This is an optimization exercise on Yosys and OpenROAD, whose aim is small area and a short achievable clock period, not a production implementation. RTL that was checked went through simulation tests only; none was proved equivalent to the original. Some runs may be left out. An edit can pass the tests and still lose a function that they never use. No functional check of the RTL was part of runs 9 and 10. The clock cells of runs 8 to 10 come from the design's own scripts or RTL, not from TritonCTS. The flow treats the clock pin as an ideal source. Dropping or thinning the clock tree relies on that and would not hold on a real chip. No activity file was given, so power comes from the tool's default toggle rates.

Fig. 1: run 1, metal layers overlaid
Only two layers are drawn.
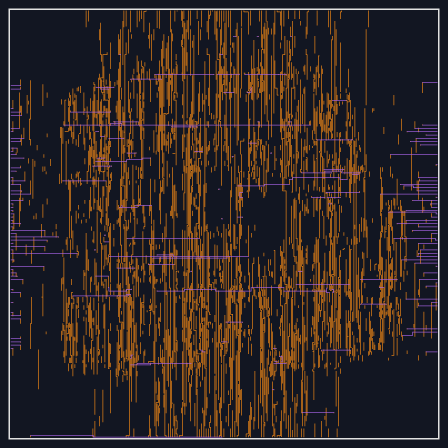
Fig. 2: run 1, sequential cells grouped by signal name
Other sequential cells in the stronger grey, the rest of the logic in the fainter grey.
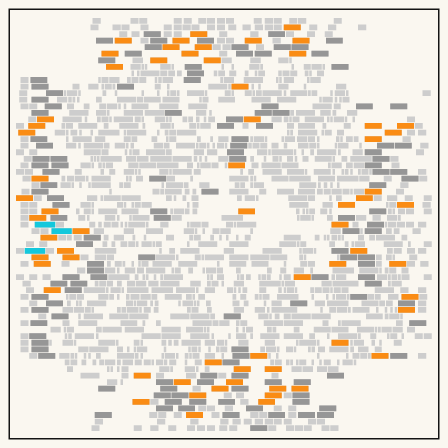
Fig. 3: run 1, clock wiring as the flow saved it
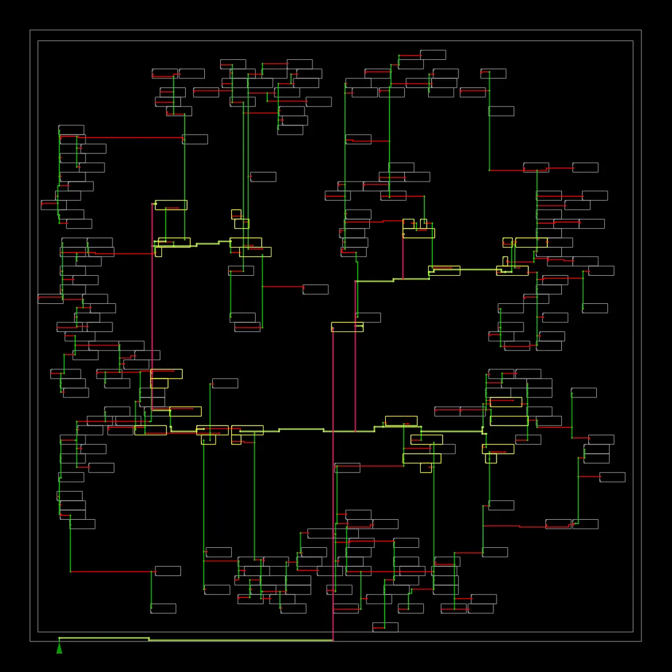
Fig. 4: run 1, I/O nets highlighted
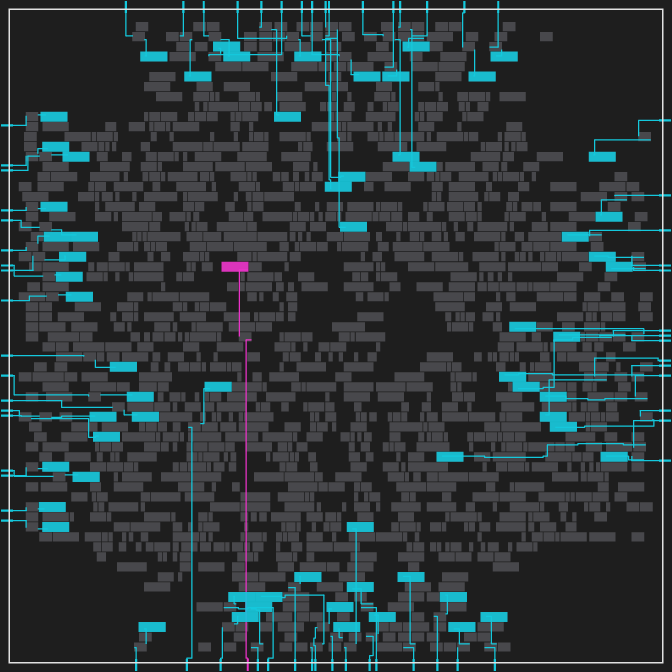
<file path="flow/run.sh">
#!/bin/bash
# synth_recipe.tcl (not shown) runs the flow's synth.tcl, then flattens the netlist and writes it again
# the make line also repeats each setting of config.mk as NAME=value (left out here)
make -C /OpenROAD-flow-scripts/flow DESIGN_CONFIG=/design/flow/config.mk WORK_HOME=/design/flow/orfs CLKGATE_MAP_FILE= SYNTH_SCRIPT=/design/flow/synth_recipe.tcl finish
</file>
<file path="flow/config.mk">
export PLATFORM = sky130hd
export DESIGN_NAME = alu_top
export DESIGN_NICKNAME = alu_top
export VERILOG_FILES = /design/flow/design.v
export SDC_FILE = /design/flow/constraint.sdc
export NUM_CORES = 4
export LEC_CHECK = 0
export CAP_MARGIN = 20
export CORE_MARGIN = 2
export CORE_UTILIZATION = 40
export SLEW_MARGIN = 20
</file>
<file path="flow/constraint.sdc">
create_clock -name core_clock -period 26.0 [get_ports {clk_i}]
set_input_delay 5.2000 -clock core_clock [delete_from_list [all_inputs] [get_ports {clk_i}]]
set_output_delay 5.2000 -clock core_clock [all_outputs]
set_load 0.01 [all_outputs]
</file>
<file path="flow/design.v">
`timescale 1ns/10ps
module alu_top (
    input  logic        clk_i,
    input  logic [2:0]  ALUControl_i,
    input  logic [63:0] A_i,
    input  logic [63:0] B_i,
    output logic [63:0] result_o,
    output logic        zero_o,
    output logic        overflow_o,
    output logic        carryout_o,
    output logic        negative_o
);
    logic [2:0]  ctrl_q;
    logic [63:0] a_q;
    logic [63:0] b_q;
    logic [63:0] result_d;
    logic        zero_d, overflow_d, carryout_d, negative_d;
    always_ff @(posedge clk_i) begin
        ctrl_q <= ALUControl_i;
        a_q    <= A_i;
        b_q    <= B_i;
    end
    ALU u_alu (
        .result_o     (result_d),
        .zero_o       (zero_d),
        .overflow_o   (overflow_d),
        .carryout_o   (carryout_d),
        .negative_o   (negative_d),
        .ALUControl_i (ctrl_q),
        .A_i          (a_q),
        .B_i          (b_q)
    );
    always_ff @(posedge clk_i) begin
        result_o   <= result_d;
        zero_o     <= zero_d;
        overflow_o <= overflow_d;
        carryout_o <= carryout_d;
        negative_o <= negative_d;
    end
endmodule

`timescale 1ns/10ps
module MUX_2x1 (out_o, in_zero_i, in_one_i, select_i);
    output  logic   out_o;
    input   logic   in_zero_i;
    input   logic   in_one_i;
    input   logic   select_i;
    logic           not_select;
    logic           and_zero;
    logic           and_one;
    not     NOT_SELECT  (not_select, select_i);
    and     AND_ZERO    (and_zero, in_zero_i, not_select);
    and     AND_ONE     (and_one, in_one_i, select_i);
    or      OR_OUT      (out_o, and_zero, and_one);
endmodule
`timescale 1ns/10ps
module MUX_Nx2x1(outputs_o, inputs_i, select_i);
    parameter   INPUT_LENGTH    = 64;
    parameter   INPUT_WIDTH     = 2;
    output  logic [INPUT_LENGTH - 1 : 0]                        outputs_o;
    input   logic [INPUT_WIDTH - 1 : 0] [INPUT_LENGTH - 1 : 0]  inputs_i;
    input   logic                                               select_i;
    genvar i;
    generate
        for (i = 0; i < INPUT_LENGTH; i++)
            MUX_2x1  mux_i   (.out_o(outputs_o[i]), .in_zero_i(inputs_i[0][i]), .in_one_i(inputs_i[1][i]), .select_i(select_i));
    endgenerate
endmodule
`timescale 1ns/10ps
module MUX_Nx4x1(outputs_o, inputs_i, selects_i);
    parameter   INPUT_LENGTH    = 64;
    parameter   INPUT_WIDTH     = 4;
    parameter   SELECT_WIDTH    = $clog2(INPUT_WIDTH);
    output  logic [INPUT_LENGTH - 1 : 0]                        outputs_o;
    input   logic [INPUT_WIDTH - 1 : 0] [INPUT_LENGTH - 1 : 0]  inputs_i;
    input   logic [SELECT_WIDTH - 1 : 0]                        selects_i;
    logic [SELECT_WIDTH - 1 : 0] [INPUT_LENGTH - 1 : 0]         temp;
    MUX_Nx2x1   m1  (.outputs_o(temp[0]), .inputs_i(inputs_i[1:0]), .select_i(selects_i[0]));
    MUX_Nx2x1   m2  (.outputs_o(temp[1]), .inputs_i(inputs_i[3:2]), .select_i(selects_i[0]));
    MUX_Nx2x1   m3  (.outputs_o(outputs_o), .inputs_i(temp), .select_i(selects_i[1]));
endmodule
`timescale 1ns/10ps
module MUX_Nx8x1(outputs_o, inputs_i, selects_i);
    parameter   INPUT_LENGTH    = 64;
    parameter   INPUT_WIDTH     = 8;
    parameter   SELECT_WIDTH    = $clog2(INPUT_WIDTH);
    output  logic [INPUT_LENGTH - 1 : 0]                        outputs_o;
    input   logic [INPUT_WIDTH - 1 : 0] [INPUT_LENGTH - 1 : 0]  inputs_i;
    input   logic [SELECT_WIDTH - 1 : 0]                        selects_i;
    logic [1 : 0] [INPUT_LENGTH - 1 : 0]         temp;
    MUX_Nx4x1   m1  (.outputs_o(temp[0]), .inputs_i(inputs_i[3:0]), .selects_i(selects_i[1:0]));
    MUX_Nx4x1   m2  (.outputs_o(temp[1]), .inputs_i(inputs_i[7:4]), .selects_i(selects_i[1:0]));
    MUX_Nx2x1   m3  (.outputs_o(outputs_o), .inputs_i(temp), .select_i(selects_i[2]));
endmodule
`timescale 1ns/10ps
module Full_Adder(S_o, C_out_o, A_i, B_i, C_in_i);
    output  logic   S_o;
    output  logic   C_out_o;
    input   logic   A_i;
    input   logic   B_i;
    input   logic   C_in_i;
    logic           AB;
    logic           BC_in;
    logic           AC_in;
    and     and_ab      (AB, A_i, B_i);
    and     and_bc      (BC_in, B_i, C_in_i);
    and     and_ac      (AC_in, A_i, C_in_i);
    or      or_c_out    (C_out_o, AB, BC_in, AC_in);
    xor     xor_s       (S_o, A_i, B_i, C_in_i);
endmodule
`timescale 1ns/10ps
module Full_Adder_N(S_o, C_out_o, A_i, B_i, C_in_i);
    parameter   REGISTER_WIDTH              = 64;
    output  logic [REGISTER_WIDTH - 1 : 0]  S_o;
    output  logic [REGISTER_WIDTH - 1 : 0]  C_out_o;
    input   logic [REGISTER_WIDTH - 1 : 0]  A_i;
    input   logic [REGISTER_WIDTH - 1 : 0]  B_i;
    input   logic                           C_in_i;
    Full_Adder  fa_i    (.S_o(S_o[0]), .C_out_o(C_out_o[0]), .A_i(A_i[0]), .B_i(B_i[0]), .C_in_i(C_in_i));
    genvar i;
    generate
        for(i = 1; i < REGISTER_WIDTH; i++) begin
            Full_Adder  fa_i    (.S_o(S_o[i]), .C_out_o(C_out_o[i]), .A_i(A_i[i]), .B_i(B_i[i]), .C_in_i(C_out_o[i-1]));
        end
    endgenerate
endmodule
`timescale 1ns/10ps
module AND_N (out_o, A_i, B_i);
    parameter   REGISTER_LENGTH                 = 64;
    output  logic [REGISTER_LENGTH - 1 : 0]     out_o; 
    input   logic [REGISTER_LENGTH - 1 : 0]     A_i;
    input   logic [REGISTER_LENGTH - 1 : 0]     B_i;
    genvar i;
    generate
        for (i = 0; i < REGISTER_LENGTH; i++) begin
            and     and_i   (out_o[i], A_i[i], B_i[i]);
        end
    endgenerate
endmodule
`timescale 1ns/10ps
module OR_N (out_o, A_i, B_i);
    parameter   REGISTER_LENGTH                 = 64;
    output  logic [REGISTER_LENGTH - 1 : 0]     out_o; 
    input   logic [REGISTER_LENGTH - 1 : 0]     A_i;
    input   logic [REGISTER_LENGTH - 1 : 0]     B_i;
    genvar i;
    generate
        for (i = 0; i < REGISTER_LENGTH; i++) begin
            or  or_i    (out_o[i], A_i[i], B_i[i]);
        end
    endgenerate
endmodule
`timescale 1ns/10ps
module XOR_N (out_o, A_i, B_i);
    parameter   REGISTER_LENGTH                 = 64;
    output  logic [REGISTER_LENGTH - 1 : 0]     out_o; 
    input   logic [REGISTER_LENGTH - 1 : 0]     A_i;
    input   logic [REGISTER_LENGTH - 1 : 0]     B_i;
    genvar i;
    generate
        for (i = 0; i < REGISTER_LENGTH; i++) begin
            xor     xor_i   (out_o[i], A_i[i], B_i[i]);
        end
    endgenerate
endmodule
`timescale 1ns/10ps
module zero_checker (flag_o, in_i);
    parameter   REGISTER_LENGTH     = 64;
    output  logic                               flag_o; 
    input   logic [REGISTER_LENGTH - 1 : 0]     in_i;
    logic [REGISTER_LENGTH : 0]             temp;
    assign temp[0] = 1'b0;
    not     not_one     (flag_o, temp[REGISTER_LENGTH]);
    genvar i;
    generate
        for (i = 0; i < REGISTER_LENGTH; i++) begin
            or  or_i    (temp[i+1], in_i[i], temp[i]);
        end
    endgenerate
endmodule
`timescale 1ns/10ps
module ALU (result_o, zero_o, overflow_o, carryout_o, negative_o, ALUControl_i, A_i, B_i);
    parameter   REGISTER_LENGTH                 = 64;
    parameter   ALU_CONTROL_LENGTH              = 3;
    output  logic [REGISTER_LENGTH - 1 : 0]     result_o;
    output  logic                               zero_o;
    output  logic                               overflow_o;
    output  logic                               carryout_o;
    output  logic                               negative_o;
    input   logic [ALU_CONTROL_LENGTH - 1 : 0]  ALUControl_i;
    input   logic [REGISTER_LENGTH - 1 : 0]     A_i;
    input   logic [REGISTER_LENGTH - 1 : 0]     B_i;
    logic [REGISTER_LENGTH - 1 : 0]             B_not;
    logic [REGISTER_LENGTH - 1 : 0]             cout_add;
    logic [REGISTER_LENGTH - 1 : 0]             cout_sub;
    /*verilator lint_off UNUSEDSIGNAL*/
    logic [REGISTER_LENGTH - 1 : 0]             cout;
    /*verilator lint_on UNUSEDSIGNAL*/
    logic [7 : 0] [REGISTER_LENGTH - 1 : 0]     op_matrix;
    genvar i;
    generate
        for (i = 0; i < REGISTER_LENGTH; i++)
            not     not_b_i     (B_not[i], B_i[i]);
    endgenerate
    Full_Adder_N    add_res     (.S_o(op_matrix[2]), .C_out_o(cout_add), .A_i(A_i), .B_i(B_i), .C_in_i(1'b0));
    Full_Adder_N    sub_res     (.S_o(op_matrix[3]), .C_out_o(cout_sub), .A_i(A_i), .B_i(B_not), .C_in_i(1'b1));
    AND_N           and_res     (.out_o(op_matrix[4]), .A_i(A_i), .B_i(B_i));
    OR_N            or_res      (.out_o(op_matrix[5]), .A_i(A_i), .B_i(B_i));
    XOR_N           xor_res     (.out_o(op_matrix[6]), .A_i(A_i), .B_i(B_i));
    assign op_matrix[0] = B_i;
    assign op_matrix[1] = '0;
    assign op_matrix[7] = '0;
    MUX_Nx8x1       res_mux     (.outputs_o(result_o), .inputs_i(op_matrix), .selects_i(ALUControl_i));
    MUX_Nx2x1       cout_mux    (.outputs_o(cout), .inputs_i({cout_sub, cout_add}), .select_i(ALUControl_i[0]));
    zero_checker    zflag       (.flag_o(zero_o), .in_i(result_o));
    xor             xor_of      (overflow_o, cout[63], cout[62]);
    assign carryout_o = cout[63];
    assign negative_o = result_o[63];
endmodule
</file>
==> results.cfg, run 1 <==
[run_status]
outcome = finished clean

[final_layout]
final_cell_area_mm2 = 0.0150
antenna_cells = 0

[cts]
clkSlewWorstSetupHoldPaths_ps = 70
ctsHoldBuffers = 0
cts_root_buf = clkbuf_16

[global_route]
grt_max_degree = 207
grt_pass1_wl_um = 48500
antenna_found_initial = 0
grt-ovfl-total = 0

[drt]
drt-total-wl_um = 31200
route.detailed.wl_per_inst_um = 18.3

[synth]
ys_seq_elements = 198
synth_cell_types = 30
syn_nets = 1527

[setup_path]
worstPathArrival_ps = 25660
crit_slowest_cell = fa_2
rrSetupSlack_ps = 700
critPathMaxStageDelay_ps = 460
critPathCaptureType = flop

[sta]
min_period_ps = 25300
fin_skew_ps = 12.8
finalHoldViolCount = 0
max_freq_ghz = 0.0395
hold-worst-slack_ps = 679

[floorplan]
rows = 63

[job]
maxCapViolations = 0

[min_path]
hold_class = flop to flop
hold_end = result_o[55]

[placed_design]
dp_slack_ps = -1370
Back to the opening pictures, Fig. 1:
Purple is met3, wire length 1570 µm. Orange is met2, wire length 15600 µm.

Back to the opening pictures, Fig. 2:
Orange is result_o, sequential cells 64, where widely spread. Cyan is ctrl_q, sequential cells 3.
Another 131 sequential cells are not coloured.

Back to the opening pictures, Fig. 3:
FFs & Latches: 198
clk sinks: 198
Power Clock: 276 µW
Num CTS Buffers: 17

Back to the opening pictures, Fig. 4:
Magenta is carryout_o, bits 1, direction output, end cells 1, buffers 1, wire 109 µm. Cyan is A_i, bits 64, direction input, end cells 64, buffers 64, wire 1710 µm.

==> run 1: how the worst max path moves through the flow <==
stage | startpoint | to | depth (start not counted)
after global placement | b_q[0] | zero_o | 70
after CTS | b_q[0] | zero_o | 70
after floorplan | b_q[0] | zero_o | 70
after global routing | b_q[0] | zero_o | 70
after detailed placement | b_q[0] | zero_o | 70
final | b_q[0] | zero_o | 70
==> run 1: cells in the final DEF (no fill, tap or decap), drive strengths merged, types with 2 or more instances in the layout <==
cell	netlist	layout
bufinv	0	2
a211o	59	59
nor2	62	62
nor2b	17	17
o211ai	56	56
o21ai	8	8
dfxtp	198	198
clkdlybuf4s50	0	199
a32oi	63	63
nand2b	8	8
a21o	4	4
nand4	4	4
clkbuf	20	20
ha	129	129
fa	126	126
nor4	17	17
a21oi	65	65
clkinvlp	0	3
nand2	121	121
buf	51	18
inv	129	133
clkinv	0	3
==> run 1: cell usage after synthesis <==
cell type,count,area (µm²)
buf_6,17,191
nand2b_1,8,50.1
buf_8,1,15.0
inv_1,129,484
o211ai_1,47,353
buf_1,5,18.8
nor2b_4,1,13.8
nand2_1,121,454
a21o_1,4,30.0
nor2_2,1,6.26
o21ai_1,5,25.0
a21oi_1,65,325
a211o_1,59,517
mux2i_1,1,10.0
o21ai_0,3,15.0
clkbuf_1,20,75.1
buf_2,18,90.1
nor4_1,15,93.8
dfxtp_1,198,3960
a22oi_1,1,7.51
a32oi_1,63,552
nor2b_1,16,100
fa_1,126,2520
o211ai_2,9,113
buf_4,10,75.1
ha_1,129,1610
nor4_2,2,25.0
nor2_1,61,229
xnor2_1,1,8.76
nand4_1,4,25.0
==> run 1: worst max-delay path: cells and delay by family (launching register included) <==
family / cells / cell delay (ps)
fa+ha+maj: 64 / 23780
compound gates: 2 / 260
flops: 1 / 320
simple gates: 4 / 830
==> run 1: where the power goes <==
part	leakage [nW]	switching [mW]	internal [mW]
sequential	1.67	0.0270	0.328
combinational	4.36	0.0932	0.0991
clock	0.292	0.124	0.152
total	6.32	0.244	0.579
==> run 1: cell type report <==
type / instances / area (µm²)
repair buffers: 217 / 2140
well taps: 390 / 488
clock buffers: 20 / 468
inverters: 129 / 484
clock inverters: 12 / 141
fillers: 2671 / 14500
flip-flops and latches: 198 / 3980
multi-input cells: 742 / 7310
==> run 1: registers in the layout, indices dropped and copies added (netlist names) <==
register,cells
ctrl_q,3
overflow_o,1
b_q,64
carryout_o,1
zero_o,1
result_o,64
a_q,64
==> run 1: logic make-up (layout without fill, tap and decap cells) <==
| kind of cell | count (synthesis) | count (layout) | share of synthesized area (%) |
|---|---|---|---|
| flops | 198 | 198 | 33.0 |
| mux | 1 | 1 | 0.0834 |
| compound gates | 256 | 256 | 16.1 |
| xor+xnor | 1 | 1 | 0.0730 |
| simple gates | 229 | 229 | 8.31 |
| fa+ha+maj | 255 | 255 | 34.5 |
| buf+inv | 200 | 378 | 7.91 |
==> run 1: timing repair <==
| action | 4_1_cts | 5_1_grt |
|---|---|---|
| gates resized for setup | 39 | 34 |
| pin swaps | 11 | 16 |
| endpoints found under the setup margin | 6 | 5 |
==> run 1: per-layer routing <==
| metal | routed length, µm | global-route usage, % | share of wire, % |
|---|---|---|---|
| met1 | 13400 | 25.9 | 43 |
| met2 | 15600 | 35.3 | 50 |
| met3 | 1570 | 3.89 | 5.0 |
| met4 | 634 | 5.79 | 2.0 |
| met5 | 0 | 0 | 0 |
==> run 1: stage by stage <==
stage,setup TNS [ps],std cells
global placement,-2540,1676
finish,0,1708
global route,0,1708
CTS,0,1708
floorplan,0,1140
detailed placement,-3910,1676
Fig. 5: run 1, metal 1
Cells faint in the background.
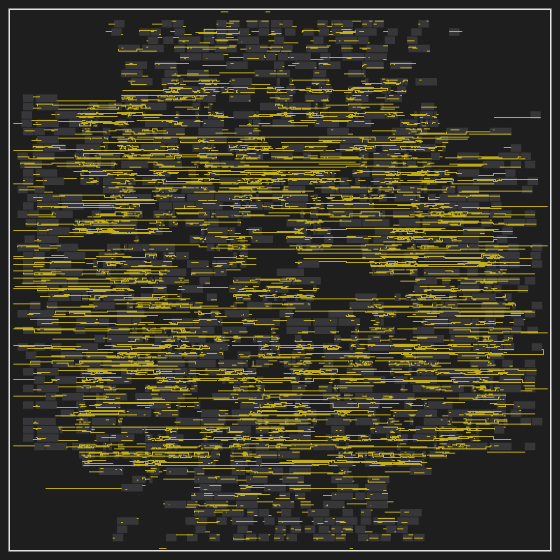

## Run 2: files that changed since run 1, shown whole
removed: flow/run.sh
==> flow/design.v <==
`timescale 1ns/10ps
module alu_top (
    input  logic        clk_i,
    input  logic [2:0]  ALUControl_i,
    input  logic [63:0] A_i,
    input  logic [63:0] B_i,
    output logic [63:0] result_o,
    output logic        zero_o,
    output logic        overflow_o,
    output logic        carryout_o,
    output logic        negative_o
);
    logic [2:0]  ctrl_q;
    logic [63:0] a_q;
    logic [63:0] b_q;
    logic [63:0] result_d;
    logic        zero_d, overflow_d, carryout_d, negative_d;
    always_ff @(posedge clk_i) begin
        ctrl_q <= ALUControl_i;
        a_q    <= A_i;
        b_q    <= B_i;
    end
    ALU u_alu (
        .result_o     (result_d),
        .zero_o       (zero_d),
        .overflow_o   (overflow_d),
        .carryout_o   (carryout_d),
        .negative_o   (negative_d),
        .ALUControl_i (ctrl_q),
        .A_i          (a_q),
        .B_i          (b_q)
    );
    always_ff @(posedge clk_i) begin
        result_o   <= result_d;
        zero_o     <= zero_d;
        overflow_o <= overflow_d;
        carryout_o <= carryout_d;
        negative_o <= negative_d;
    end
endmodule

`timescale 1ns/10ps
module alu_group #(parameter N = 8, parameter FIRST = 0) (
    input  logic [N-1:0] a_i,
    input  logic [N-1:0] b_i,
    input  logic         sub_i,      
    input  logic         ci_i,       
    input  logic         ts_i,       
    input  logic         tn_i,       
    input  logic         tx_i,       
    input  logic         tb_i,       
    output logic [N-1:0] r_o,
    output logic         g_o,        
    output logic         p_o,        
    output logic         c_last_o    
);
    logic [N-1:0] x, n, pp, s;
    logic [N:0]   gl, pl, c;
    assign x  = a_i ^ b_i;
    assign n  = a_i & b_i;
    assign pp = x ^ {N{sub_i}};
    assign gl[0] = FIRST ? ci_i : 1'b0;
    assign pl[0] = 1'b1;
    genvar i;
    generate
        for (i = 0; i < N; i++) begin : g_bit
            assign gl[i+1] = pp[i] ? gl[i] : a_i[i];
            assign pl[i+1] = pl[i] & pp[i];
            if (FIRST) begin : g_first
                assign c[i] = gl[i];
            end else begin : g_next
                assign c[i] = gl[i] | (pl[i] & ci_i);
            end
        end
    endgenerate
    assign c[N] = 1'b0;
    assign s   = pp ^ c[N-1:0];
    assign r_o = (s & {N{ts_i}}) | (n & {N{tn_i}}) | (x & {N{tx_i}}) | (b_i & {N{tb_i}});
    assign g_o = gl[N];
    assign p_o = pl[N];
    assign c_last_o = c[N-1];
endmodule
module ALU (result_o, zero_o, overflow_o, carryout_o, negative_o, ALUControl_i, A_i, B_i);
    output  logic [63:0]    result_o;
    output  logic           zero_o;
    output  logic           overflow_o;
    output  logic           carryout_o;
    output  logic           negative_o;
    input   logic [2:0]     ALUControl_i;
    input   logic [63:0]    A_i;
    input   logic [63:0]    B_i;
    logic [8:0] gc;        
    logic [7:0] gg, gp, gcl;
    logic ts, tn, tx, tb;
    assign ts = ~ALUControl_i[2] &  ALUControl_i[1];
    assign tb = ~ALUControl_i[2] & ~ALUControl_i[1] & ~ALUControl_i[0];
    assign tn =  ALUControl_i[2] & ~ALUControl_i[1];
    assign tx =  ALUControl_i[2] & (ALUControl_i[1] ^ ALUControl_i[0]);
    assign gc[0] = ALUControl_i[0];
    alu_group #(.N(6), .FIRST(1)) u_g0 (.a_i(A_i[5:0]), .b_i(B_i[5:0]), .sub_i(ALUControl_i[0]), .ci_i(gc[0]),
        .ts_i(ts), .tn_i(tn), .tx_i(tx), .tb_i(tb), .r_o(result_o[5:0]), .g_o(gg[0]), .p_o(gp[0]), .c_last_o(gcl[0]));
    assign gc[1] = gg[0];
    alu_group #(.N(6), .FIRST(0)) u_g1 (.a_i(A_i[11:6]), .b_i(B_i[11:6]), .sub_i(ALUControl_i[0]), .ci_i(gc[1]),
        .ts_i(ts), .tn_i(tn), .tx_i(tx), .tb_i(tb), .r_o(result_o[11:6]), .g_o(gg[1]), .p_o(gp[1]), .c_last_o(gcl[1]));
    assign gc[2] = gg[1] | (gp[1] & gc[1]);
    alu_group #(.N(7), .FIRST(0)) u_g2 (.a_i(A_i[18:12]), .b_i(B_i[18:12]), .sub_i(ALUControl_i[0]), .ci_i(gc[2]),
        .ts_i(ts), .tn_i(tn), .tx_i(tx), .tb_i(tb), .r_o(result_o[18:12]), .g_o(gg[2]), .p_o(gp[2]), .c_last_o(gcl[2]));
    assign gc[3] = gg[2] | (gp[2] & gc[2]);
    alu_group #(.N(8), .FIRST(0)) u_g3 (.a_i(A_i[26:19]), .b_i(B_i[26:19]), .sub_i(ALUControl_i[0]), .ci_i(gc[3]),
        .ts_i(ts), .tn_i(tn), .tx_i(tx), .tb_i(tb), .r_o(result_o[26:19]), .g_o(gg[3]), .p_o(gp[3]), .c_last_o(gcl[3]));
    assign gc[4] = gg[3] | (gp[3] & gc[3]);
    alu_group #(.N(9), .FIRST(0)) u_g4 (.a_i(A_i[35:27]), .b_i(B_i[35:27]), .sub_i(ALUControl_i[0]), .ci_i(gc[4]),
        .ts_i(ts), .tn_i(tn), .tx_i(tx), .tb_i(tb), .r_o(result_o[35:27]), .g_o(gg[4]), .p_o(gp[4]), .c_last_o(gcl[4]));
    assign gc[5] = gg[4] | (gp[4] & gc[4]);
    alu_group #(.N(10), .FIRST(0)) u_g5 (.a_i(A_i[45:36]), .b_i(B_i[45:36]), .sub_i(ALUControl_i[0]), .ci_i(gc[5]),
        .ts_i(ts), .tn_i(tn), .tx_i(tx), .tb_i(tb), .r_o(result_o[45:36]), .g_o(gg[5]), .p_o(gp[5]), .c_last_o(gcl[5]));
    assign gc[6] = gg[5] | (gp[5] & gc[5]);
    alu_group #(.N(11), .FIRST(0)) u_g6 (.a_i(A_i[56:46]), .b_i(B_i[56:46]), .sub_i(ALUControl_i[0]), .ci_i(gc[6]),
        .ts_i(ts), .tn_i(tn), .tx_i(tx), .tb_i(tb), .r_o(result_o[56:46]), .g_o(gg[6]), .p_o(gp[6]), .c_last_o(gcl[6]));
    assign gc[7] = gg[6] | (gp[6] & gc[6]);
    alu_group #(.N(7), .FIRST(0)) u_g7 (.a_i(A_i[63:57]), .b_i(B_i[63:57]), .sub_i(ALUControl_i[0]), .ci_i(gc[7]),
        .ts_i(ts), .tn_i(tn), .tx_i(tx), .tb_i(tb), .r_o(result_o[63:57]), .g_o(gg[7]), .p_o(gp[7]), .c_last_o(gcl[7]));
    assign gc[8] = gg[7] | (gp[7] & gc[7]);
    assign zero_o     = ~|result_o;
    assign negative_o = result_o[63];
    assign carryout_o = gc[8];
    assign overflow_o = gc[8] ^ gcl[7];
endmodule
==> flow/flow/run.sh <==
#!/bin/bash
export BUFFER_PORTS_ARGS="-buffer_cell sky130_fd_sc_hd__buf_1"
bash standard.sh > standard.log 2>&1
==> flow/standard.sh <==
#!/bin/bash
# synth_recipe.tcl (not shown) runs the flow's synth.tcl, then flattens the netlist and writes it again
# the make line also repeats each setting of config.mk as NAME=value (left out here)
make -C /OpenROAD-flow-scripts/flow DESIGN_CONFIG=/design/flow/config.mk WORK_HOME=/design/flow/orfs CLKGATE_MAP_FILE= SYNTH_SCRIPT=/design/flow/synth_recipe.tcl "${@:-finish}"
==> flow/config.mk <==
export PLATFORM = sky130hd
export DESIGN_NAME = alu_top
export DESIGN_NICKNAME = alu_top
export VERILOG_FILES = /design/flow/design.v
export SDC_FILE = /design/flow/constraint.sdc
export NUM_CORES = 4
export LEC_CHECK = 0
export ABC_AREA = 1
export CAP_MARGIN = 20
export CORE_MARGIN = 2
export CORE_UTILIZATION = 40
export SLEW_MARGIN = 20
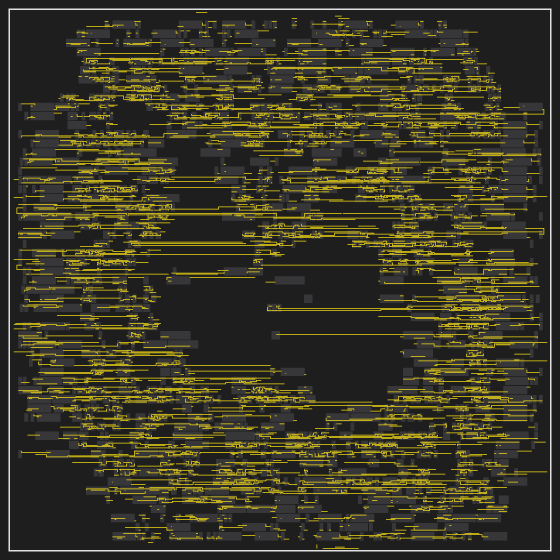
Fig. 6. Metal 1 (run 2).
Cells faint in the background.
The wires run mostly horizontal. The layer holds 50% of the routed length. 1504 nets have wire on it.

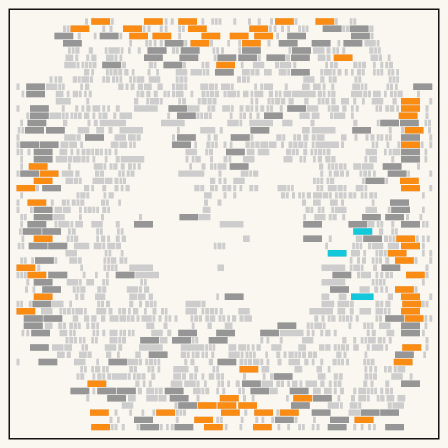
Fig. 7. Sequential cells grouped by signal name (run 2).
Other sequential cells in the stronger grey, the rest of the logic in the fainter grey.
Orange is result_o, sequential cells 64, where widely spread. Cyan is ctrl_q, sequential cells 3.
Another 131 sequential cells are not coloured.

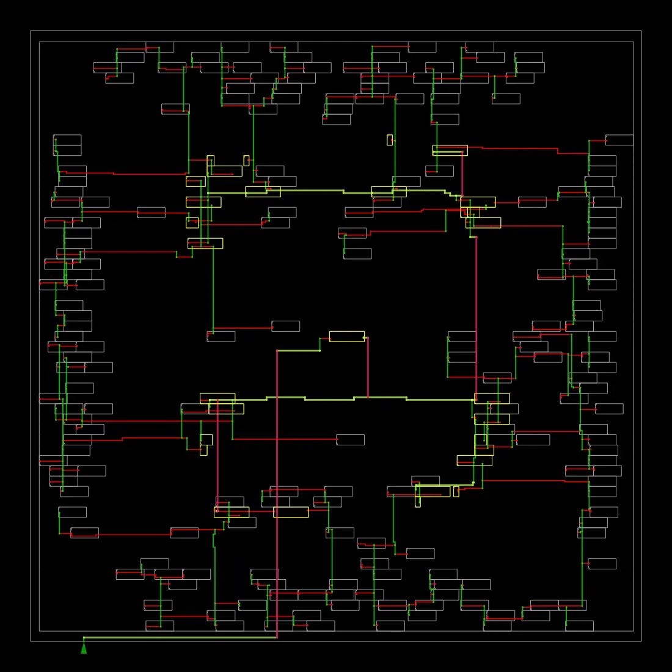
Fig. 8. Clock wiring as the flow saved it (run 2).
CLK BUF: 23
Power Clock: 241 µW
Clock Skews: 14.0 ps
Clock Latency Late Sink: 430 ps

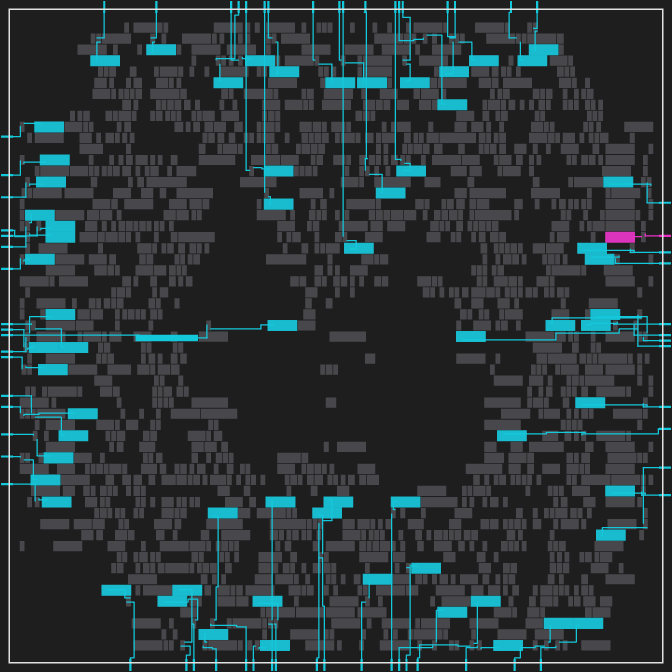
Fig. 9. I/O nets highlighted (run 2).
Cyan is A_i, bits 64, direction input, end cells 64, buffers 64, wire 1500 µm. Magenta is carryout_o, bits 1, direction output, end cells 1, buffers 1, wire 6.90 µm.

==> run 2 against run 1 <==
  * Still clean
  * Cell count is 5.0% higher
  * Critical path depth fell by 69
  * Core utilization decreased by 4.1 points
  * Worst hold slack worse by 170 ps
  * Critical path type is now flop to output pin
  * Critical endpoint is now result_o[32]
  * Highest routed layer is now met5
==> results.cfg, run 2 <==
[cts]
clkSlewWorstSetupHoldPaths_ps = 70
ctsHoldBuffers = 0
cts_sinks = 198
cts_root_buf = clkbuf_16
ctsResizeCount = 0
cts_buffers = 17

[setup_path]
critPathCaptureType = output pin
cpLargestDelayFamily = flip-flops
crit_slowest_cell = dfxtp_1
crit_buf_inv = 1
critPathMaxStageDelay_ps = 330
worstPathArrival_ps = 920

[synth]
synthMuxAreaShare_pct = 0
syn_area_per_cell_um2 = 7.73
ys.flop_type = dfxtp_1
synth_cell_types = 44
yosys-top-cells-area = dfxtp_1, nand2_1, ha_1, nand3_1, xnor2_1
yosysMostFrequentCell = nand2_1
synth_compound_area_share_pct = 10.0
synth_edf_count = 0
synthTopCellsByCount = nand2_1, dfxtp_1, inv_1
synth_top_area_cell = dfxtp_1
synth_fa_ha_area_share_pct = 8.15
syn_nets = 1467
synth_simple_gate_area_share_pct = 27.9
synth_top_family_by_area = simple AND/OR/NAND/NOR gates
async_flop_share_pct = 0

[final_layout]
mostFrequentLayoutCells = nand2_1, buf_1, dfxtp_1
nFillCells = 2525
drive_gt1_share_pct = 7.89
antenna_cells = 0
mostFrequentLayoutCell = nand2_1
reg.largest.list = a_q (64), b_q (64), result_o (64)

[pwr]
pwr-share-clk_pct = 30.7
ir_worst_vdd_mv = 0.0290
p_comb_share_pct = 25.6
intPower_uw = 531
switching_share_pct = 32.4
p_sw_uw = 255

[job]
maxCapViolations = 0

[sta]
hold-worst-slack_ps = 510
max_freq_ghz = 0.164
finalSetupTns_ps = 0
min_period_ps = 6120
finalHoldViolCount = 0

[global_route]
antenna_found_initial = 1
grt_pass1_wl_um = 39100
grt-ovfl-total = 0
grt_max_degree = 60

[placed_design]
dp_slack_ps = 20350

[min_path]
hold_class = flop to flop

[drt]
drt-total-wl_um = 24200
route.detailed.wl_per_inst_um = 13.5

[run_status]
outcome = finished clean
[run 2: cell types whose count changed after synthesis, moves of 50 or more]
cell	previous run	this run
a211o_1	59	0
a32oi_1	63	0
fa_1	126	0
ha_1	129	64
nand2_1	121	353
nand3_1	0	109
xnor2_1	1	51
[run 2: logic make-up (layout without fill, tap and decap cells)]
group           count (synthesis)  count (layout)
compound gates                163             163
xor+xnor                       64              64
fa+ha+maj                      64              64
buf+inv                       159             358
flops                         198             198
simple gates                  623             623
[run 2: path summary, 6_finish.rpt]
| kind | cells after the start | slack (ps) | to |
|---|---|---|---|
| hold reg to reg | 2 | 510 | carryout_o |
| hold / removal | 2 | 510 | carryout_o |
| setup reg to reg | 31 | 20920 | zero_o |
| setup / recovery | 1 | 19880 | result_o[32] |
[run 2: final cells by class]
type,instances,area [µm²],share of cell area [%]
clock buffer,23,468,4.13
clock inverter,7,50.0,0.442
inverter,124,465,4.11
multi-input combinational,914,5190,45.8
sequential,198,3970,35.0
tap,324,405,3.58
timing repair buffer,204,785,6.92
[run 2: power groups by stage]
stage	Combinational [mW]	Clock, mW	Sequential, mW
2_1_floorplan	0.144	0	0.357
3_3_place_gp	0.199	0	0.349
3_5_place_dp	0.201	0	0.350
4_1_cts	0.202	0.248	0.344
5_1_grt	0.228	0.262	0.346
6_report	0.201	0.241	0.343
[run 2: metrics by stage]
step,std cells,instance area [µm²]
3_5_place_dp,1764,10800
4_1_cts,1794,11300
2_1_floorplan,1271,9830
5_1_grt,1794,11300
3_3_place_gp,1764,10800
6_report,1794,11300
[run 2: layer usage]
layer,vias up,wire [µm],track usage [%]
li1,4472,-,-
met1,3818,12000,26.6
met2,172,11000,30.5
met3,18,905,3.18
met4,2,279,4.46
met5,-,13,0
Fig. 10: run 2, metal layers overlaid
Only two layers are drawn.
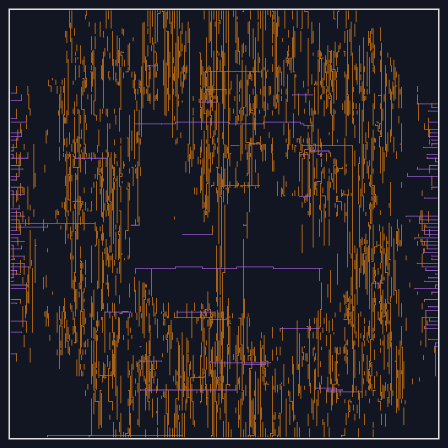

==> run 3: changes to the inputs <==
==> flow/run.sh (new file) <==
#!/bin/bash
# synth_recipe.tcl (not shown) runs the flow's synth.tcl, then flattens the netlist and writes it again
# the make line also repeats each setting of config.mk as NAME=value (left out here)
make -C /OpenROAD-flow-scripts/flow DESIGN_CONFIG=/design/flow/config.mk WORK_HOME=/design/flow/orfs CLKGATE_MAP_FILE= SYNTH_SCRIPT=/design/flow/synth_recipe.tcl finish
removed: flow/flow/run.sh
removed: flow/standard.sh
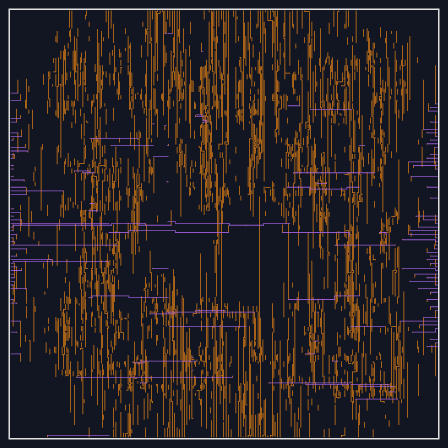
Fig. 11. Metal layers overlaid (run 3).
Only two layers are drawn.
Purple is met3, wire length 1210 µm. Orange is met2, wire length 11400 µm.

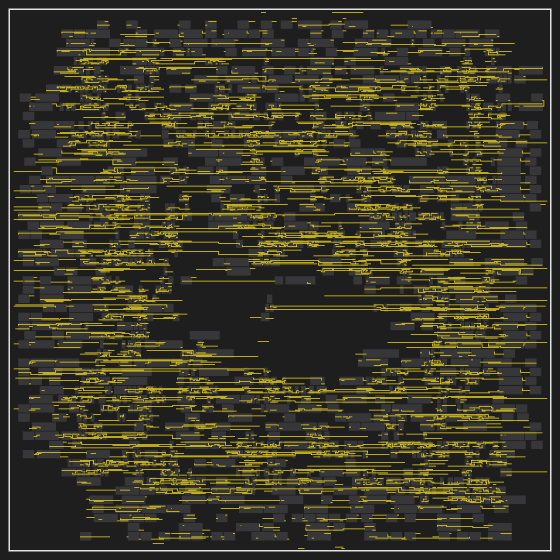
Fig. 12. Metal 1 (run 3).
Cells faint in the background.
The wires run mostly horizontal. 1522 nets have wire on it. The layer holds 48% of the routed length. The longest straight run is 66.7 µm. The layer carries 12100 µm of wire.

==> run 3 against run 2 <==
  * Still clean
  * Worst hold slack gained 4.0 ps
  * Via count increased by 0.11%
  * Power rose by 9.0%
  * Setup slack worse by 380 ps
  * Non-clock buffer count did not move
  * Routed wire length rose by 3.3%
  * Die area unchanged
  * Register-to-register slack worse by 60 ps
  * Synthesized cell count did not move
  * Final area increased by 12%
  * Critical path type unchanged
  * Largest cell class unchanged
  * Highest routed layer unchanged
==> results.cfg, run 3 <==
[run_status]
outcome = finished clean

[drt]
route.detailed.wl_per_inst_um = 13.9

[setup_path]
critPathMaxStageDelay_ps = 540
ff2ff_path_depth = 31
critical_path_depth = 1
crit_slowest_cell = clkdlybuf4s50_1
cp-endpoint = result_o[29]

[global_route]
grt_pass1_wl_um = 40000
grt-ovfl-total = 0
grt_max_degree = 60
antenna_found_initial = 1

[synth]
syn_nets = 1467
synth_edf_count = 0
synthTopCellsByCount = nand2_1, dfxtp_1, inv_1
synth_cell_types = 44
ys_seq_elements = 198

[job]
maxCapViolations = 0

[sta]
finalHoldViolCount = 0

[final_layout]
drive_gt1_share_pct = 8.08
mostFrequentLayoutCell = nand2_1
nFillCells = 2316
reg.largest.list = a_q (64), b_q (64), result_o (64)
mostFrequentLayoutCells = nand2_1, clkdlybuf4s50_1, dfxtp_1

[cts]
clkSlewWorstSetupHoldPaths_ps = 70
ctsHoldBuffers = 0
ctsResizeCount = 0

[floorplan]
rows = 57
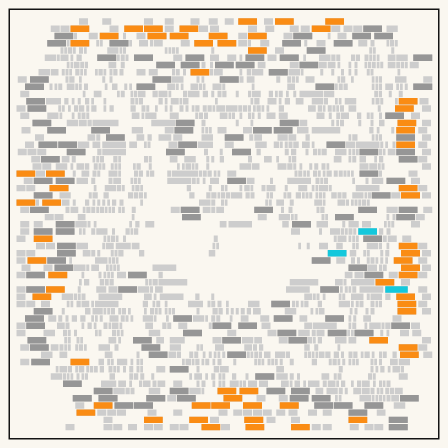
Fig. 13. Sequential cells grouped by signal name (run 3).
Other sequential cells in the stronger grey, the rest of the logic in the fainter grey.
Cyan is ctrl_q, sequential cells 3. Orange is result_o, sequential cells 64, where widely spread.

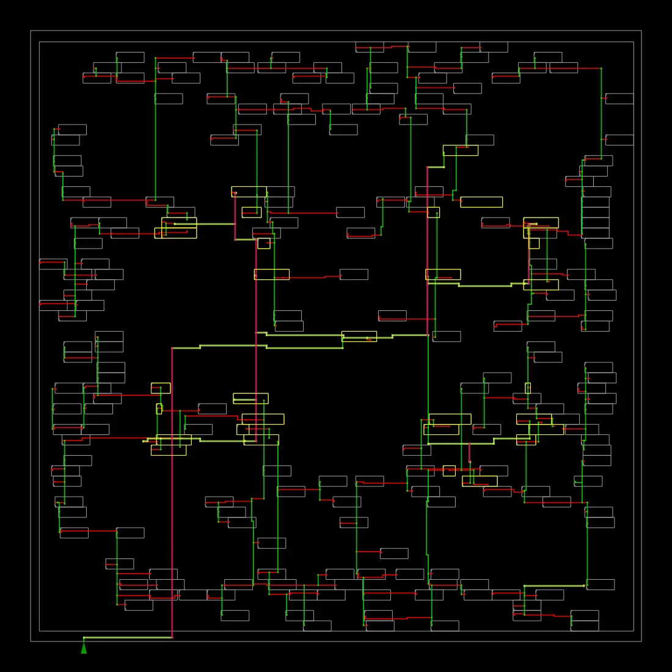
Fig. 14. Clock wiring as the flow saved it (run 3).
Power Clock: 278 µW
Clock Skews: 11.4 ps

run 3: changes by cell type in the layout (fill, tap and decap cells not counted):
cell	delta
buf_1	-199
bufinv_16	+3
clkbuf_1	-1
clkbuf_8	+1
clkdlybuf4s50_1	+199
clkinv_2	-2
clkinv_4	-2
clkinvlp_4	+1
inv_6	+2
run 3: worst min path at each step:
stage / slack, ps / startpoint / end / cells past startpoint
floorplan: 470 / a_q[63] / carryout_o / 2
global placement: 500 / a_q[63] / carryout_o / 2
detailed placement: 500 / a_q[63] / carryout_o / 2
CTS: 510 / a_q[63] / carryout_o / 2
global route: 540 / a_q[63] / carryout_o / 2
finish: 510 / a_q[63] / carryout_o / 2
run 3: worst min-delay path, cell delays in order, from the launching register on:
cell and delay [ps]:
dfxtp_1 320, nand2_1 70, nand2_1 70
run 3: cells by family after synthesis:
kind of cell	count (synthesis)	share of synthesized area, %
simple gates	623	27.9
flops	198	40.3
compound gates	163	10.0
fa+ha+maj	64	8.15
xor+xnor	64	6.54
buf+inv	159	7.02
run 3: cell type report:
cell class                      instances  area, µm²  area share [%]
Timing Repair Buffer                  204       2030            16.0
Sequential cell                       198       3970            31.3
Clock inverter                          9        138            1.09
Clock buffer                           23        478            3.77
Inverter                              124        465            3.67
Multi-Input combinational cell        914       5190            40.9
Tap cell                              324        405            3.20
run 3: power breakdown:
group          switching [mW]  total [mW]  internal, mW
sequential             0.0118       0.343         0.331
clock                   0.118       0.278         0.160
combinational           0.128       0.235         0.106
total                   0.258       0.856         0.598
run 3: through the flow:
step	worst slack [ps]	hold slack [ps]	instances	instance area [µm²]	power, mW
final	19510	514	1796	12700	0.856
after global routing	19450	537	1796	12700	0.909
after CTS	19470	512	1796	12700	0.865
after detailed placement	19950	495	1764	12100	0.584
after global placement	19970	499	1764	12100	0.582
after floorplan	20310	467	1271	9830	0.500
run 3: per-layer routing:
layer  share of wire, %  vias to the layer above  track usage, %
met5              0.044                        -               0
met4                1.2                        2            5.64
met3                4.8                       27            3.54
met2                 45                      192            31.8
met1                 48                     3779            26.4
li1                   -                     4491               -
Fig. 15: run 3, I/O nets highlighted
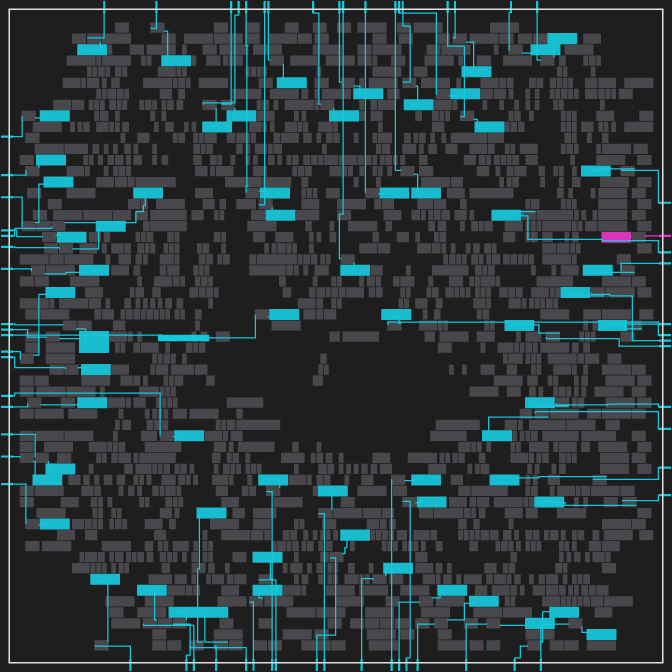

==> run 4: changes to the inputs <==
==> flow/flow/run.sh (new file) <==
#!/bin/bash
# The standard layout with two changes:
#  - synthesis maps with flow/abc_map.script (see flow/abc_override.tcl);
#    everything else in synth_recipe.tcl is kept as is;
#  - the port buffers are the smallest buffer, sky130_fd_sc_hd__buf_1.
set -euo pipefail
here=$(pwd)
export FLOW_FLOW_DIR=$here/flow
{ head -n 1 synth_recipe.tcl; cat flow/abc_override.tcl; tail -n +2 synth_recipe.tcl; } > my_synth.tcl
sed "s#SYNTH_SCRIPT=[^ ]*#SYNTH_SCRIPT=$here/my_synth.tcl#" standard.sh > my_standard.sh
grep -q "SYNTH_SCRIPT=$here/my_synth.tcl" my_standard.sh
export BUFFER_PORTS_ARGS="-buffer_cell sky130_fd_sc_hd__buf_1"
bash my_standard.sh > standard.log 2>&1
==> flow/flow/abc_map.script (new file) <==
&get -n
&st
&dch
&nf -R 1000
&put
topo
stime -c
buffer -c
upsize -c
dnsize -c
==> flow/flow/abc_override.tcl (new file) <==
# Run Yosys's abc with flow/abc_map.script, an area-recovering mapping
# (&nf -R 1000), in place of ORFS's speed script and its 26 ps delay target.
proc abc {args} {
  set new {}
  set skip 0
  foreach a $args {
    if { $skip } { set skip 0; continue }
    if { $a eq "-script" } { lappend new -script $::env(FLOW_FLOW_DIR)/abc_map.script; set skip 1; continue }
    if { $a eq "-D" } { set skip 1; continue }
    lappend new $a
  }
  lappend new -D 4000
  yosys abc {*}$new
}
==> flow/standard.sh (new file) <==
#!/bin/bash
# synth_recipe.tcl (not shown) runs the flow's synth.tcl, then flattens the netlist and writes it again
# the make line also repeats each setting of config.mk as NAME=value (left out here)
make -C /OpenROAD-flow-scripts/flow DESIGN_CONFIG=/design/flow/config.mk WORK_HOME=/design/flow/orfs CLKGATE_MAP_FILE= SYNTH_SCRIPT=/design/flow/synth_recipe.tcl "${@:-finish}"
--- a/flow/config.mk
+++ b/flow/config.mk
@@ -5,8 +5,7 @@
 export SDC_FILE = /design/flow/constraint.sdc
 export NUM_CORES = 4
 export LEC_CHECK = 0
-export ABC_AREA = 1
 export CAP_MARGIN = 20
 export CORE_MARGIN = 2
-export CORE_UTILIZATION = 40
+export CORE_UTILIZATION = 70
 export SLEW_MARGIN = 20
removed: flow/run.sh
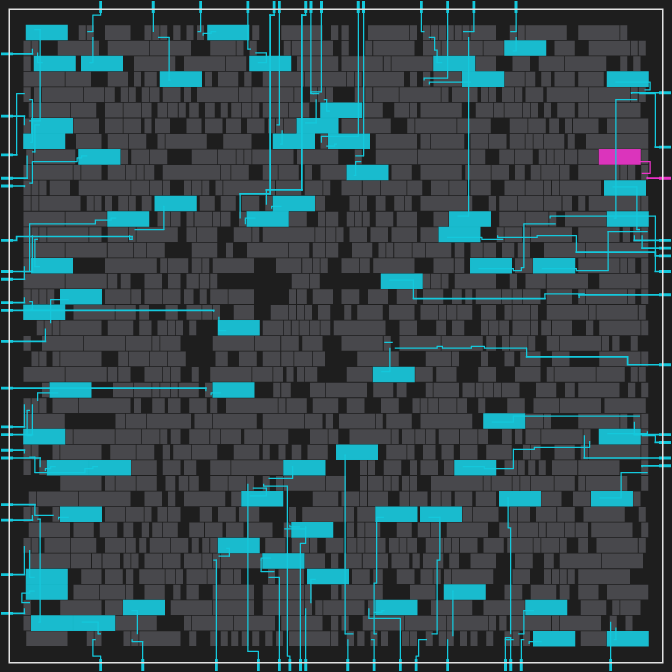
Fig. 16. I/O nets highlighted (run 4).
Cyan is A_i, bits 64, direction input, end cells 64, buffers 64, wire 1470 µm. Magenta is carryout_o, bits 1, direction output, end cells 1, buffers 1, wire 7.50 µm.

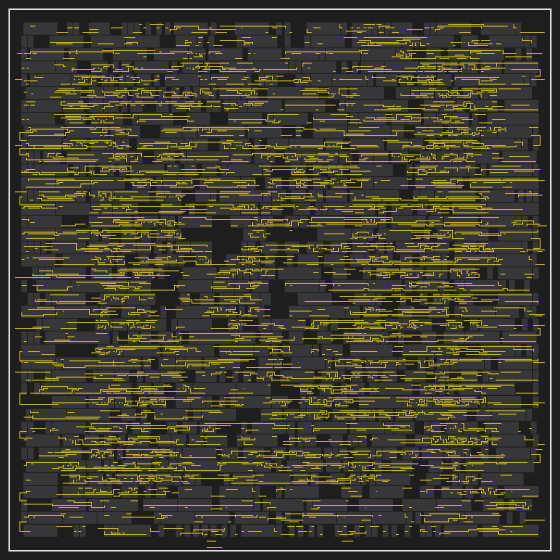
Fig. 17. Metal 1 (run 4).
Cells faint in the background.
The layer carries 8300 µm of wire. 1101 nets have wire on it. The layer holds 41% of the routed length.

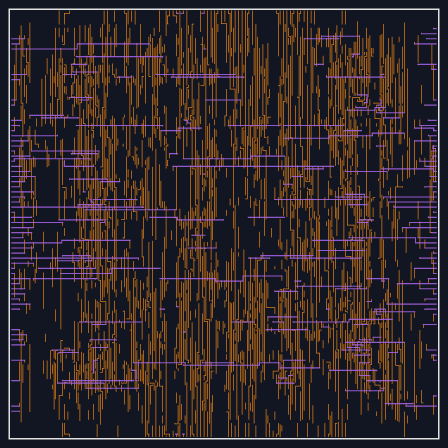
Fig. 18. Metal layers overlaid (run 4).
Only two layers are drawn.
Purple is met3, wire length 1700 µm. Orange is met2, wire length 9970 µm.

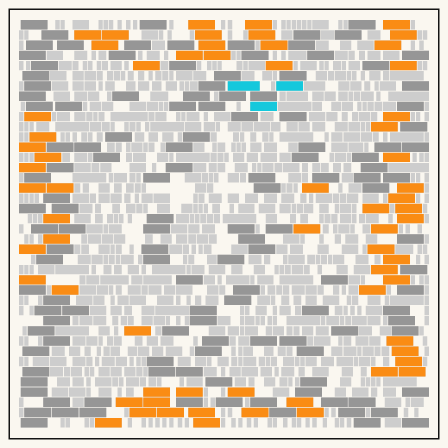
Fig. 19. Sequential cells grouped by signal name (run 4).
Other sequential cells in the stronger grey, the rest of the logic in the fainter grey.
Orange is result_o, sequential cells 64, where widely spread. Cyan is ctrl_q, sequential cells 3.

==> run 4 against run 3 <==
  * Still clean
  * Setup slack better by 170 ps
  * Global-route usage increased by 12 points
  * Core utilization is 31 points higher
  * Combinational power down 21%
  * Fmax up 2.8%
  * Sequential share of layout area is 8.7 points higher
  * Critical path type is now flop to flop
  * Critical endpoint is now zero_o
  * Highest routed layer is now met4
==> results.cfg, run 4 <==
[global_route]
grt_max_degree = 60
antenna_found_initial = 0
grt-ovfl-total = 0

[sta]
finalHoldViolCount = 0
min_period_ps = 6320

[synth]
async_flop_share_pct = 0
syn_area_per_cell_um2 = 10.1
synth_top_area_share_pct = 46.7
ys.flop_type = dfxtp_1
ys_seq_elements = 198
synth_top_family_by_area = compound AO/OA/AOI/OAI gates
synthTopCellsByCount = dfxtp_1, nand2_1, xnor2_1
synth_compound_area_share_pct = 16.1
synth_top_area_cell = dfxtp_1
synthMuxAreaShare_pct = 2.26
yosys-top-cells-area = dfxtp_1, ha_1, xnor2_1, a222oi_1, nand2_1

[floorplan]
rows = 40

[pwr]
intPower_uw = 553
switching_share_pct = 29.9
pwr-share-clk_pct = 32.8
p_sw_uw = 237
ir_worst_vdd_mv = 0.0643
p_comb_share_pct = 23.4
pwr-share-seq_pct = 43.8

[final_layout]
regArea_mm2 = 0.00397
mostFrequentLayoutCells = buf_1, dfxtp_1, nand2_1
multiInputGateArea_mm2 = 0.00437
nFillCells = 751
mostFrequentLayoutCell = buf_1
drive_gt1_share_pct = 5.10
stdcell_count = 1189

[cts]
cts_sinks = 198
ctsResizeCount = 0
clkSlewWorstSetupHoldPaths_ps = 70
ctsHoldBuffers = 0
cts_buffers = 17

[setup_path]
rrSetupSlack_ps = 19680

[run_status]
outcome = finished clean

[placed_design]
dpl.cell_count = 1155

[job]
maxCapViolations = 0

[drt]
route.detailed.wl_per_inst_um = 17.2
drt-total-wl_um = 20500
[run 4: cell count changes in the layout (fill, tap and decap cells not counted), sizes merged, moves of 27 or more]
cell / delta
nand2: -264
nor2: -49
nand3: -102
buf: +199
clkdlybuf4s50: -199
a22o: -31
a21oi: -60
a222oi: +63
xor2: +27
o21ai: +31
inv: -115
[run 4: routing by layer]
metal	wire (µm)	vias to the layer above	global-route usage [%]
li1	-	3459	-
met1	8300	3329	38.1
met2	9970	358	53.7
met3	1700	46	8.52
met4	518	0	13.2
met5	0	-	0
[run 4: per-stage QoR]
stage | instance area, µm² | power (mW) | utilization [%] | setup slack (ps) | hold WS [ps]
after floorplan | 8490 | 0.484 | - | 20310 | 470
after global placement | 9330 | 0.527 | 78.4 | 19960 | 497
after detailed placement | 9330 | 0.531 | 78.4 | 19840 | 501
after CTS | 9920 | 0.788 | 83.3 | 19730 | 515
after global routing | 9920 | 0.827 | 83.3 | 19230 | 548
final | 9930 | 0.790 | 83.4 | 19680 | 514
[run 4: cells by family after synthesis]
logic type,count (synthesis)
simple gates,220
flops,198
buf+inv,43
xor+xnor,112
mux,19
compound gates,183
fa+ha+maj,64
[run 4: layout make-up]
type                            count  share of cell area [%]
Clock inverter                     11                    1.25
Timing Repair Buffer              204                    7.90
Antenna cell                        2                  0.0504
Tap cell                          147                    1.85
Clock buffer                       21                    4.64
Inverter                            8                   0.302
Sequential cell                   198                    40.0
Multi-Input combinational cell    598                    44.0
[run 4: path summary, 6_finish.rpt]
check | from | to | cells after the start
worst max register to register | ctrl_q[0] | zero_o | 24
worst min-delay path | b_q[3] | result_o[3] | 2
worst min register to register | b_q[3] | result_o[3] | 2
worst max-delay path | ctrl_q[0] | zero_o | 24
[run 4: worst max-delay path, stage by stage (launching register included)]
cell and delay (ps):
dfxtp_4 590, buf_4 700, xnor2_1 210, or2_1 300
a21o_1 190, a21o_1 180, a21o_1 190, a21oi_2 160
a21oi_2 100, o41ai_4 580, a31oi_4 260, o31ai_4 500
a31o_4 260, nand3_1 90, o211ai_2 240, nand2_1 140
nand2_2 170, nand2_1 80, nand2_1 80, xor2_1 130
o21ai_0 150, nor4_1 430, and4_1 250, nand4_1 80
nor2b_1 160
[run 4: power groups by stage]
stage | clock network (mW) | registers (mW) | logic, mW
6_report | 0.259 | 0.346 | 0.185
2_1_floorplan | 0 | 0.359 | 0.125
3_3_place_gp | 0 | 0.351 | 0.176
5_1_grt | 0.275 | 0.348 | 0.204
3_5_place_dp | 0 | 0.352 | 0.180
4_1_cts | 0.260 | 0.346 | 0.183
Fig. 20: run 4, clock wiring as the flow saved it
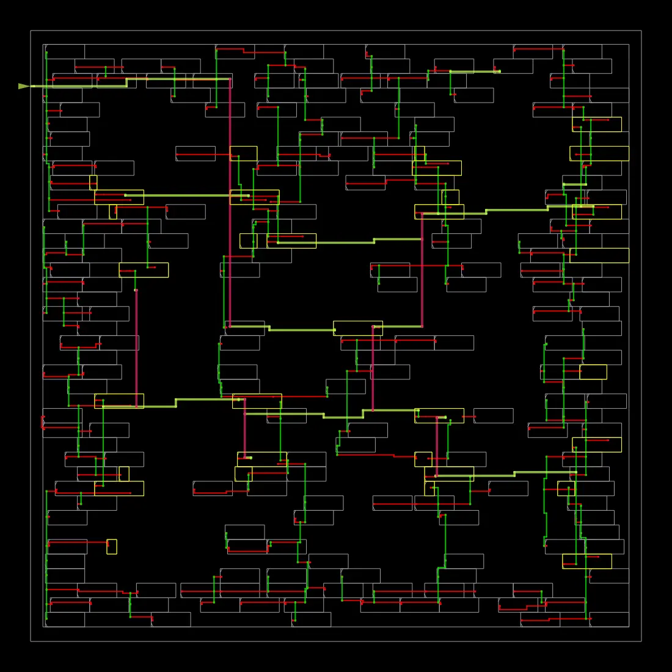

==> run 5: changes to the inputs <==
--- a/flow/config.mk
+++ b/flow/config.mk
@@ -7,5 +7,5 @@
 export LEC_CHECK = 0
 export CAP_MARGIN = 20
 export CORE_MARGIN = 2
-export CORE_UTILIZATION = 70
+export CORE_UTILIZATION = 40
 export SLEW_MARGIN = 20
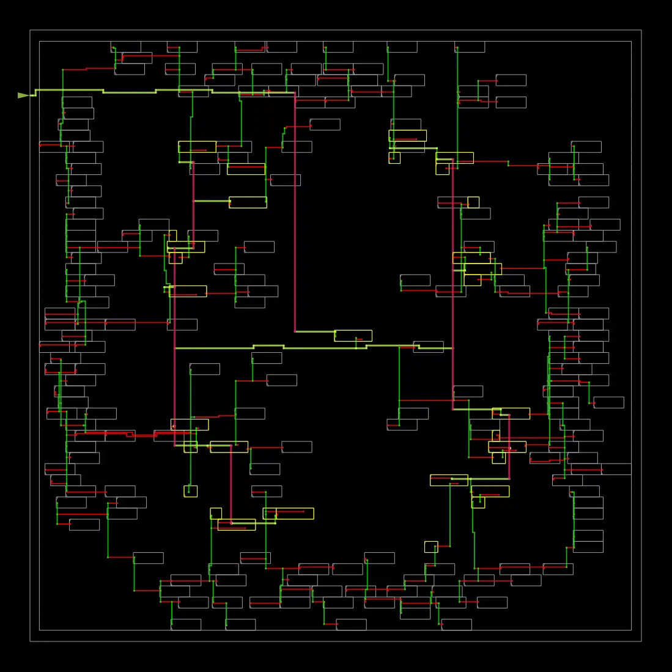
Fig. 21. Clock wiring as the flow saved it (run 5).
CLK BUF: 18
Clock Skews: 10.1 ps
Power Clock: 253 µW
Clock Latency Late Sink: 440 ps

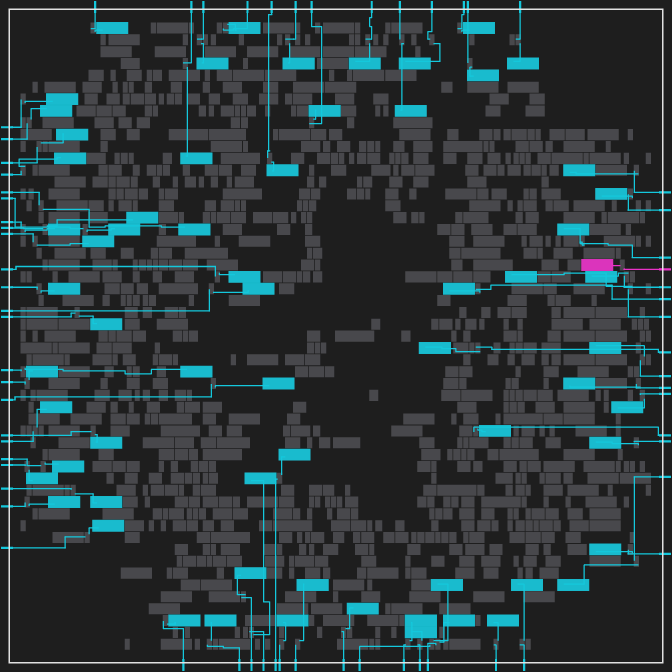
Fig. 22. I/O nets highlighted (run 5).
Cyan is A_i, bits 64, direction input, end cells 64, buffers 64, wire 1530 µm. Magenta is carryout_o, bits 1, direction output, end cells 1, buffers 1, wire 11.2 µm.

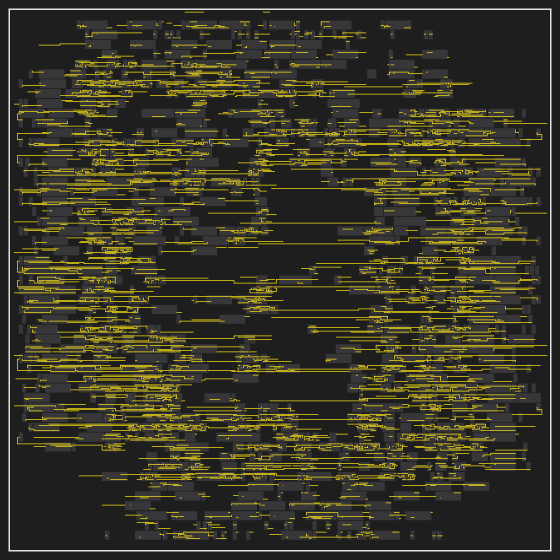
Fig. 23. Metal 1 (run 5).
Cells faint in the background.
The longest straight run is 47.4 µm. The layer carries 9890 µm of wire. The wires run mostly horizontal. 1087 nets have wire on it. The layer holds 46% of the routed length.

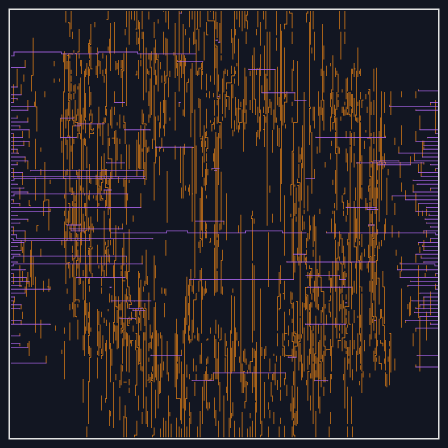
Fig. 24. Metal layers overlaid (run 5).
Only two layers are drawn.
Purple is met3, wire length 1600 µm. Orange is met2, wire length 9650 µm.

==> run 5 against run 4 <==
  * Core utilization fell by 35 points
  * Highest routed layer unchanged
  * Largest power group unchanged
  * Critical path type is now flop to output pin
  * Clock-buffer cell count fell by 3
  * Clock power fell by 2%
  * Non-clock buffer count rose by 1
  * Still clean on timing, DRC and antenna
==> results.cfg, run 5 <==
[min_path]
hold_class = flop to flop
hold_start = b_q[4]
hold_end = result_o[4]
min_path_cells = 2

[placed_design]
dpl_cell_area_mm2 = 0.00950

[synth]
ys_seq_elements = 198
synth_top_area_cell = dfxtp_1
synth_edf_count = 0
synth_cell_types = 51
synthTopCellsByCount = dfxtp_1, nand2_1, xnor2_1
ys.flop_type = dfxtp_1
async_flop_share_pct = 0
yosysMostFrequentCell = dfxtp_1

[pwr]
p_comb_share_pct = 23.4
pwr-share-seq_pct = 44.2
p_sw_uw = 244
switching_share_pct = 31.3
p_total_uw = 781

[setup_path]
worstPathArrival_ps = 970
critPathCaptureType = output pin
r2r-start = a_q[1]
path_cells = buf_1
rrSetupSlack_ps = 20220
cpLargestDelayFamily = flip-flops

[global_route]
grt_max_degree = 46
grt_pass1_wl_um = 33400
grt-ovfl-total = 0

[final_layout]
mostFrequentLayoutCells = buf_1, dfxtp_1, nand2_1
mostFrequentLayoutCell = buf_1
reg.largest.list = a_q (64), b_q (64), result_o (64)

[run_status]
outcome = finished clean

[drt]
drt-total-wl_um = 21500
route.detailed.wl_per_inst_um = 16.3

[sta]
min_period_ps = 6160
finalHoldViolCount = 0

[cts]
ctsHoldBuffers = 0
ctsResizeCount = 0
clkSlewWorstSetupHoldPaths_ps = 70

[job]
maxCapViolations = 0
## run 5: cell counts after synthesis
Identical to the previous run, type by type.
## run 5: cell type report
| cell class | count | area [µm²] |
|---|---|---|
| clock inverter | 14 | 114 |
| timing repair buffer | 205 | 792 |
| sequential | 198 | 3970 |
| tap | 275 | 344 |
| clock buffer | 18 | 450 |
| fill | 2035 | 10800 |
| multi-input combinational | 598 | 4370 |
| inverter | 8 | 30.0 |
| antenna | 1 | 2.50 |
## run 5: cell families after synthesis
family          after synthesis  share of synthesized area (%)
flops                       198                           46.7
compound gates              183                           16.1
simple gates                220                           11.7
xor+xnor                    112                           11.6
buf+inv                      43                           2.17
fa+ha+maj                    64                           9.44
mux                          19                           2.26
## run 5: how the worst max path moves through the flow
stage,cells past startpoint,startpoint,slack (ps),endpoint
final,1,zero_o,19840,zero_o
after CTS,1,zero_o,19840,zero_o
after floorplan,1,result_o[63],20310,result_o[63]
after detailed placement,24,a_q[1],20230,zero_o
after global routing,26,ctrl_q[0],19610,zero_o
after global placement,1,zero_o,20310,zero_o
## run 5: power groups by stage
| stage | Combinational, mW | Sequential (mW) | Clock, mW |
|---|---|---|---|
| detailed placement | 0.182 | 0.352 | 0 |
| global placement | 0.181 | 0.352 | 0 |
| global route | 0.205 | 0.348 | 0.270 |
| floorplan | 0.125 | 0.359 | 0 |
| finish | 0.183 | 0.345 | 0.253 |
| CTS | 0.184 | 0.345 | 0.259 |
## run 5: per-stage QoR
stage          std cells  util (%)  hold slack, ps  setup slack [ps]
3_3_place_gp        1284      45.5             503             20310
6_report            1317      48.2             511             19840
4_1_cts             1316      48.2             516             19840
5_1_grt             1316      48.2             539             19610
3_5_place_dp        1284      45.5             498             20230
2_1_floorplan        839         -             470             20310
## run 5: layer usage
metal | wire [µm] | up-vias | track usage (%)
met3 | 1600 | 28 | 5.06
li1 | - | 3455 | -
met4 | 378 | 0 | 6.32
met1 | 9890 | 3125 | 24.6
met5 | 0 | - | 0
met2 | 9650 | 210 | 31.1
Fig. 25: run 5, sequential cells grouped by signal name
Other sequential cells in the stronger grey, the rest of the logic in the fainter grey.
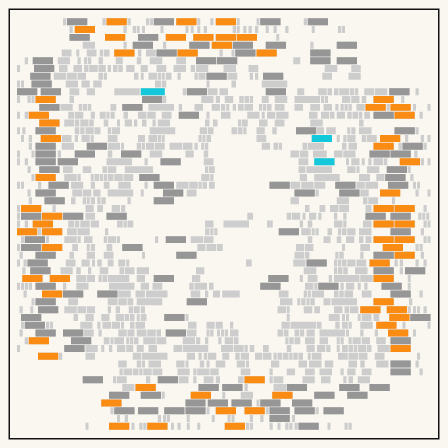

==> run 6: changes to the inputs <==
--- a/flow/flow/run.sh
+++ b/flow/flow/run.sh
@@ -10,4 +10,6 @@
 sed "s#SYNTH_SCRIPT=[^ ]*#SYNTH_SCRIPT=$here/my_synth.tcl#" standard.sh > my_standard.sh
 grep -q "SYNTH_SCRIPT=$here/my_synth.tcl" my_standard.sh
 export BUFFER_PORTS_ARGS="-buffer_cell sky130_fd_sc_hd__buf_1"
+# repair_timing: aim for setup slack of 19.9 ns (a 6.1 ns period) on every path it can fix
+export SETUP_SLACK_MARGIN=19.9
 bash my_standard.sh > standard.log 2>&1
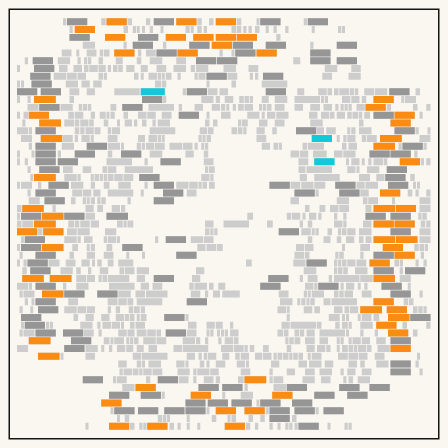
Fig. 26. Sequential cells grouped by signal name (run 6).
Other sequential cells in the stronger grey, the rest of the logic in the fainter grey.
Orange is result_o, sequential cells 64, where widely spread. Cyan is ctrl_q, sequential cells 3.

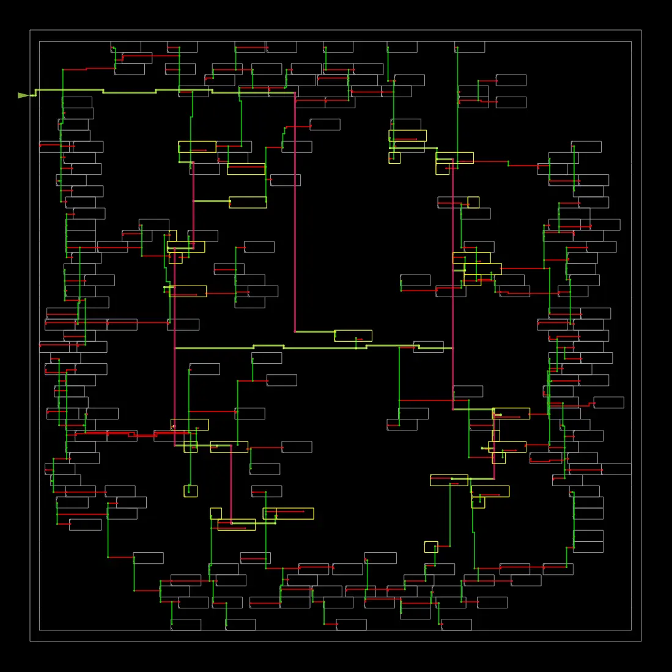
Fig. 27. Clock wiring as the flow saved it (run 6).
Clock Skews: 10.2 ps

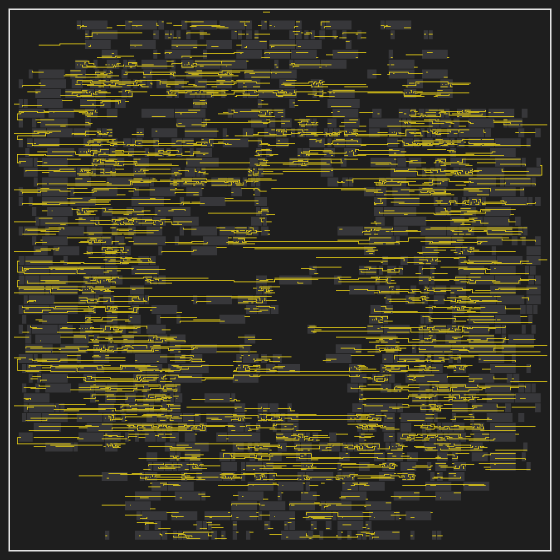
Fig. 28. Metal 1 (run 6).
Cells faint in the background.
The layer holds 46% of the routed length. The longest straight run is 47.4 µm.

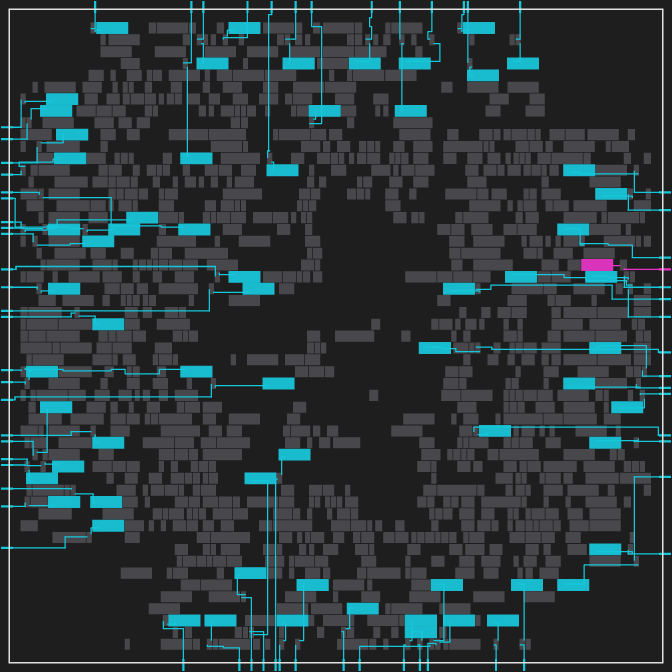
Fig. 29. I/O nets highlighted (run 6).
Cyan is A_i, bits 64, direction input, end cells 64, buffers 64, wire 1540 µm. Magenta is carryout_o, bits 1, direction output, end cells 1, buffers 1, wire 11.2 µm.

==> run 6 against run 5 <==
  * Cell count hardly changed
  * Synthesized cell count stayed put
  * Clock skew hardly changed
  * Routed wire length is 0.49% higher
  * Fmax is 1.4% higher
  * Sequential power hardly changed
  * Synthesized area stayed put
  * Non-clock buffer count is 1 higher
  * Critical path type unchanged
  * Critical endpoint is now result_o[18]
  * Highest routed layer unchanged
==> results.cfg, run 6 <==
[run_status]
outcome = finished clean

[placed_design]
dp_slack_ps = 20230
dpl_cell_area_mm2 = 0.00950

[synth]
synth_edf_count = 0
syn_nets = 1035
synth_top_area_cell = dfxtp_1
syn_area_per_cell_um2 = 10.1
synth_cell_types = 51
yosys-top-cells-area = dfxtp_1, ha_1, xnor2_1, a222oi_1, nand2_1
yosysMostFrequentCell = dfxtp_1
synth_top_area_share_pct = 46.7
synthTopCellsByCount = dfxtp_1, nand2_1, xnor2_1

[global_route]
grt-ovfl-total = 0
grt_max_degree = 46

[final_layout]
drive_gt1_share_pct = 14.2
mostFrequentLayoutCells = dfxtp_1, buf_1, nand2_1
reg.largest.list = a_q (64), b_q (64), result_o (64)

[cts]
insertion_delay_ps = 440
clkSlewWorstSetupHoldPaths_ps = 80
cts_sinks = 198
ctsHoldBuffers = 0
cts_root_buf = clkbuf_16
cts_buffers = 17

[setup_path]
critPathCaptureType = output pin
worstPathArrival_ps = 880
critPathMaxStageDelay_ps = 330
path_cells = buf_6
crit_buf_inv = 1

[pwr]
p_total_uw = 794
ir_worst_vdd_mv = 0.0382

[drt]
drt-total-wl_um = 21600
route.detailed.wl_per_inst_um = 16.4

[sta]
min_period_ps = 6080
finalHoldViolCount = 0
setup_ws_ps = 19920
finalSetupTns_ps = 0

[floorplan]
rows = 53
[run 6: through the flow]
| stage | utilization, % | instances | hold WS (ps) |
|---|---|---|---|
| after CTS | 48.6 | 1316 | 516 |
| after detailed placement | 45.5 | 1284 | 498 |
| after global placement | 45.5 | 1284 | 503 |
| after global routing | 49.4 | 1317 | 539 |
| after floorplan | - | 839 | 470 |
| final | 49.4 | 1318 | 511 |
[run 6: cells by family (layout without fill, tap and decap cells)]
group | count (synthesis) | after routing | share of synthesized area (%)
xor gates and xnor gates | 112 | 112 | 11.6
muxes | 19 | 19 | 2.26
DFF | 198 | 198 | 46.7
other | 0 | 1 | 0
and+or+nand+nor | 220 | 220 | 11.7
buffers and inverters | 43 | 246 | 2.17
adders and majority gates | 64 | 64 | 9.44
AOI/OAI and AO/OA | 183 | 183 | 16.1
[run 6: worst paths after layout]
kind	slack, ps	depth (start not counted)	end	startpoint
setup / recovery	19920	1	result_o[18]	result_o[18]
hold / removal	510	2	result_o[4]	b_q[4]
hold reg to reg	510	2	result_o[4]	b_q[4]
setup reg to reg	20440	24	zero_o	a_q[1]
[run 6: layer usage]
metal / vias up / global-route usage, % / routed length, µm
met5: - / 0 / 0
met4: 0 / 6.32 / 393
met3: 30 / 5.03 / 1560
met2: 209 / 31.2 / 9770
met1: 3142 / 24.6 / 9900
li1: 3457 / - / -
[run 6: what timing repair did]
item                       4_1_cts  5_1_grt
pin swaps                        0        1
setup buffers                    0        1
setup endpoints to repair       57       40
resized for setup               60       60
[run 6: cell type report]
cell class / count / area, µm²
multi-input combinational: 598 / 4370
clock buffer: 18 / 450
sequential: 198 / 4000
timing repair buffer: 206 / 1010
inverter: 8 / 30.0
fill: 1998 / 10600
antenna: 1 / 2.50
tap: 275 / 344
clock inverter: 14 / 114
[run 6: where the power goes]
part / total, mW / internal (mW) / switching, mW / leakage [nW]
Sequential: 0.347 / 0.334 / 0.0134 / 1.67
Combinational: 0.194 / 0.0841 / 0.110 / 2.35
Clock: 0.253 / 0.131 / 0.122 / 0.272
Total: 0.794 / 0.549 / 0.246 / 4.30
Fig. 30: run 6, metal layers overlaid
Only two layers are drawn.
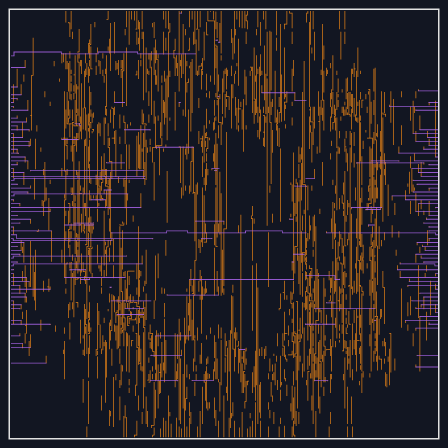

==> run 7: changes to the inputs <==
--- a/flow/config.mk
+++ b/flow/config.mk
@@ -7,5 +7,5 @@
 export LEC_CHECK = 0
 export CAP_MARGIN = 20
 export CORE_MARGIN = 2
-export CORE_UTILIZATION = 40
+export CORE_UTILIZATION = 60
 export SLEW_MARGIN = 20
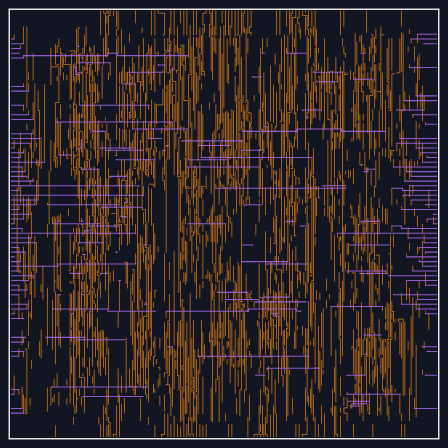
Fig. 31. Metal layers overlaid (run 7).
Only two layers are drawn.
Orange is met2, wire length 10900 µm. Purple is met3, wire length 1570 µm.

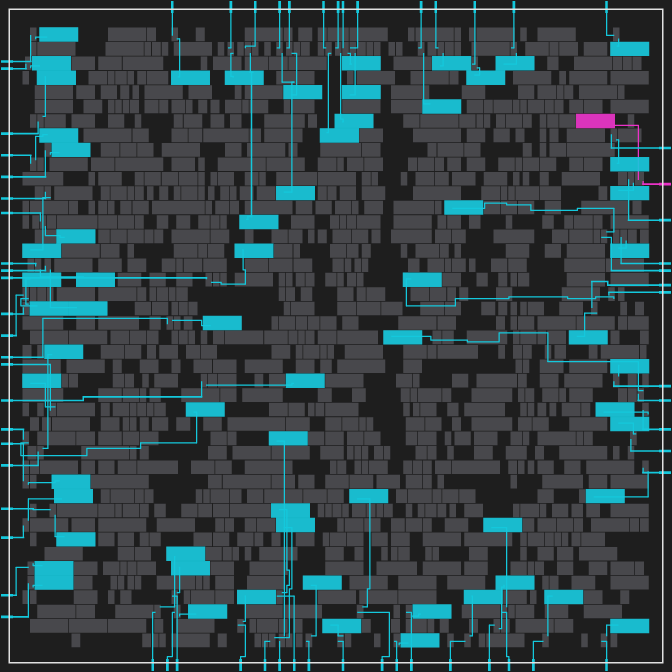
Fig. 32. I/O nets highlighted (run 7).
Cyan is A_i, bits 64, direction input, end cells 64, buffers 64, wire 1370 µm. Magenta is carryout_o, bits 1, direction output, end cells 1, buffers 1, wire 18.5 µm.

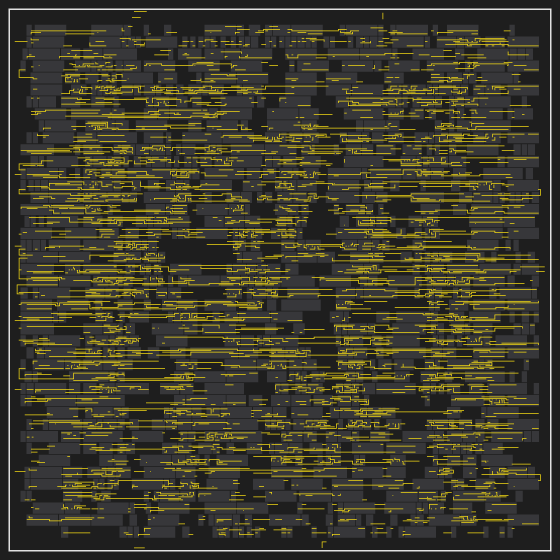
Fig. 33. Metal 1 (run 7).
Cells faint in the background.
The wires run mostly horizontal. The layer holds 39% of the routed length.

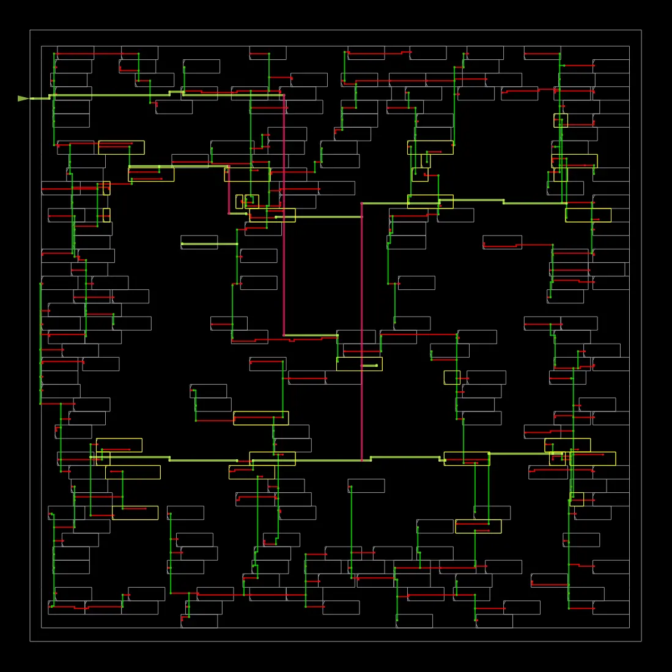
Fig. 34. Clock wiring as the flow saved it (run 7).
Clock Skews: 10.0 ps
Clock Latency Late Sink: 430 ps
CLK BUF: 20

==> run 7 against run 6 <==
  * Still clean
  * Clock power about the same
  * Clock skew is essentially flat
  * Routed wire length fell by 0.17%
  * Worst hold slack better by 1.6 ps
  * Cell count decreased by 7.1%
  * Combinational power is essentially flat
  * Setup slack worse by 5.3 ps
  * Synthesized cell count unchanged
  * Critical path type unchanged
  * Largest power group unchanged
==> results.cfg, run 7 <==
[pwr]
ir_worst_vdd_mv = 0.0564

[cts]
cts_root_buf = clkbuf_16
cts_sinks = 198
cts_buffers = 17
clkSlewWorstSetupHoldPaths_ps = 70

[sta]
min_period_ps = 6090
setup_ws_ps = 19910
finalHoldViolCount = 0
max_freq_ghz = 0.164
finalSetupTns_ps = 0

[setup_path]
path_cells = clkbuf_2
crit_slowest_cell = dfxtp_1
critPathCaptureType = output pin
cpLargestDelayFamily = flip-flops
crit_buf_inv = 1

[final_layout]
mostFrequentLayoutCell = dfxtp_1
reg.largest.list = a_q (64), b_q (64), result_o (64)
mostFrequentLayoutCells = dfxtp_1, buf_1, nand2_1
nFillCells = 1043
antenna_cells = 0
utilization_pct = 73.5

[drt]
dr_wl_met3_um = 1570
route.detailed.wl_per_inst_um = 17.6
wl_met1_um = 8430
route.met2.wl_um = 10900

[synth]
synth_top_area_share_pct = 46.7
synth_cell_types = 51
syn_area_per_cell_um2 = 10.1
yosysMostFrequentCell = dfxtp_1
ys.flop_type = dfxtp_1
ys_seq_elements = 198
async_flop_share_pct = 0

[run_status]
outcome = finished clean

[global_route]
grt_max_degree = 65

[placed_design]
dp_slack_ps = 19650

[floorplan]
rows = 43
-- run 7: cell count changes in the layout (fill, tap and decap cells not counted), moves of 3 or more --
cell	before	now
inv_6	6	1
clkbuf_2	5	23
clkbuf_1	0	3
buf_6	19	8
buf_2	44	37
-- run 7: cell type report --
class / count / area, µm² / share of cell area, %
Tap cell: 180 / 225 / 2.22
Clock inverter: 11 / 129 / 1.27
Timing Repair Buffer: 209 / 977 / 9.62
Sequential cell: 198 / 4000 / 39.3
Inverter: 8 / 30.0 / 0.295
Multi-Input combinational cell: 598 / 4370 / 43.0
Clock buffer: 20 / 437 / 4.30
-- run 7: logic make-up (layout without fill, tap and decap cells) --
group | after synthesis | in the layout | share of synthesized area (%)
and+or+nand+nor | 220 | 220 | 11.7
DFF | 198 | 198 | 46.7
AOI/OAI and AO/OA | 183 | 183 | 16.1
xor gates and xnor gates | 112 | 112 | 11.6
adders and majority gates | 64 | 64 | 9.44
buffers and inverters | 43 | 248 | 2.17
muxes | 19 | 19 | 2.26
-- run 7: what timing repair did --
item,in CTS,in global routing
hold buffers,0,0
resized for setup,46,64
pin swaps,0,1
endpoints found under the setup margin,40,51
setup buffers,0,4
hold endpoints to repair,0,0
-- run 7: routing by layer --
metal  GRT usage [%]  vias up
met1            30.8     3416
met3            6.87       48
met5               0        -
met4            12.4        0
li1                -     3450
met2            51.4      280
-- run 7: stage by stage --
step / area, µm² / instances / power [mW] / hold slack [ps]
2_1_floorplan: 8490 / 839 / 0.484 / 470
3_3_place_gp: 9380 / 1189 / 0.528 / 494
5_1_grt: 10200 / 1224 / 0.833 / 558
3_5_place_dp: 9380 / 1189 / 0.534 / 500
6_report: 10200 / 1224 / 0.795 / 513
4_1_cts: 10000 / 1220 / 0.788 / 514
-- run 7: path summary, 6_finish.rpt --
check / from / endpoint / slack (ps) / depth (start not counted)
hold reg to reg: b_q[23] / result_o[23] / 510 / 2
setup / recovery: result_o[20] / result_o[20] / 19910 / 1
hold / removal: b_q[23] / result_o[23] / 510 / 2
setup reg to reg: ctrl_q[0] / zero_o / 20330 / 25
-- run 7: worst min-delay path, delay by kind of cell, from the launching register on --
kind	cells	cell delay, ps
and+or+nand+nor	1	80
AOI/OAI and AO/OA	1	70
DFF	1	330
-- run 7: power by group --
part	internal [mW]	switching, mW	leakage, nW
Clock	0.141	0.111	0.259
Sequential	0.334	0.0142	1.67
Combinational	0.0824	0.112	2.35
Fig. 35: run 7, sequential cells grouped by signal name
Other sequential cells in the stronger grey, the rest of the logic in the fainter grey.
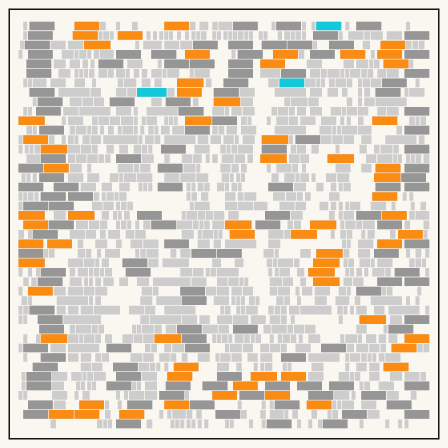

==> run 8: changes to the inputs <==
==> flow/flow/run.sh (replaced) <==
#!/bin/bash
# The standard layout with these changes:
#  - synthesis maps with flow/abc_map.script (see flow/abc_override.tcl);
#    everything else in synth_recipe.tcl is kept as is;
#  - the port buffers are the smallest buffer, sky130_fd_sc_hd__buf_1;
#  - repair_timing aims at a setup slack of 19.8 ns;
#  - the clock tree is built by flow/pre_cts.tcl (two balanced levels of
#    clkbuf_16, see flow/manual_cts.tcl) instead of TritonCTS.
set -euo pipefail
here=$(pwd)
export FLOW_FLOW_DIR=$here/flow
{ head -n 1 synth_recipe.tcl; cat flow/abc_override.tcl; tail -n +2 synth_recipe.tcl; } > my_synth.tcl
sed "s#SYNTH_SCRIPT=[^ ]*#SYNTH_SCRIPT=$here/my_synth.tcl#" standard.sh > my_standard.sh
grep -q "SYNTH_SCRIPT=$here/my_synth.tcl" my_standard.sh
export BUFFER_PORTS_ARGS="-buffer_cell sky130_fd_sc_hd__buf_1"
# repair_timing: aim for a setup slack of 19.8 ns (a 6.2 ns period), below what the
# output paths reach, so that it only speeds up paths inside the design
export SETUP_SLACK_MARGIN=19.8
export PRE_CTS_TCL=$here/flow/pre_cts.tcl
bash my_standard.sh > standard.log 2>&1
==> flow/flow/manual_cts.tcl (new file) <==
proc mc_kmeans { pts k } {
  set n [llength $pts]
  set xs [lsort -real [lmap p $pts {lindex $p 0}]]
  set ys [lsort -real [lmap p $pts {lindex $p 1}]]
  set x0 [lindex $xs 0]; set x1 [lindex $xs end]; set y0 [lindex $ys 0]; set y1 [lindex $ys end]
  set nx [expr {int(ceil(sqrt($k)))}]; set ny [expr {int(ceil(double($k) / $nx))}]
  set cent {}
  for {set c 0} {$c < $k} {incr c} {
    set i [expr {$c % $nx}]; set j [expr {$c / $nx}]
    lappend cent [list [expr {$x0 + ($i + 0.5) * ($x1 - $x0) / $nx}] [expr {$y0 + ($j + 0.5) * ($y1 - $y0) / $ny}]]
  }
  set cap [expr {int(ceil(1.15 * $n / $k))}]
  for {set iter 0} {$iter < 40} {incr iter} {
    set cnt [lrepeat $k 0]
    set asg {}
    foreach p $pts {
      set order {}
      for {set c 0} {$c < $k} {incr c} {
        set q [lindex $cent $c]
        lappend order [list $c [expr {abs([lindex $p 0] - [lindex $q 0]) + abs([lindex $p 1] - [lindex $q 1])}]]
      }
      set best -1
      foreach o [lsort -real -index 1 $order] {
        set c [lindex $o 0]
        if { [lindex $cnt $c] < $cap } { set best $c; break }
      }
      lset cnt $best [expr {[lindex $cnt $best] + 1}]
      lappend asg $best
    }
    set newc {}
    for {set c 0} {$c < $k} {incr c} {
      set sx 0; set sy 0; set m 0
      foreach p $pts a $asg { if { $a == $c } { set sx [expr {$sx + [lindex $p 0]}]; set sy [expr {$sy + [lindex $p 1]}]; incr m } }
      if { $m > 0 } { lappend newc [list [expr {$sx / $m}] [expr {$sy / $m}]] } else { lappend newc [lindex $cent $c] }
    }
    set cent $newc
  }
  return [list $asg $cent]
}
proc mc_make_buf { block master name in_net centre } {
  set inst [odb::dbInst_create $block $master $name]
  set net [odb::dbNet_create $block "${name}_net"]
  $net setSigType CLOCK
  $inst setLocation [expr {int([lindex $centre 0])}] [expr {int([lindex $centre 1])}]
  $inst setPlacementStatus PLACED
  foreach it [$inst getITerms] {
    set mt [$it getMTerm]
    if { [$mt getSigType] eq "POWER" || [$mt getSigType] eq "GROUND" } { continue }
    if { [$mt getIoType] eq "INPUT" } { $it connect $in_net } else { $it connect $net }
  }
  return $net
}
proc manual_clock_tree2 { clk_name n1 m1 n2 m2 } {
  set block [ord::get_db_block]
  set clk_net [$block findNet $clk_name]
  set sinks {}
  foreach it [$clk_net getITerms] { if { [$it isInputSignal] } { lappend sinks $it } }
  set pts {}
  foreach it $sinks {
    set bb [[$it getInst] getBBox]
    lappend pts [list [expr {([$bb xMin] + [$bb xMax]) / 2.0}] [expr {([$bb yMin] + [$bb yMax]) / 2.0}]]
  }
  lassign [mc_kmeans $pts $n2] asg2 cent2
  lassign [mc_kmeans $cent2 $n1] asg1 cent1
  set l1nets {}
  for {set c 0} {$c < $n1} {incr c} {
    lappend l1nets [mc_make_buf $block [[ord::get_db] findMaster $m1] "clkbuf_l1_$c" $clk_net [lindex $cent1 $c]]
  }
  for {set c 0} {$c < $n2} {incr c} {
    set net [mc_make_buf $block [[ord::get_db] findMaster $m2] "clkbuf_l2_$c" [lindex $l1nets [lindex $asg1 $c]] [lindex $cent2 $c]]
    set cnt 0
    foreach it $sinks a $asg2 { if { $a == $c } { $it disconnect; $it connect $net; incr cnt } }
    puts "clkbuf_l2_$c: $cnt sinks, driven by clkbuf_l1_[lindex $asg1 $c]"
  }
}
==> flow/flow/pre_cts.tcl (new file) <==
# Sourced by ORFS's cts.tcl before it builds the clock tree (PRE_CTS_TCL).
# Replaces TritonCTS with a two-level tree of clkbuf_16 cells: the clock port
# drives 4 buffers, which drive 8 leaf buffers, each of which drives about 25
# flip-flops that sit close together.  The tree is balanced; it is shallower
# and smaller than TritonCTS's H-tree, which adds a root buffer and dummy loads.
source $::env(FLOW_FLOW_DIR)/manual_cts.tcl
rename clock_tree_synthesis tritoncts_clock_tree_synthesis
proc clock_tree_synthesis { args } {
  manual_clock_tree2 clk_i 4 sky130_fd_sc_hd__clkbuf_16 8 sky130_fd_sc_hd__clkbuf_16
}
--- a/flow/config.mk
+++ b/flow/config.mk
@@ -7,5 +7,5 @@
 export LEC_CHECK = 0
 export CAP_MARGIN = 20
 export CORE_MARGIN = 2
-export CORE_UTILIZATION = 60
+export CORE_UTILIZATION = 40
 export SLEW_MARGIN = 20
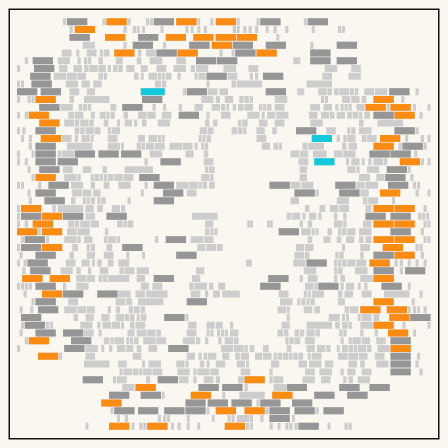
Fig. 36. Sequential cells grouped by signal name (run 8).
Other sequential cells in the stronger grey, the rest of the logic in the fainter grey.
Orange is result_o, sequential cells 64, where widely spread. Cyan is ctrl_q, sequential cells 3.

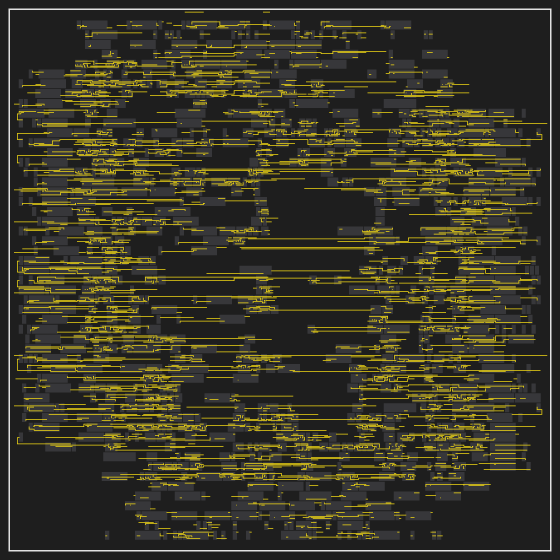
Fig. 37. Metal 1 (run 8).
Cells faint in the background.
1078 nets have wire on it. The layer holds 46% of the routed length.

==> run 8 against run 7 <==
  * Still clean
  * Sequential share of layout area up 1.1 points
  * Worst hold slack improved by 6.2 ps
  * First-iteration DRC count is 27% lower
  * Via count down 6.4%
  * Sequential cell count unchanged
  * Final area fell by 3.4%
  * Global-route usage shrank 10 points
  * Power fell by 12%
  * Largest cell class unchanged
  * Highest routed layer unchanged
==> results.cfg, run 8 <==
[synth]
ys.flop_type = dfxtp_1
synth_fa_ha_area_share_pct = 9.44
ys_seq_elements = 198
yosysMostFrequentCell = dfxtp_1
async_flop_share_pct = 0
synth_top_family_by_area = compound AO/OA/AOI/OAI gates
synth_top_area_share_pct = 46.7
synth_top_area_cell = dfxtp_1
synth_simple_gate_area_share_pct = 11.7

[drt]
route.detailed.wl_per_inst_um = 16.5
drt-total-wl_um = 21400

[setup_path]
crit_slowest_cell = dfxtp_1
worstPathArrival_ps = 800
rrSetupSlack_ps = 20470
path_cells = buf_1

[pwr]
p_total_uw = 700
p_comb_share_pct = 26.2
pwr-share-seq_pct = 49.4
switching_share_pct = 30.0
ir_worst_vdd_mv = 0.0493

[run_status]
outcome = finished clean

[final_layout]
reg.largest.list = a_q (64), b_q (64), result_o (64)
multiInputGateArea_mm2 = 0.00437
regArea_mm2 = 0.00397
mostFrequentLayoutCell = buf_1
mostFrequentLayoutCells = buf_1, dfxtp_1, nand2_1

[job]
maxCapViolations = 0

[sta]
fin_skew_ps = 37.6
max_freq_ghz = 0.167
min_period_ps = 6000
finalHoldViolCount = 0

[cts]
insertion_delay_ps = 310

[min_path]
hold_class = flop to flop

[global_route]
grt_max_degree = 46
antenna_found_initial = 1
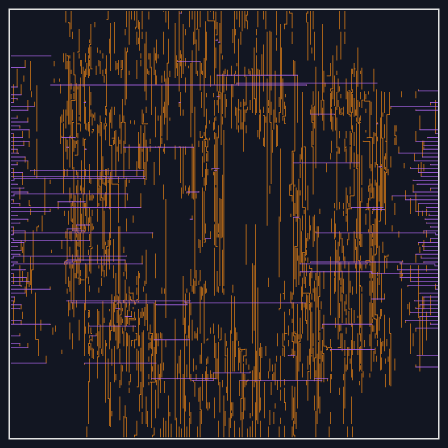
Fig. 38. Metal layers overlaid (run 8).
Only two layers are drawn.
Orange is met2, wire length 9470 µm. Purple is met3, wire length 1770 µm.

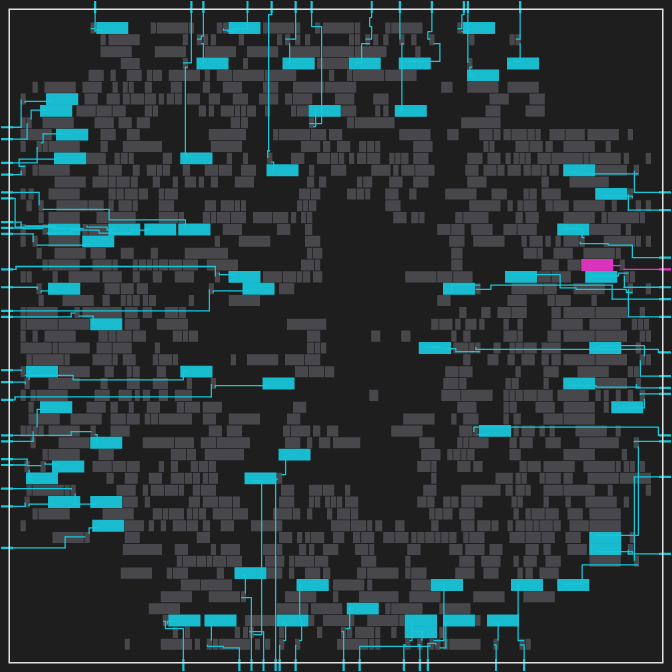
Fig. 39. I/O nets highlighted (run 8).
Magenta is carryout_o, bits 1, direction output, end cells 1, buffers 1, wire 11.2 µm. Cyan is A_i, bits 64, direction input, end cells 64, buffers 64, wire 1550 µm.

## run 8: changes by cell type in the layout (fill, tap and decap cells not counted), moves of 7 or more
cell / change
buf_1: +68
buf_2: -37
buf_6: -7
clkbuf_2: -23
dfxtp_1: +24
dfxtp_2: -24
## run 8: worst paths after layout
check               start           end  depth (start not counted)
setup / recovery   zero_o        zero_o                          1
hold / removal    b_q[11]  result_o[11]                          2
setup reg to reg   a_q[1]        zero_o                         24
hold reg to reg   b_q[11]  result_o[11]                          2
## run 8: power by group through the flow
stage	clock, mW	combinational, mW	sequential (mW)
2_1_floorplan	0	0.125	0.359
3_3_place_gp	0	0.181	0.352
3_5_place_dp	0	0.182	0.352
4_1_cts	0.136	0.184	0.353
5_1_grt	0.186	0.205	0.348
6_report	0.171	0.183	0.345
## run 8: cells by family (layout without fill, tap and decap cells)
group / count (synthesis) / after routing
fa+ha+maj: 64 / 64
flops: 198 / 198
simple gates: 220 / 220
buf+inv: 43 / 226
xor+xnor: 112 / 112
mux: 19 / 19
compound gates: 183 / 183
other cells: 0 / 2
## run 8: metal layers
metal	share of wire, %	wire, µm	global-route usage [%]	vias to the layer above
met2	44	9470	30.7	221
li1	-	-	-	3428
met5	0	0	0	-
met3	8.3	1770	3.38	27
met4	1.8	380	3.16	0
met1	46	9780	24.2	3061
## run 8: through the flow
stage	setup slack [ps]	instance area (µm²)	util, %	cells	hold WS [ps]
after floorplan	20310	8490	-	839	470
after global placement	20310	9500	45.5	1284	503
after detailed placement	20230	9500	45.5	1284	498
after CTS	20220	9800	46.9	1296	498
after global routing	19830	9810	47.0	1297	548
final	20000	9820	47.0	1299	519
## run 8: repair_timing
action | 4_1_cts | 5_1_grt
resized for setup | 0 | 1
buffers inserted | 0 | 1
endpoints found under the setup margin | 0 | 1
## run 8: area by class of cell
cell class                 instances  share of cell area [%]
antenna                            2                  0.0510
buffer                            12                    3.06
inverter                           8                   0.306
multi-input combinational        598                    44.5
sequential                       198                    40.4
tap                              275                    3.50
timing repair buffer             206                    8.18
Fig. 40: run 8, clock wiring as the flow saved it
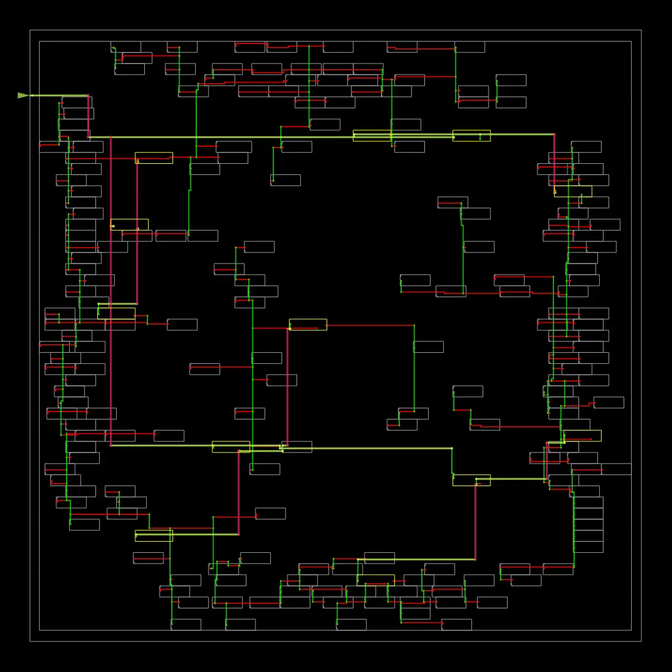

==> run 9: changes to the inputs <==
--- a/flow/design.v
+++ b/flow/design.v
@@ -89,40 +89,31 @@
     input   logic [2:0]     ALUControl_i;
     input   logic [63:0]    A_i;
     input   logic [63:0]    B_i;
-    logic [8:0] gc;        
-    logic [7:0] gg, gp, gcl;
+    logic [5:0] gc;        
+    logic [4:0] gg, gp, gcl;
     logic ts, tn, tx, tb;
     assign ts = ~ALUControl_i[2] &  ALUControl_i[1];
     assign tb = ~ALUControl_i[2] & ~ALUControl_i[1] & ~ALUControl_i[0];
     assign tn =  ALUControl_i[2] & ~ALUControl_i[1];
     assign tx =  ALUControl_i[2] & (ALUControl_i[1] ^ ALUControl_i[0]);
     assign gc[0] = ALUControl_i[0];
-    alu_group #(.N(6), .FIRST(1)) u_g0 (.a_i(A_i[5:0]), .b_i(B_i[5:0]), .sub_i(ALUControl_i[0]), .ci_i(gc[0]),
-        .ts_i(ts), .tn_i(tn), .tx_i(tx), .tb_i(tb), .r_o(result_o[5:0]), .g_o(gg[0]), .p_o(gp[0]), .c_last_o(gcl[0]));
+    alu_group #(.N(12), .FIRST(1)) u_g0 (.a_i(A_i[11:0]), .b_i(B_i[11:0]), .sub_i(ALUControl_i[0]), .ci_i(gc[0]),
+        .ts_i(ts), .tn_i(tn), .tx_i(tx), .tb_i(tb), .r_o(result_o[11:0]), .g_o(gg[0]), .p_o(gp[0]), .c_last_o(gcl[0]));
     assign gc[1] = gg[0];
-    alu_group #(.N(6), .FIRST(0)) u_g1 (.a_i(A_i[11:6]), .b_i(B_i[11:6]), .sub_i(ALUControl_i[0]), .ci_i(gc[1]),
-        .ts_i(ts), .tn_i(tn), .tx_i(tx), .tb_i(tb), .r_o(result_o[11:6]), .g_o(gg[1]), .p_o(gp[1]), .c_last_o(gcl[1]));
+    alu_group #(.N(13), .FIRST(0)) u_g1 (.a_i(A_i[24:12]), .b_i(B_i[24:12]), .sub_i(ALUControl_i[0]), .ci_i(gc[1]),
+        .ts_i(ts), .tn_i(tn), .tx_i(tx), .tb_i(tb), .r_o(result_o[24:12]), .g_o(gg[1]), .p_o(gp[1]), .c_last_o(gcl[1]));
     assign gc[2] = gg[1] | (gp[1] & gc[1]);
-    alu_group #(.N(7), .FIRST(0)) u_g2 (.a_i(A_i[18:12]), .b_i(B_i[18:12]), .sub_i(ALUControl_i[0]), .ci_i(gc[2]),
-        .ts_i(ts), .tn_i(tn), .tx_i(tx), .tb_i(tb), .r_o(result_o[18:12]), .g_o(gg[2]), .p_o(gp[2]), .c_last_o(gcl[2]));
+    alu_group #(.N(13), .FIRST(0)) u_g2 (.a_i(A_i[37:25]), .b_i(B_i[37:25]), .sub_i(ALUControl_i[0]), .ci_i(gc[2]),
+        .ts_i(ts), .tn_i(tn), .tx_i(tx), .tb_i(tb), .r_o(result_o[37:25]), .g_o(gg[2]), .p_o(gp[2]), .c_last_o(gcl[2]));
     assign gc[3] = gg[2] | (gp[2] & gc[2]);
-    alu_group #(.N(8), .FIRST(0)) u_g3 (.a_i(A_i[26:19]), .b_i(B_i[26:19]), .sub_i(ALUControl_i[0]), .ci_i(gc[3]),
-        .ts_i(ts), .tn_i(tn), .tx_i(tx), .tb_i(tb), .r_o(result_o[26:19]), .g_o(gg[3]), .p_o(gp[3]), .c_last_o(gcl[3]));
+    alu_group #(.N(13), .FIRST(0)) u_g3 (.a_i(A_i[50:38]), .b_i(B_i[50:38]), .sub_i(ALUControl_i[0]), .ci_i(gc[3]),
+        .ts_i(ts), .tn_i(tn), .tx_i(tx), .tb_i(tb), .r_o(result_o[50:38]), .g_o(gg[3]), .p_o(gp[3]), .c_last_o(gcl[3]));
     assign gc[4] = gg[3] | (gp[3] & gc[3]);
-    alu_group #(.N(9), .FIRST(0)) u_g4 (.a_i(A_i[35:27]), .b_i(B_i[35:27]), .sub_i(ALUControl_i[0]), .ci_i(gc[4]),
-        .ts_i(ts), .tn_i(tn), .tx_i(tx), .tb_i(tb), .r_o(result_o[35:27]), .g_o(gg[4]), .p_o(gp[4]), .c_last_o(gcl[4]));
+    alu_group #(.N(13), .FIRST(0)) u_g4 (.a_i(A_i[63:51]), .b_i(B_i[63:51]), .sub_i(ALUControl_i[0]), .ci_i(gc[4]),
+        .ts_i(ts), .tn_i(tn), .tx_i(tx), .tb_i(tb), .r_o(result_o[63:51]), .g_o(gg[4]), .p_o(gp[4]), .c_last_o(gcl[4]));
     assign gc[5] = gg[4] | (gp[4] & gc[4]);
-    alu_group #(.N(10), .FIRST(0)) u_g5 (.a_i(A_i[45:36]), .b_i(B_i[45:36]), .sub_i(ALUControl_i[0]), .ci_i(gc[5]),
-        .ts_i(ts), .tn_i(tn), .tx_i(tx), .tb_i(tb), .r_o(result_o[45:36]), .g_o(gg[5]), .p_o(gp[5]), .c_last_o(gcl[5]));
-    assign gc[6] = gg[5] | (gp[5] & gc[5]);
-    alu_group #(.N(11), .FIRST(0)) u_g6 (.a_i(A_i[56:46]), .b_i(B_i[56:46]), .sub_i(ALUControl_i[0]), .ci_i(gc[6]),
-        .ts_i(ts), .tn_i(tn), .tx_i(tx), .tb_i(tb), .r_o(result_o[56:46]), .g_o(gg[6]), .p_o(gp[6]), .c_last_o(gcl[6]));
-    assign gc[7] = gg[6] | (gp[6] & gc[6]);
-    alu_group #(.N(7), .FIRST(0)) u_g7 (.a_i(A_i[63:57]), .b_i(B_i[63:57]), .sub_i(ALUControl_i[0]), .ci_i(gc[7]),
-        .ts_i(ts), .tn_i(tn), .tx_i(tx), .tb_i(tb), .r_o(result_o[63:57]), .g_o(gg[7]), .p_o(gp[7]), .c_last_o(gcl[7]));
-    assign gc[8] = gg[7] | (gp[7] & gc[7]);
     assign zero_o     = ~|result_o;
     assign negative_o = result_o[63];
-    assign carryout_o = gc[8];
-    assign overflow_o = gc[8] ^ gcl[7];
+    assign carryout_o = gc[5];
+    assign overflow_o = gc[5] ^ gcl[4];
 endmodule
==> flow/flow/abc_map.script (replaced) <==
&get -n
&st
&dch
&nf -R 1000 -F 8 -A 4 -C 32
&put
topo
stime -c
buffer -c
upsize -c
dnsize -c
--- a/flow/flow/abc_override.tcl
+++ b/flow/flow/abc_override.tcl
@@ -1,5 +1,5 @@
 # Run Yosys's abc with flow/abc_map.script, an area-recovering mapping
-# (&nf -R 1000), in place of ORFS's speed script and its 26 ps delay target.
+# (&nf -R 1000 -F 8 -A 4 -C 32), in place of ORFS's speed script and its 26 ps delay target.
 proc abc {args} {
   set new {}
   set skip 0
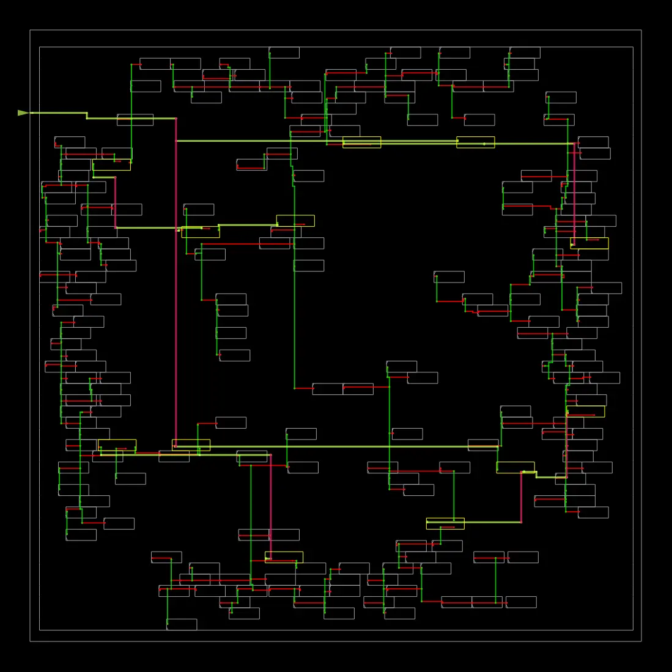
Fig. 41. Clock wiring as the flow saved it (run 9).
Clock Latency Late Sink: 300 ps
Power Clock: 169 µW

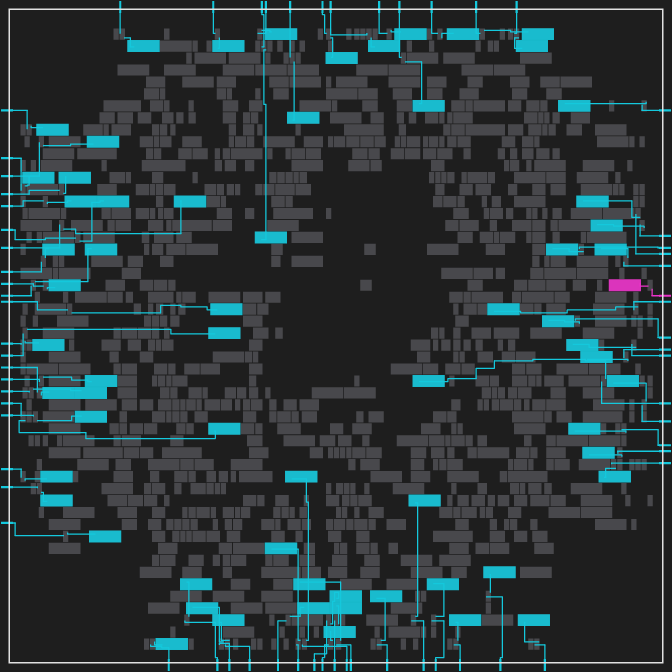
Fig. 42. I/O nets highlighted (run 9).
Magenta is carryout_o, bits 1, direction output, end cells 1, buffers 1, wire 5.70 µm. Cyan is A_i, bits 64, direction input, end cells 64, buffers 64, wire 1430 µm.

==> run 9 against run 8 <==
  * Setup slack worse by 84 ps
  * Synthesized area down 1.9%
  * Sequential share of layout area up 0.61 points
  * Worst hold slack worse by 8.2 ps
  * Largest cell class unchanged
  * Largest power group unchanged
==> results.cfg, run 9 <==
[run_status]
outcome = finished clean

[job]
maxCapViolations = 0

[global_route]
grt_pass1_wl_um = 32400
antenna_found_initial = 0
grt-ovfl-total = 0

[setup_path]
cpLargestDelayFamily = flip-flops
r2r-start = a_q[1]
path_cells = buf_1
rrSetupSlack_ps = 20320
critPathCaptureType = output pin
ff2ff_path_depth = 26
worstPathArrival_ps = 880
critPathMaxStageDelay_ps = 380

[synth]
synth_edf_count = 0
synth_compound_area_share_pct = 16.8
yosys-top-cells-area = dfxtp_1, ha_1, a222oi_1, xnor2_1, xor2_1
synth_top_area_cell = dfxtp_1
synthMuxAreaShare_pct = 1.76
yosysMostFrequentCell = dfxtp_1
synth_simple_gate_area_share_pct = 9.95
async_flop_share_pct = 0
synth-xor-area-share_pct = 11.9
synthTopCellsByCount = dfxtp_1, o21ai_0, nand2_1, xnor2_1, ha_1
synth_top_area_share_pct = 47.6
ys.flop_type = dfxtp_1
syn_nets = 1005

[min_path]
hold_start = b_q[4]
min_path_cells = 2

[final_layout]
antenna_cells = 0
reg.largest.list = a_q (64), b_q (64), result_o (64)
nFillCells = 1984
mostFrequentLayoutCell = buf_1

[placed_design]
dp_slack_ps = 19740

[drt]
drt-total-wl_um = 21100
route.detailed.wl_per_inst_um = 16.7

[pwr]
ir_worst_vdd_mv = 0.0580

[sta]
fin_skew_ps = 29.0
min_period_ps = 6080
finalHoldViolCount = 0
max_freq_ghz = 0.164

[cts]
clkSlewWorstSetupHoldPaths_ps = 100
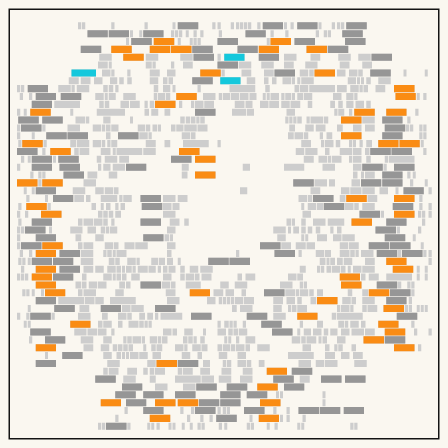
Fig. 43. Sequential cells grouped by signal name (run 9).
Other sequential cells in the stronger grey, the rest of the logic in the fainter grey.
Cyan is ctrl_q, sequential cells 3. Orange is result_o, sequential cells 64, where widely spread.
Another 131 sequential cells are not coloured.

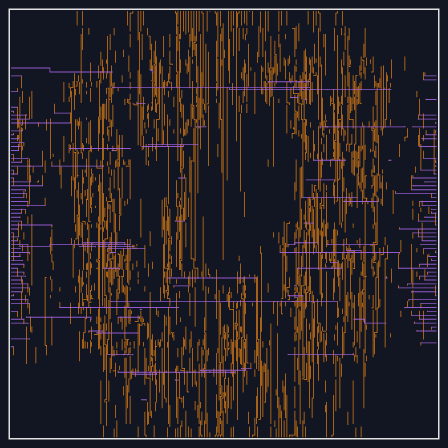
Fig. 44. Metal layers overlaid (run 9).
Only two layers are drawn.
Orange is met2, wire length 9500 µm. Purple is met3, wire length 1410 µm.

[run 9: changes by cell type after synthesis, sizes merged, moves of 6 or more]
cell,change
mux2i,-6
nand2,-40
o21ai,+14
nand3,+6
nor2,-7
xnor2,-9
xor2,+9
[run 9: cell type report]
| cell class | instances | area [µm²] | area share (%) |
|---|---|---|---|
| multi-input cells | 565 | 4190 | 43.4 |
| flip-flops and latches | 198 | 3970 | 41.0 |
| repair buffers | 207 | 840 | 8.68 |
| well taps | 270 | 338 | 3.49 |
| plain buffers | 12 | 300 | 3.10 |
| inverters | 9 | 33.8 | 0.349 |
[run 9: repair_timing]
| action | in CTS | in global routing |
|---|---|---|
| hold buffers | 0 | 0 |
| setup buffers | 0 | 1 |
| gates resized for setup | 1 | 5 |
| setup endpoints to repair | 1 | 1 |
[run 9: worst max-delay path by stage]
stage                            start            to  slack (ps)  depth (start not counted)
after global routing            a_q[1]        zero_o       19820                         26
after global placement       ctrl_q[0]        zero_o       19960                         29
final                           zero_o        zero_o       19920                          1
after floorplan           result_o[63]  result_o[63]       20310                          1
after detailed placement     ctrl_q[0]        zero_o       19740                         29
after CTS                    ctrl_q[0]        zero_o       19950                         29
[run 9: cell families after synthesis]
kind of cell,after synthesis
and+or+nand+nor,176
AOI/OAI and AO/OA,199
buffers and inverters,46
DFF,198
adders and majority gates,64
muxes,14
xor gates and xnor gates,112
[run 9: stage by stage]
stage	hold slack, ps	utilization [%]	cell area [µm²]	total power [mW]
2_1_floorplan	470	-	8330	0.478
3_3_place_gp	496	45.8	9320	0.527
3_5_place_dp	502	45.8	9320	0.528
4_1_cts	502	47.2	9620	0.666
5_1_grt	541	47.5	9670	0.733
6_report	511	47.5	9670	0.693
[run 9: report_power, final]
group	leakage (nW)	total, mW	switching, mW	internal [mW]
sequential	1.67	0.347	0.0139	0.333
clock	0.148	0.169	0.0856	0.0830
combinational	1.98	0.177	0.106	0.0715
[run 9: metal layers]
| layer | global-route usage, % | wire length [µm] | part of all wire (%) |
|---|---|---|---|
| met5 | 0 | 0 | 0 |
| met4 | 2.43 | 269 | 1.3 |
| met3 | 2.42 | 1410 | 6.7 |
| met2 | 30.2 | 9500 | 45 |
| met1 | 25.0 | 9870 | 47 |
[run 9: worst reg2reg max path: cells and delay by family, from the launching register on]
family | cells | cell delay, ps
adder cells (fa/ha/maj) | 1 | 320
XOR/XNOR | 2 | 320
multiplexers | 1 | 260
AO/OA/AOI/OAI | 17 | 3230
buffers and inverters | 1 | 190
flip-flops | 1 | 330
AND/OR/NAND/NOR | 4 | 960
Fig. 45: run 9, metal 1
Cells faint in the background.
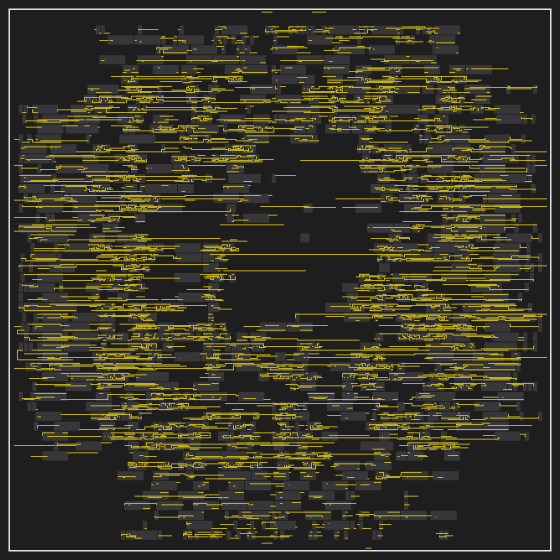

==> run 10: changes to the inputs <==
--- a/flow/config.mk
+++ b/flow/config.mk
@@ -7,5 +7,5 @@
 export LEC_CHECK = 0
 export CAP_MARGIN = 20
 export CORE_MARGIN = 2
-export CORE_UTILIZATION = 40
+export CORE_UTILIZATION = 55
 export SLEW_MARGIN = 20
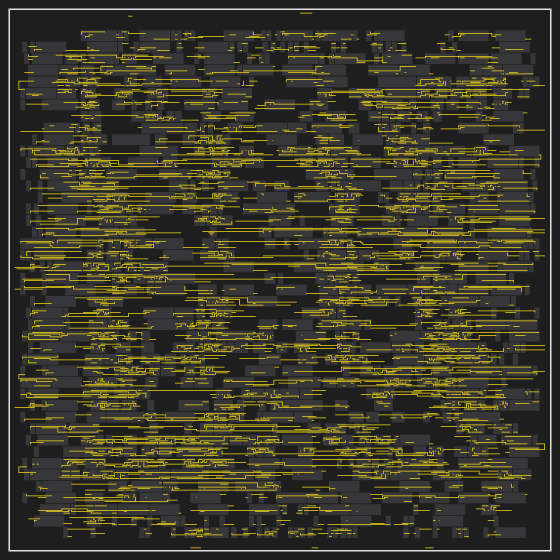
Fig. 46. Metal 1 (run 10).
Cells faint in the background.
The layer carries 8960 µm of wire. The layer holds 43% of the routed length. The wires run mostly horizontal. 1065 nets have wire on it. The longest straight run is 46.9 µm.

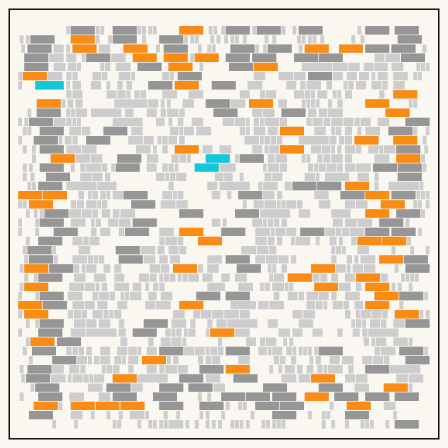
Fig. 47. Sequential cells grouped by signal name (run 10).
Other sequential cells in the stronger grey, the rest of the logic in the fainter grey.
Orange is result_o, sequential cells 64, where widely spread. Cyan is ctrl_q, sequential cells 3.

==> run 10 against run 9 <==
  * Still clean on timing, DRC and antenna
  * Die area fell by 27%
  * Sequential cell count did not move
  * Sequential share of layout area rose by 0.36 points
  * Core utilization rose by 18 points
  * Sequential power barely moved
  * Fmax barely moved
  * Largest cell class unchanged
==> results.cfg, run 10 <==
[pwr]
pwr-share-seq_pct = 50.0
powerSeq_uw = 347
ir_worst_vdd_mv = 0.0462
switching_share_pct = 29.6
p_sw_uw = 205
p_total_uw = 694
pg_comb_uw = 180
clock_power_uw = 167
p_comb_share_pct = 26.0
top_power_group = sequential cells

[global_route]
antenna_found_initial = 0
grt_pass1_wl_um = 32700

[synth]
yosysMostFrequentCell = dfxtp_1
synth_top_area_cell = dfxtp_1
syn_nets = 1005
syn_area_per_cell_um2 = 10.3

[setup_path]
crit_slowest_cell = dfxtp_1
reg2reg_to = zero_o
rrSetupSlack_ps = 20250
critPathMaxStageDelay_ps = 390
cpLargestDelayFamily = flip-flops

[sta]
hold-worst-slack_ps = 523
min_period_ps = 6070
finalHoldViolCount = 0

[min_path]
min_path_cells = 2
hold_end = result_o[22]
hold_start = b_q[22]

[cts]
clkSlewWorstSetupHoldPaths_ps = 100

[final_layout]
drive_gt1_share_pct = 3.63
mostFrequentLayoutCell = buf_1
utilization_pct = 65.5
reg.largest.list = a_q (64), b_q (64), result_o (64)

[run_status]
outcome = finished clean

[placed_design]
dpl.cell_count = 1160
dpl_cell_area_mm2 = 0.00920
dp_slack_ps = 19760

[drt]
route.detailed.wl_per_inst_um = 17.6

[floorplan]
rows = 44
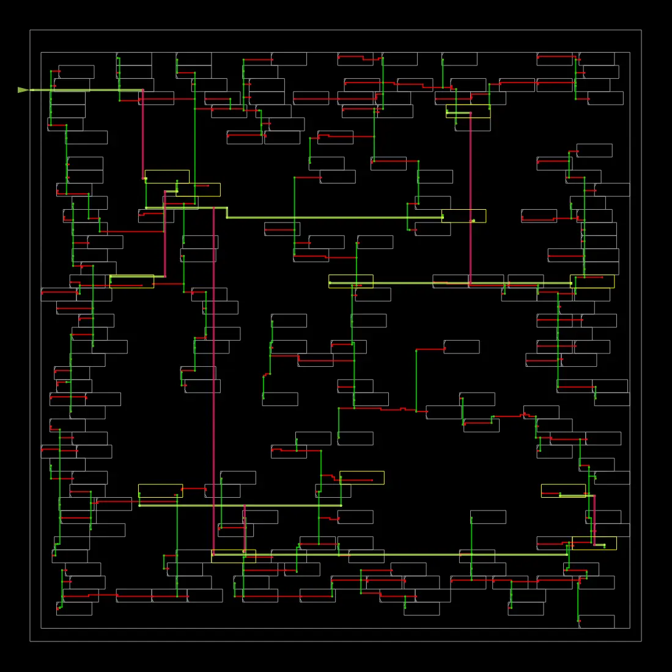
Fig. 48. Clock wiring as the flow saved it (run 10).
Clock Skews: 47.0 ps
Clock Latency Late Sink: 310 ps

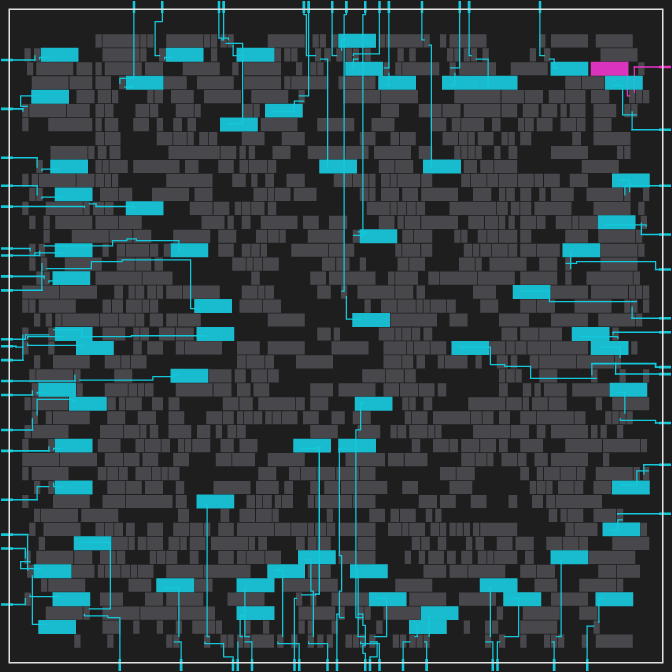
Fig. 49. I/O nets highlighted (run 10).
Cyan is A_i, bits 64, direction input, end cells 64, buffers 64, wire 1380 µm. Magenta is carryout_o, bits 1, direction output, end cells 1, buffers 1, wire 14.6 µm.

-- run 10: cell counts after synthesis --
Identical to the previous run, type by type.
-- run 10: final cells by class --
| type | instances | area [µm²] |
|---|---|---|
| sequential | 198 | 3970 |
| buffer | 12 | 300 |
| inverter | 9 | 33.8 |
| timing repair buffer | 208 | 865 |
| tap | 184 | 230 |
| fill | 1216 | 5060 |
| multi-input combinational | 565 | 4190 |
-- run 10: routing by layer --
| layer | vias to the layer above | global-route usage, % | part of all wire, % |
|---|---|---|---|
| li1 | 3364 | - | - |
| met1 | 3212 | 32.3 | 43 |
| met2 | 264 | 42.5 | 48 |
| met3 | 40 | 2.51 | 6.1 |
| met4 | 0 | 6.33 | 2.4 |
| met5 | - | 0 | 0 |
-- run 10: timing repair --
item	in CTS	in global routing
buffers inserted	0	3
setup endpoints to repair	1	1
pin swaps	0	1
hold buffers	0	0
cloned	0	1
resized for setup	1	6
-- run 10: worst max-delay path by stage --
stage | startpoint | end | depth (start not counted)
after floorplan | result_o[63] | result_o[63] | 1
after global placement | ctrl_q[0] | zero_o | 30
after detailed placement | ctrl_q[0] | zero_o | 29
after CTS | ctrl_q[0] | zero_o | 29
after global routing | a_q[1] | zero_o | 25
final | zero_o | zero_o | 1
-- run 10: cell families (layout without fill, tap and decap cells) --
group | after synthesis | after routing | synth area share, %
AOI/OAI and AO/OA | 199 | 199 | 16.8
xor gates and xnor gates | 112 | 112 | 11.9
adders and majority gates | 64 | 64 | 9.62
buffers and inverters | 46 | 229 | 2.42
DFF | 198 | 198 | 47.6
muxes | 14 | 14 | 1.76
and+or+nand+nor | 176 | 176 | 9.95

-- afterwards: timing with drivers on the ports --
No port has a modelled driver above. Below, the same layouts with a new extraction and two added sets of constraints. Step 1: set_driving_cell puts a clkbuf_16 on clk_i and a buf_2 on each other input, an assumption about the parent block. Step 2 adds t to the input delays and takes it off the output delays; t is the mean of the earliest and latest rising clock arrival at the registers after step 1. Input paths then give back, and output paths get back, about the clock's delay inside the block. a / b / c = no drivers / after step 1 / after step 2; a / b = the first two.
| run | shift t [ns] | setup slack, ns | hold slack, ns | pins driven straight from the clock port |
|---|---|---|---|---|
| run 1 | 0.480 | 0.696 / 0.696 / 0.696 | 0.679 / 0.679 / 0.679 | 1 |
| run 2 | 0.469 | 19.884 / 19.840 / 20.309 | 0.510 / 0.510 / 0.510 | 1 |
| run 3 | 0.474 | 19.505 / 19.459 / 19.933 | 0.514 / 0.514 / 0.514 | 1 |
| run 4 | 0.475 | 19.679 / 19.679 / 19.679 | 0.514 / 0.514 / 0.514 | 1 |
| run 5 | 0.481 | 19.835 / 19.788 / 20.216 | 0.511 / 0.511 / 0.511 | 1 |
| run 6 | 0.480 | 19.919 / 19.873 / 20.354 | 0.511 / 0.511 / 0.511 | 1 |
| run 7 | 0.469 | 19.913 / 19.868 / 20.333 | 0.513 / 0.513 / 0.513 | 1 |
| run 8 | 0.390 | 20.004 / 19.904 / 20.294 | 0.519 / 0.519 / 0.519 | 4 |
| run 9 | 0.387 | 19.921 / 19.823 / 20.209 | 0.511 / 0.511 / 0.511 | 4 |
| run 10 | 0.380 | 19.925 / 19.832 / 20.212 | 0.523 / 0.523 / 0.523 | 4 |
After both steps every run listed still meets setup and hold.
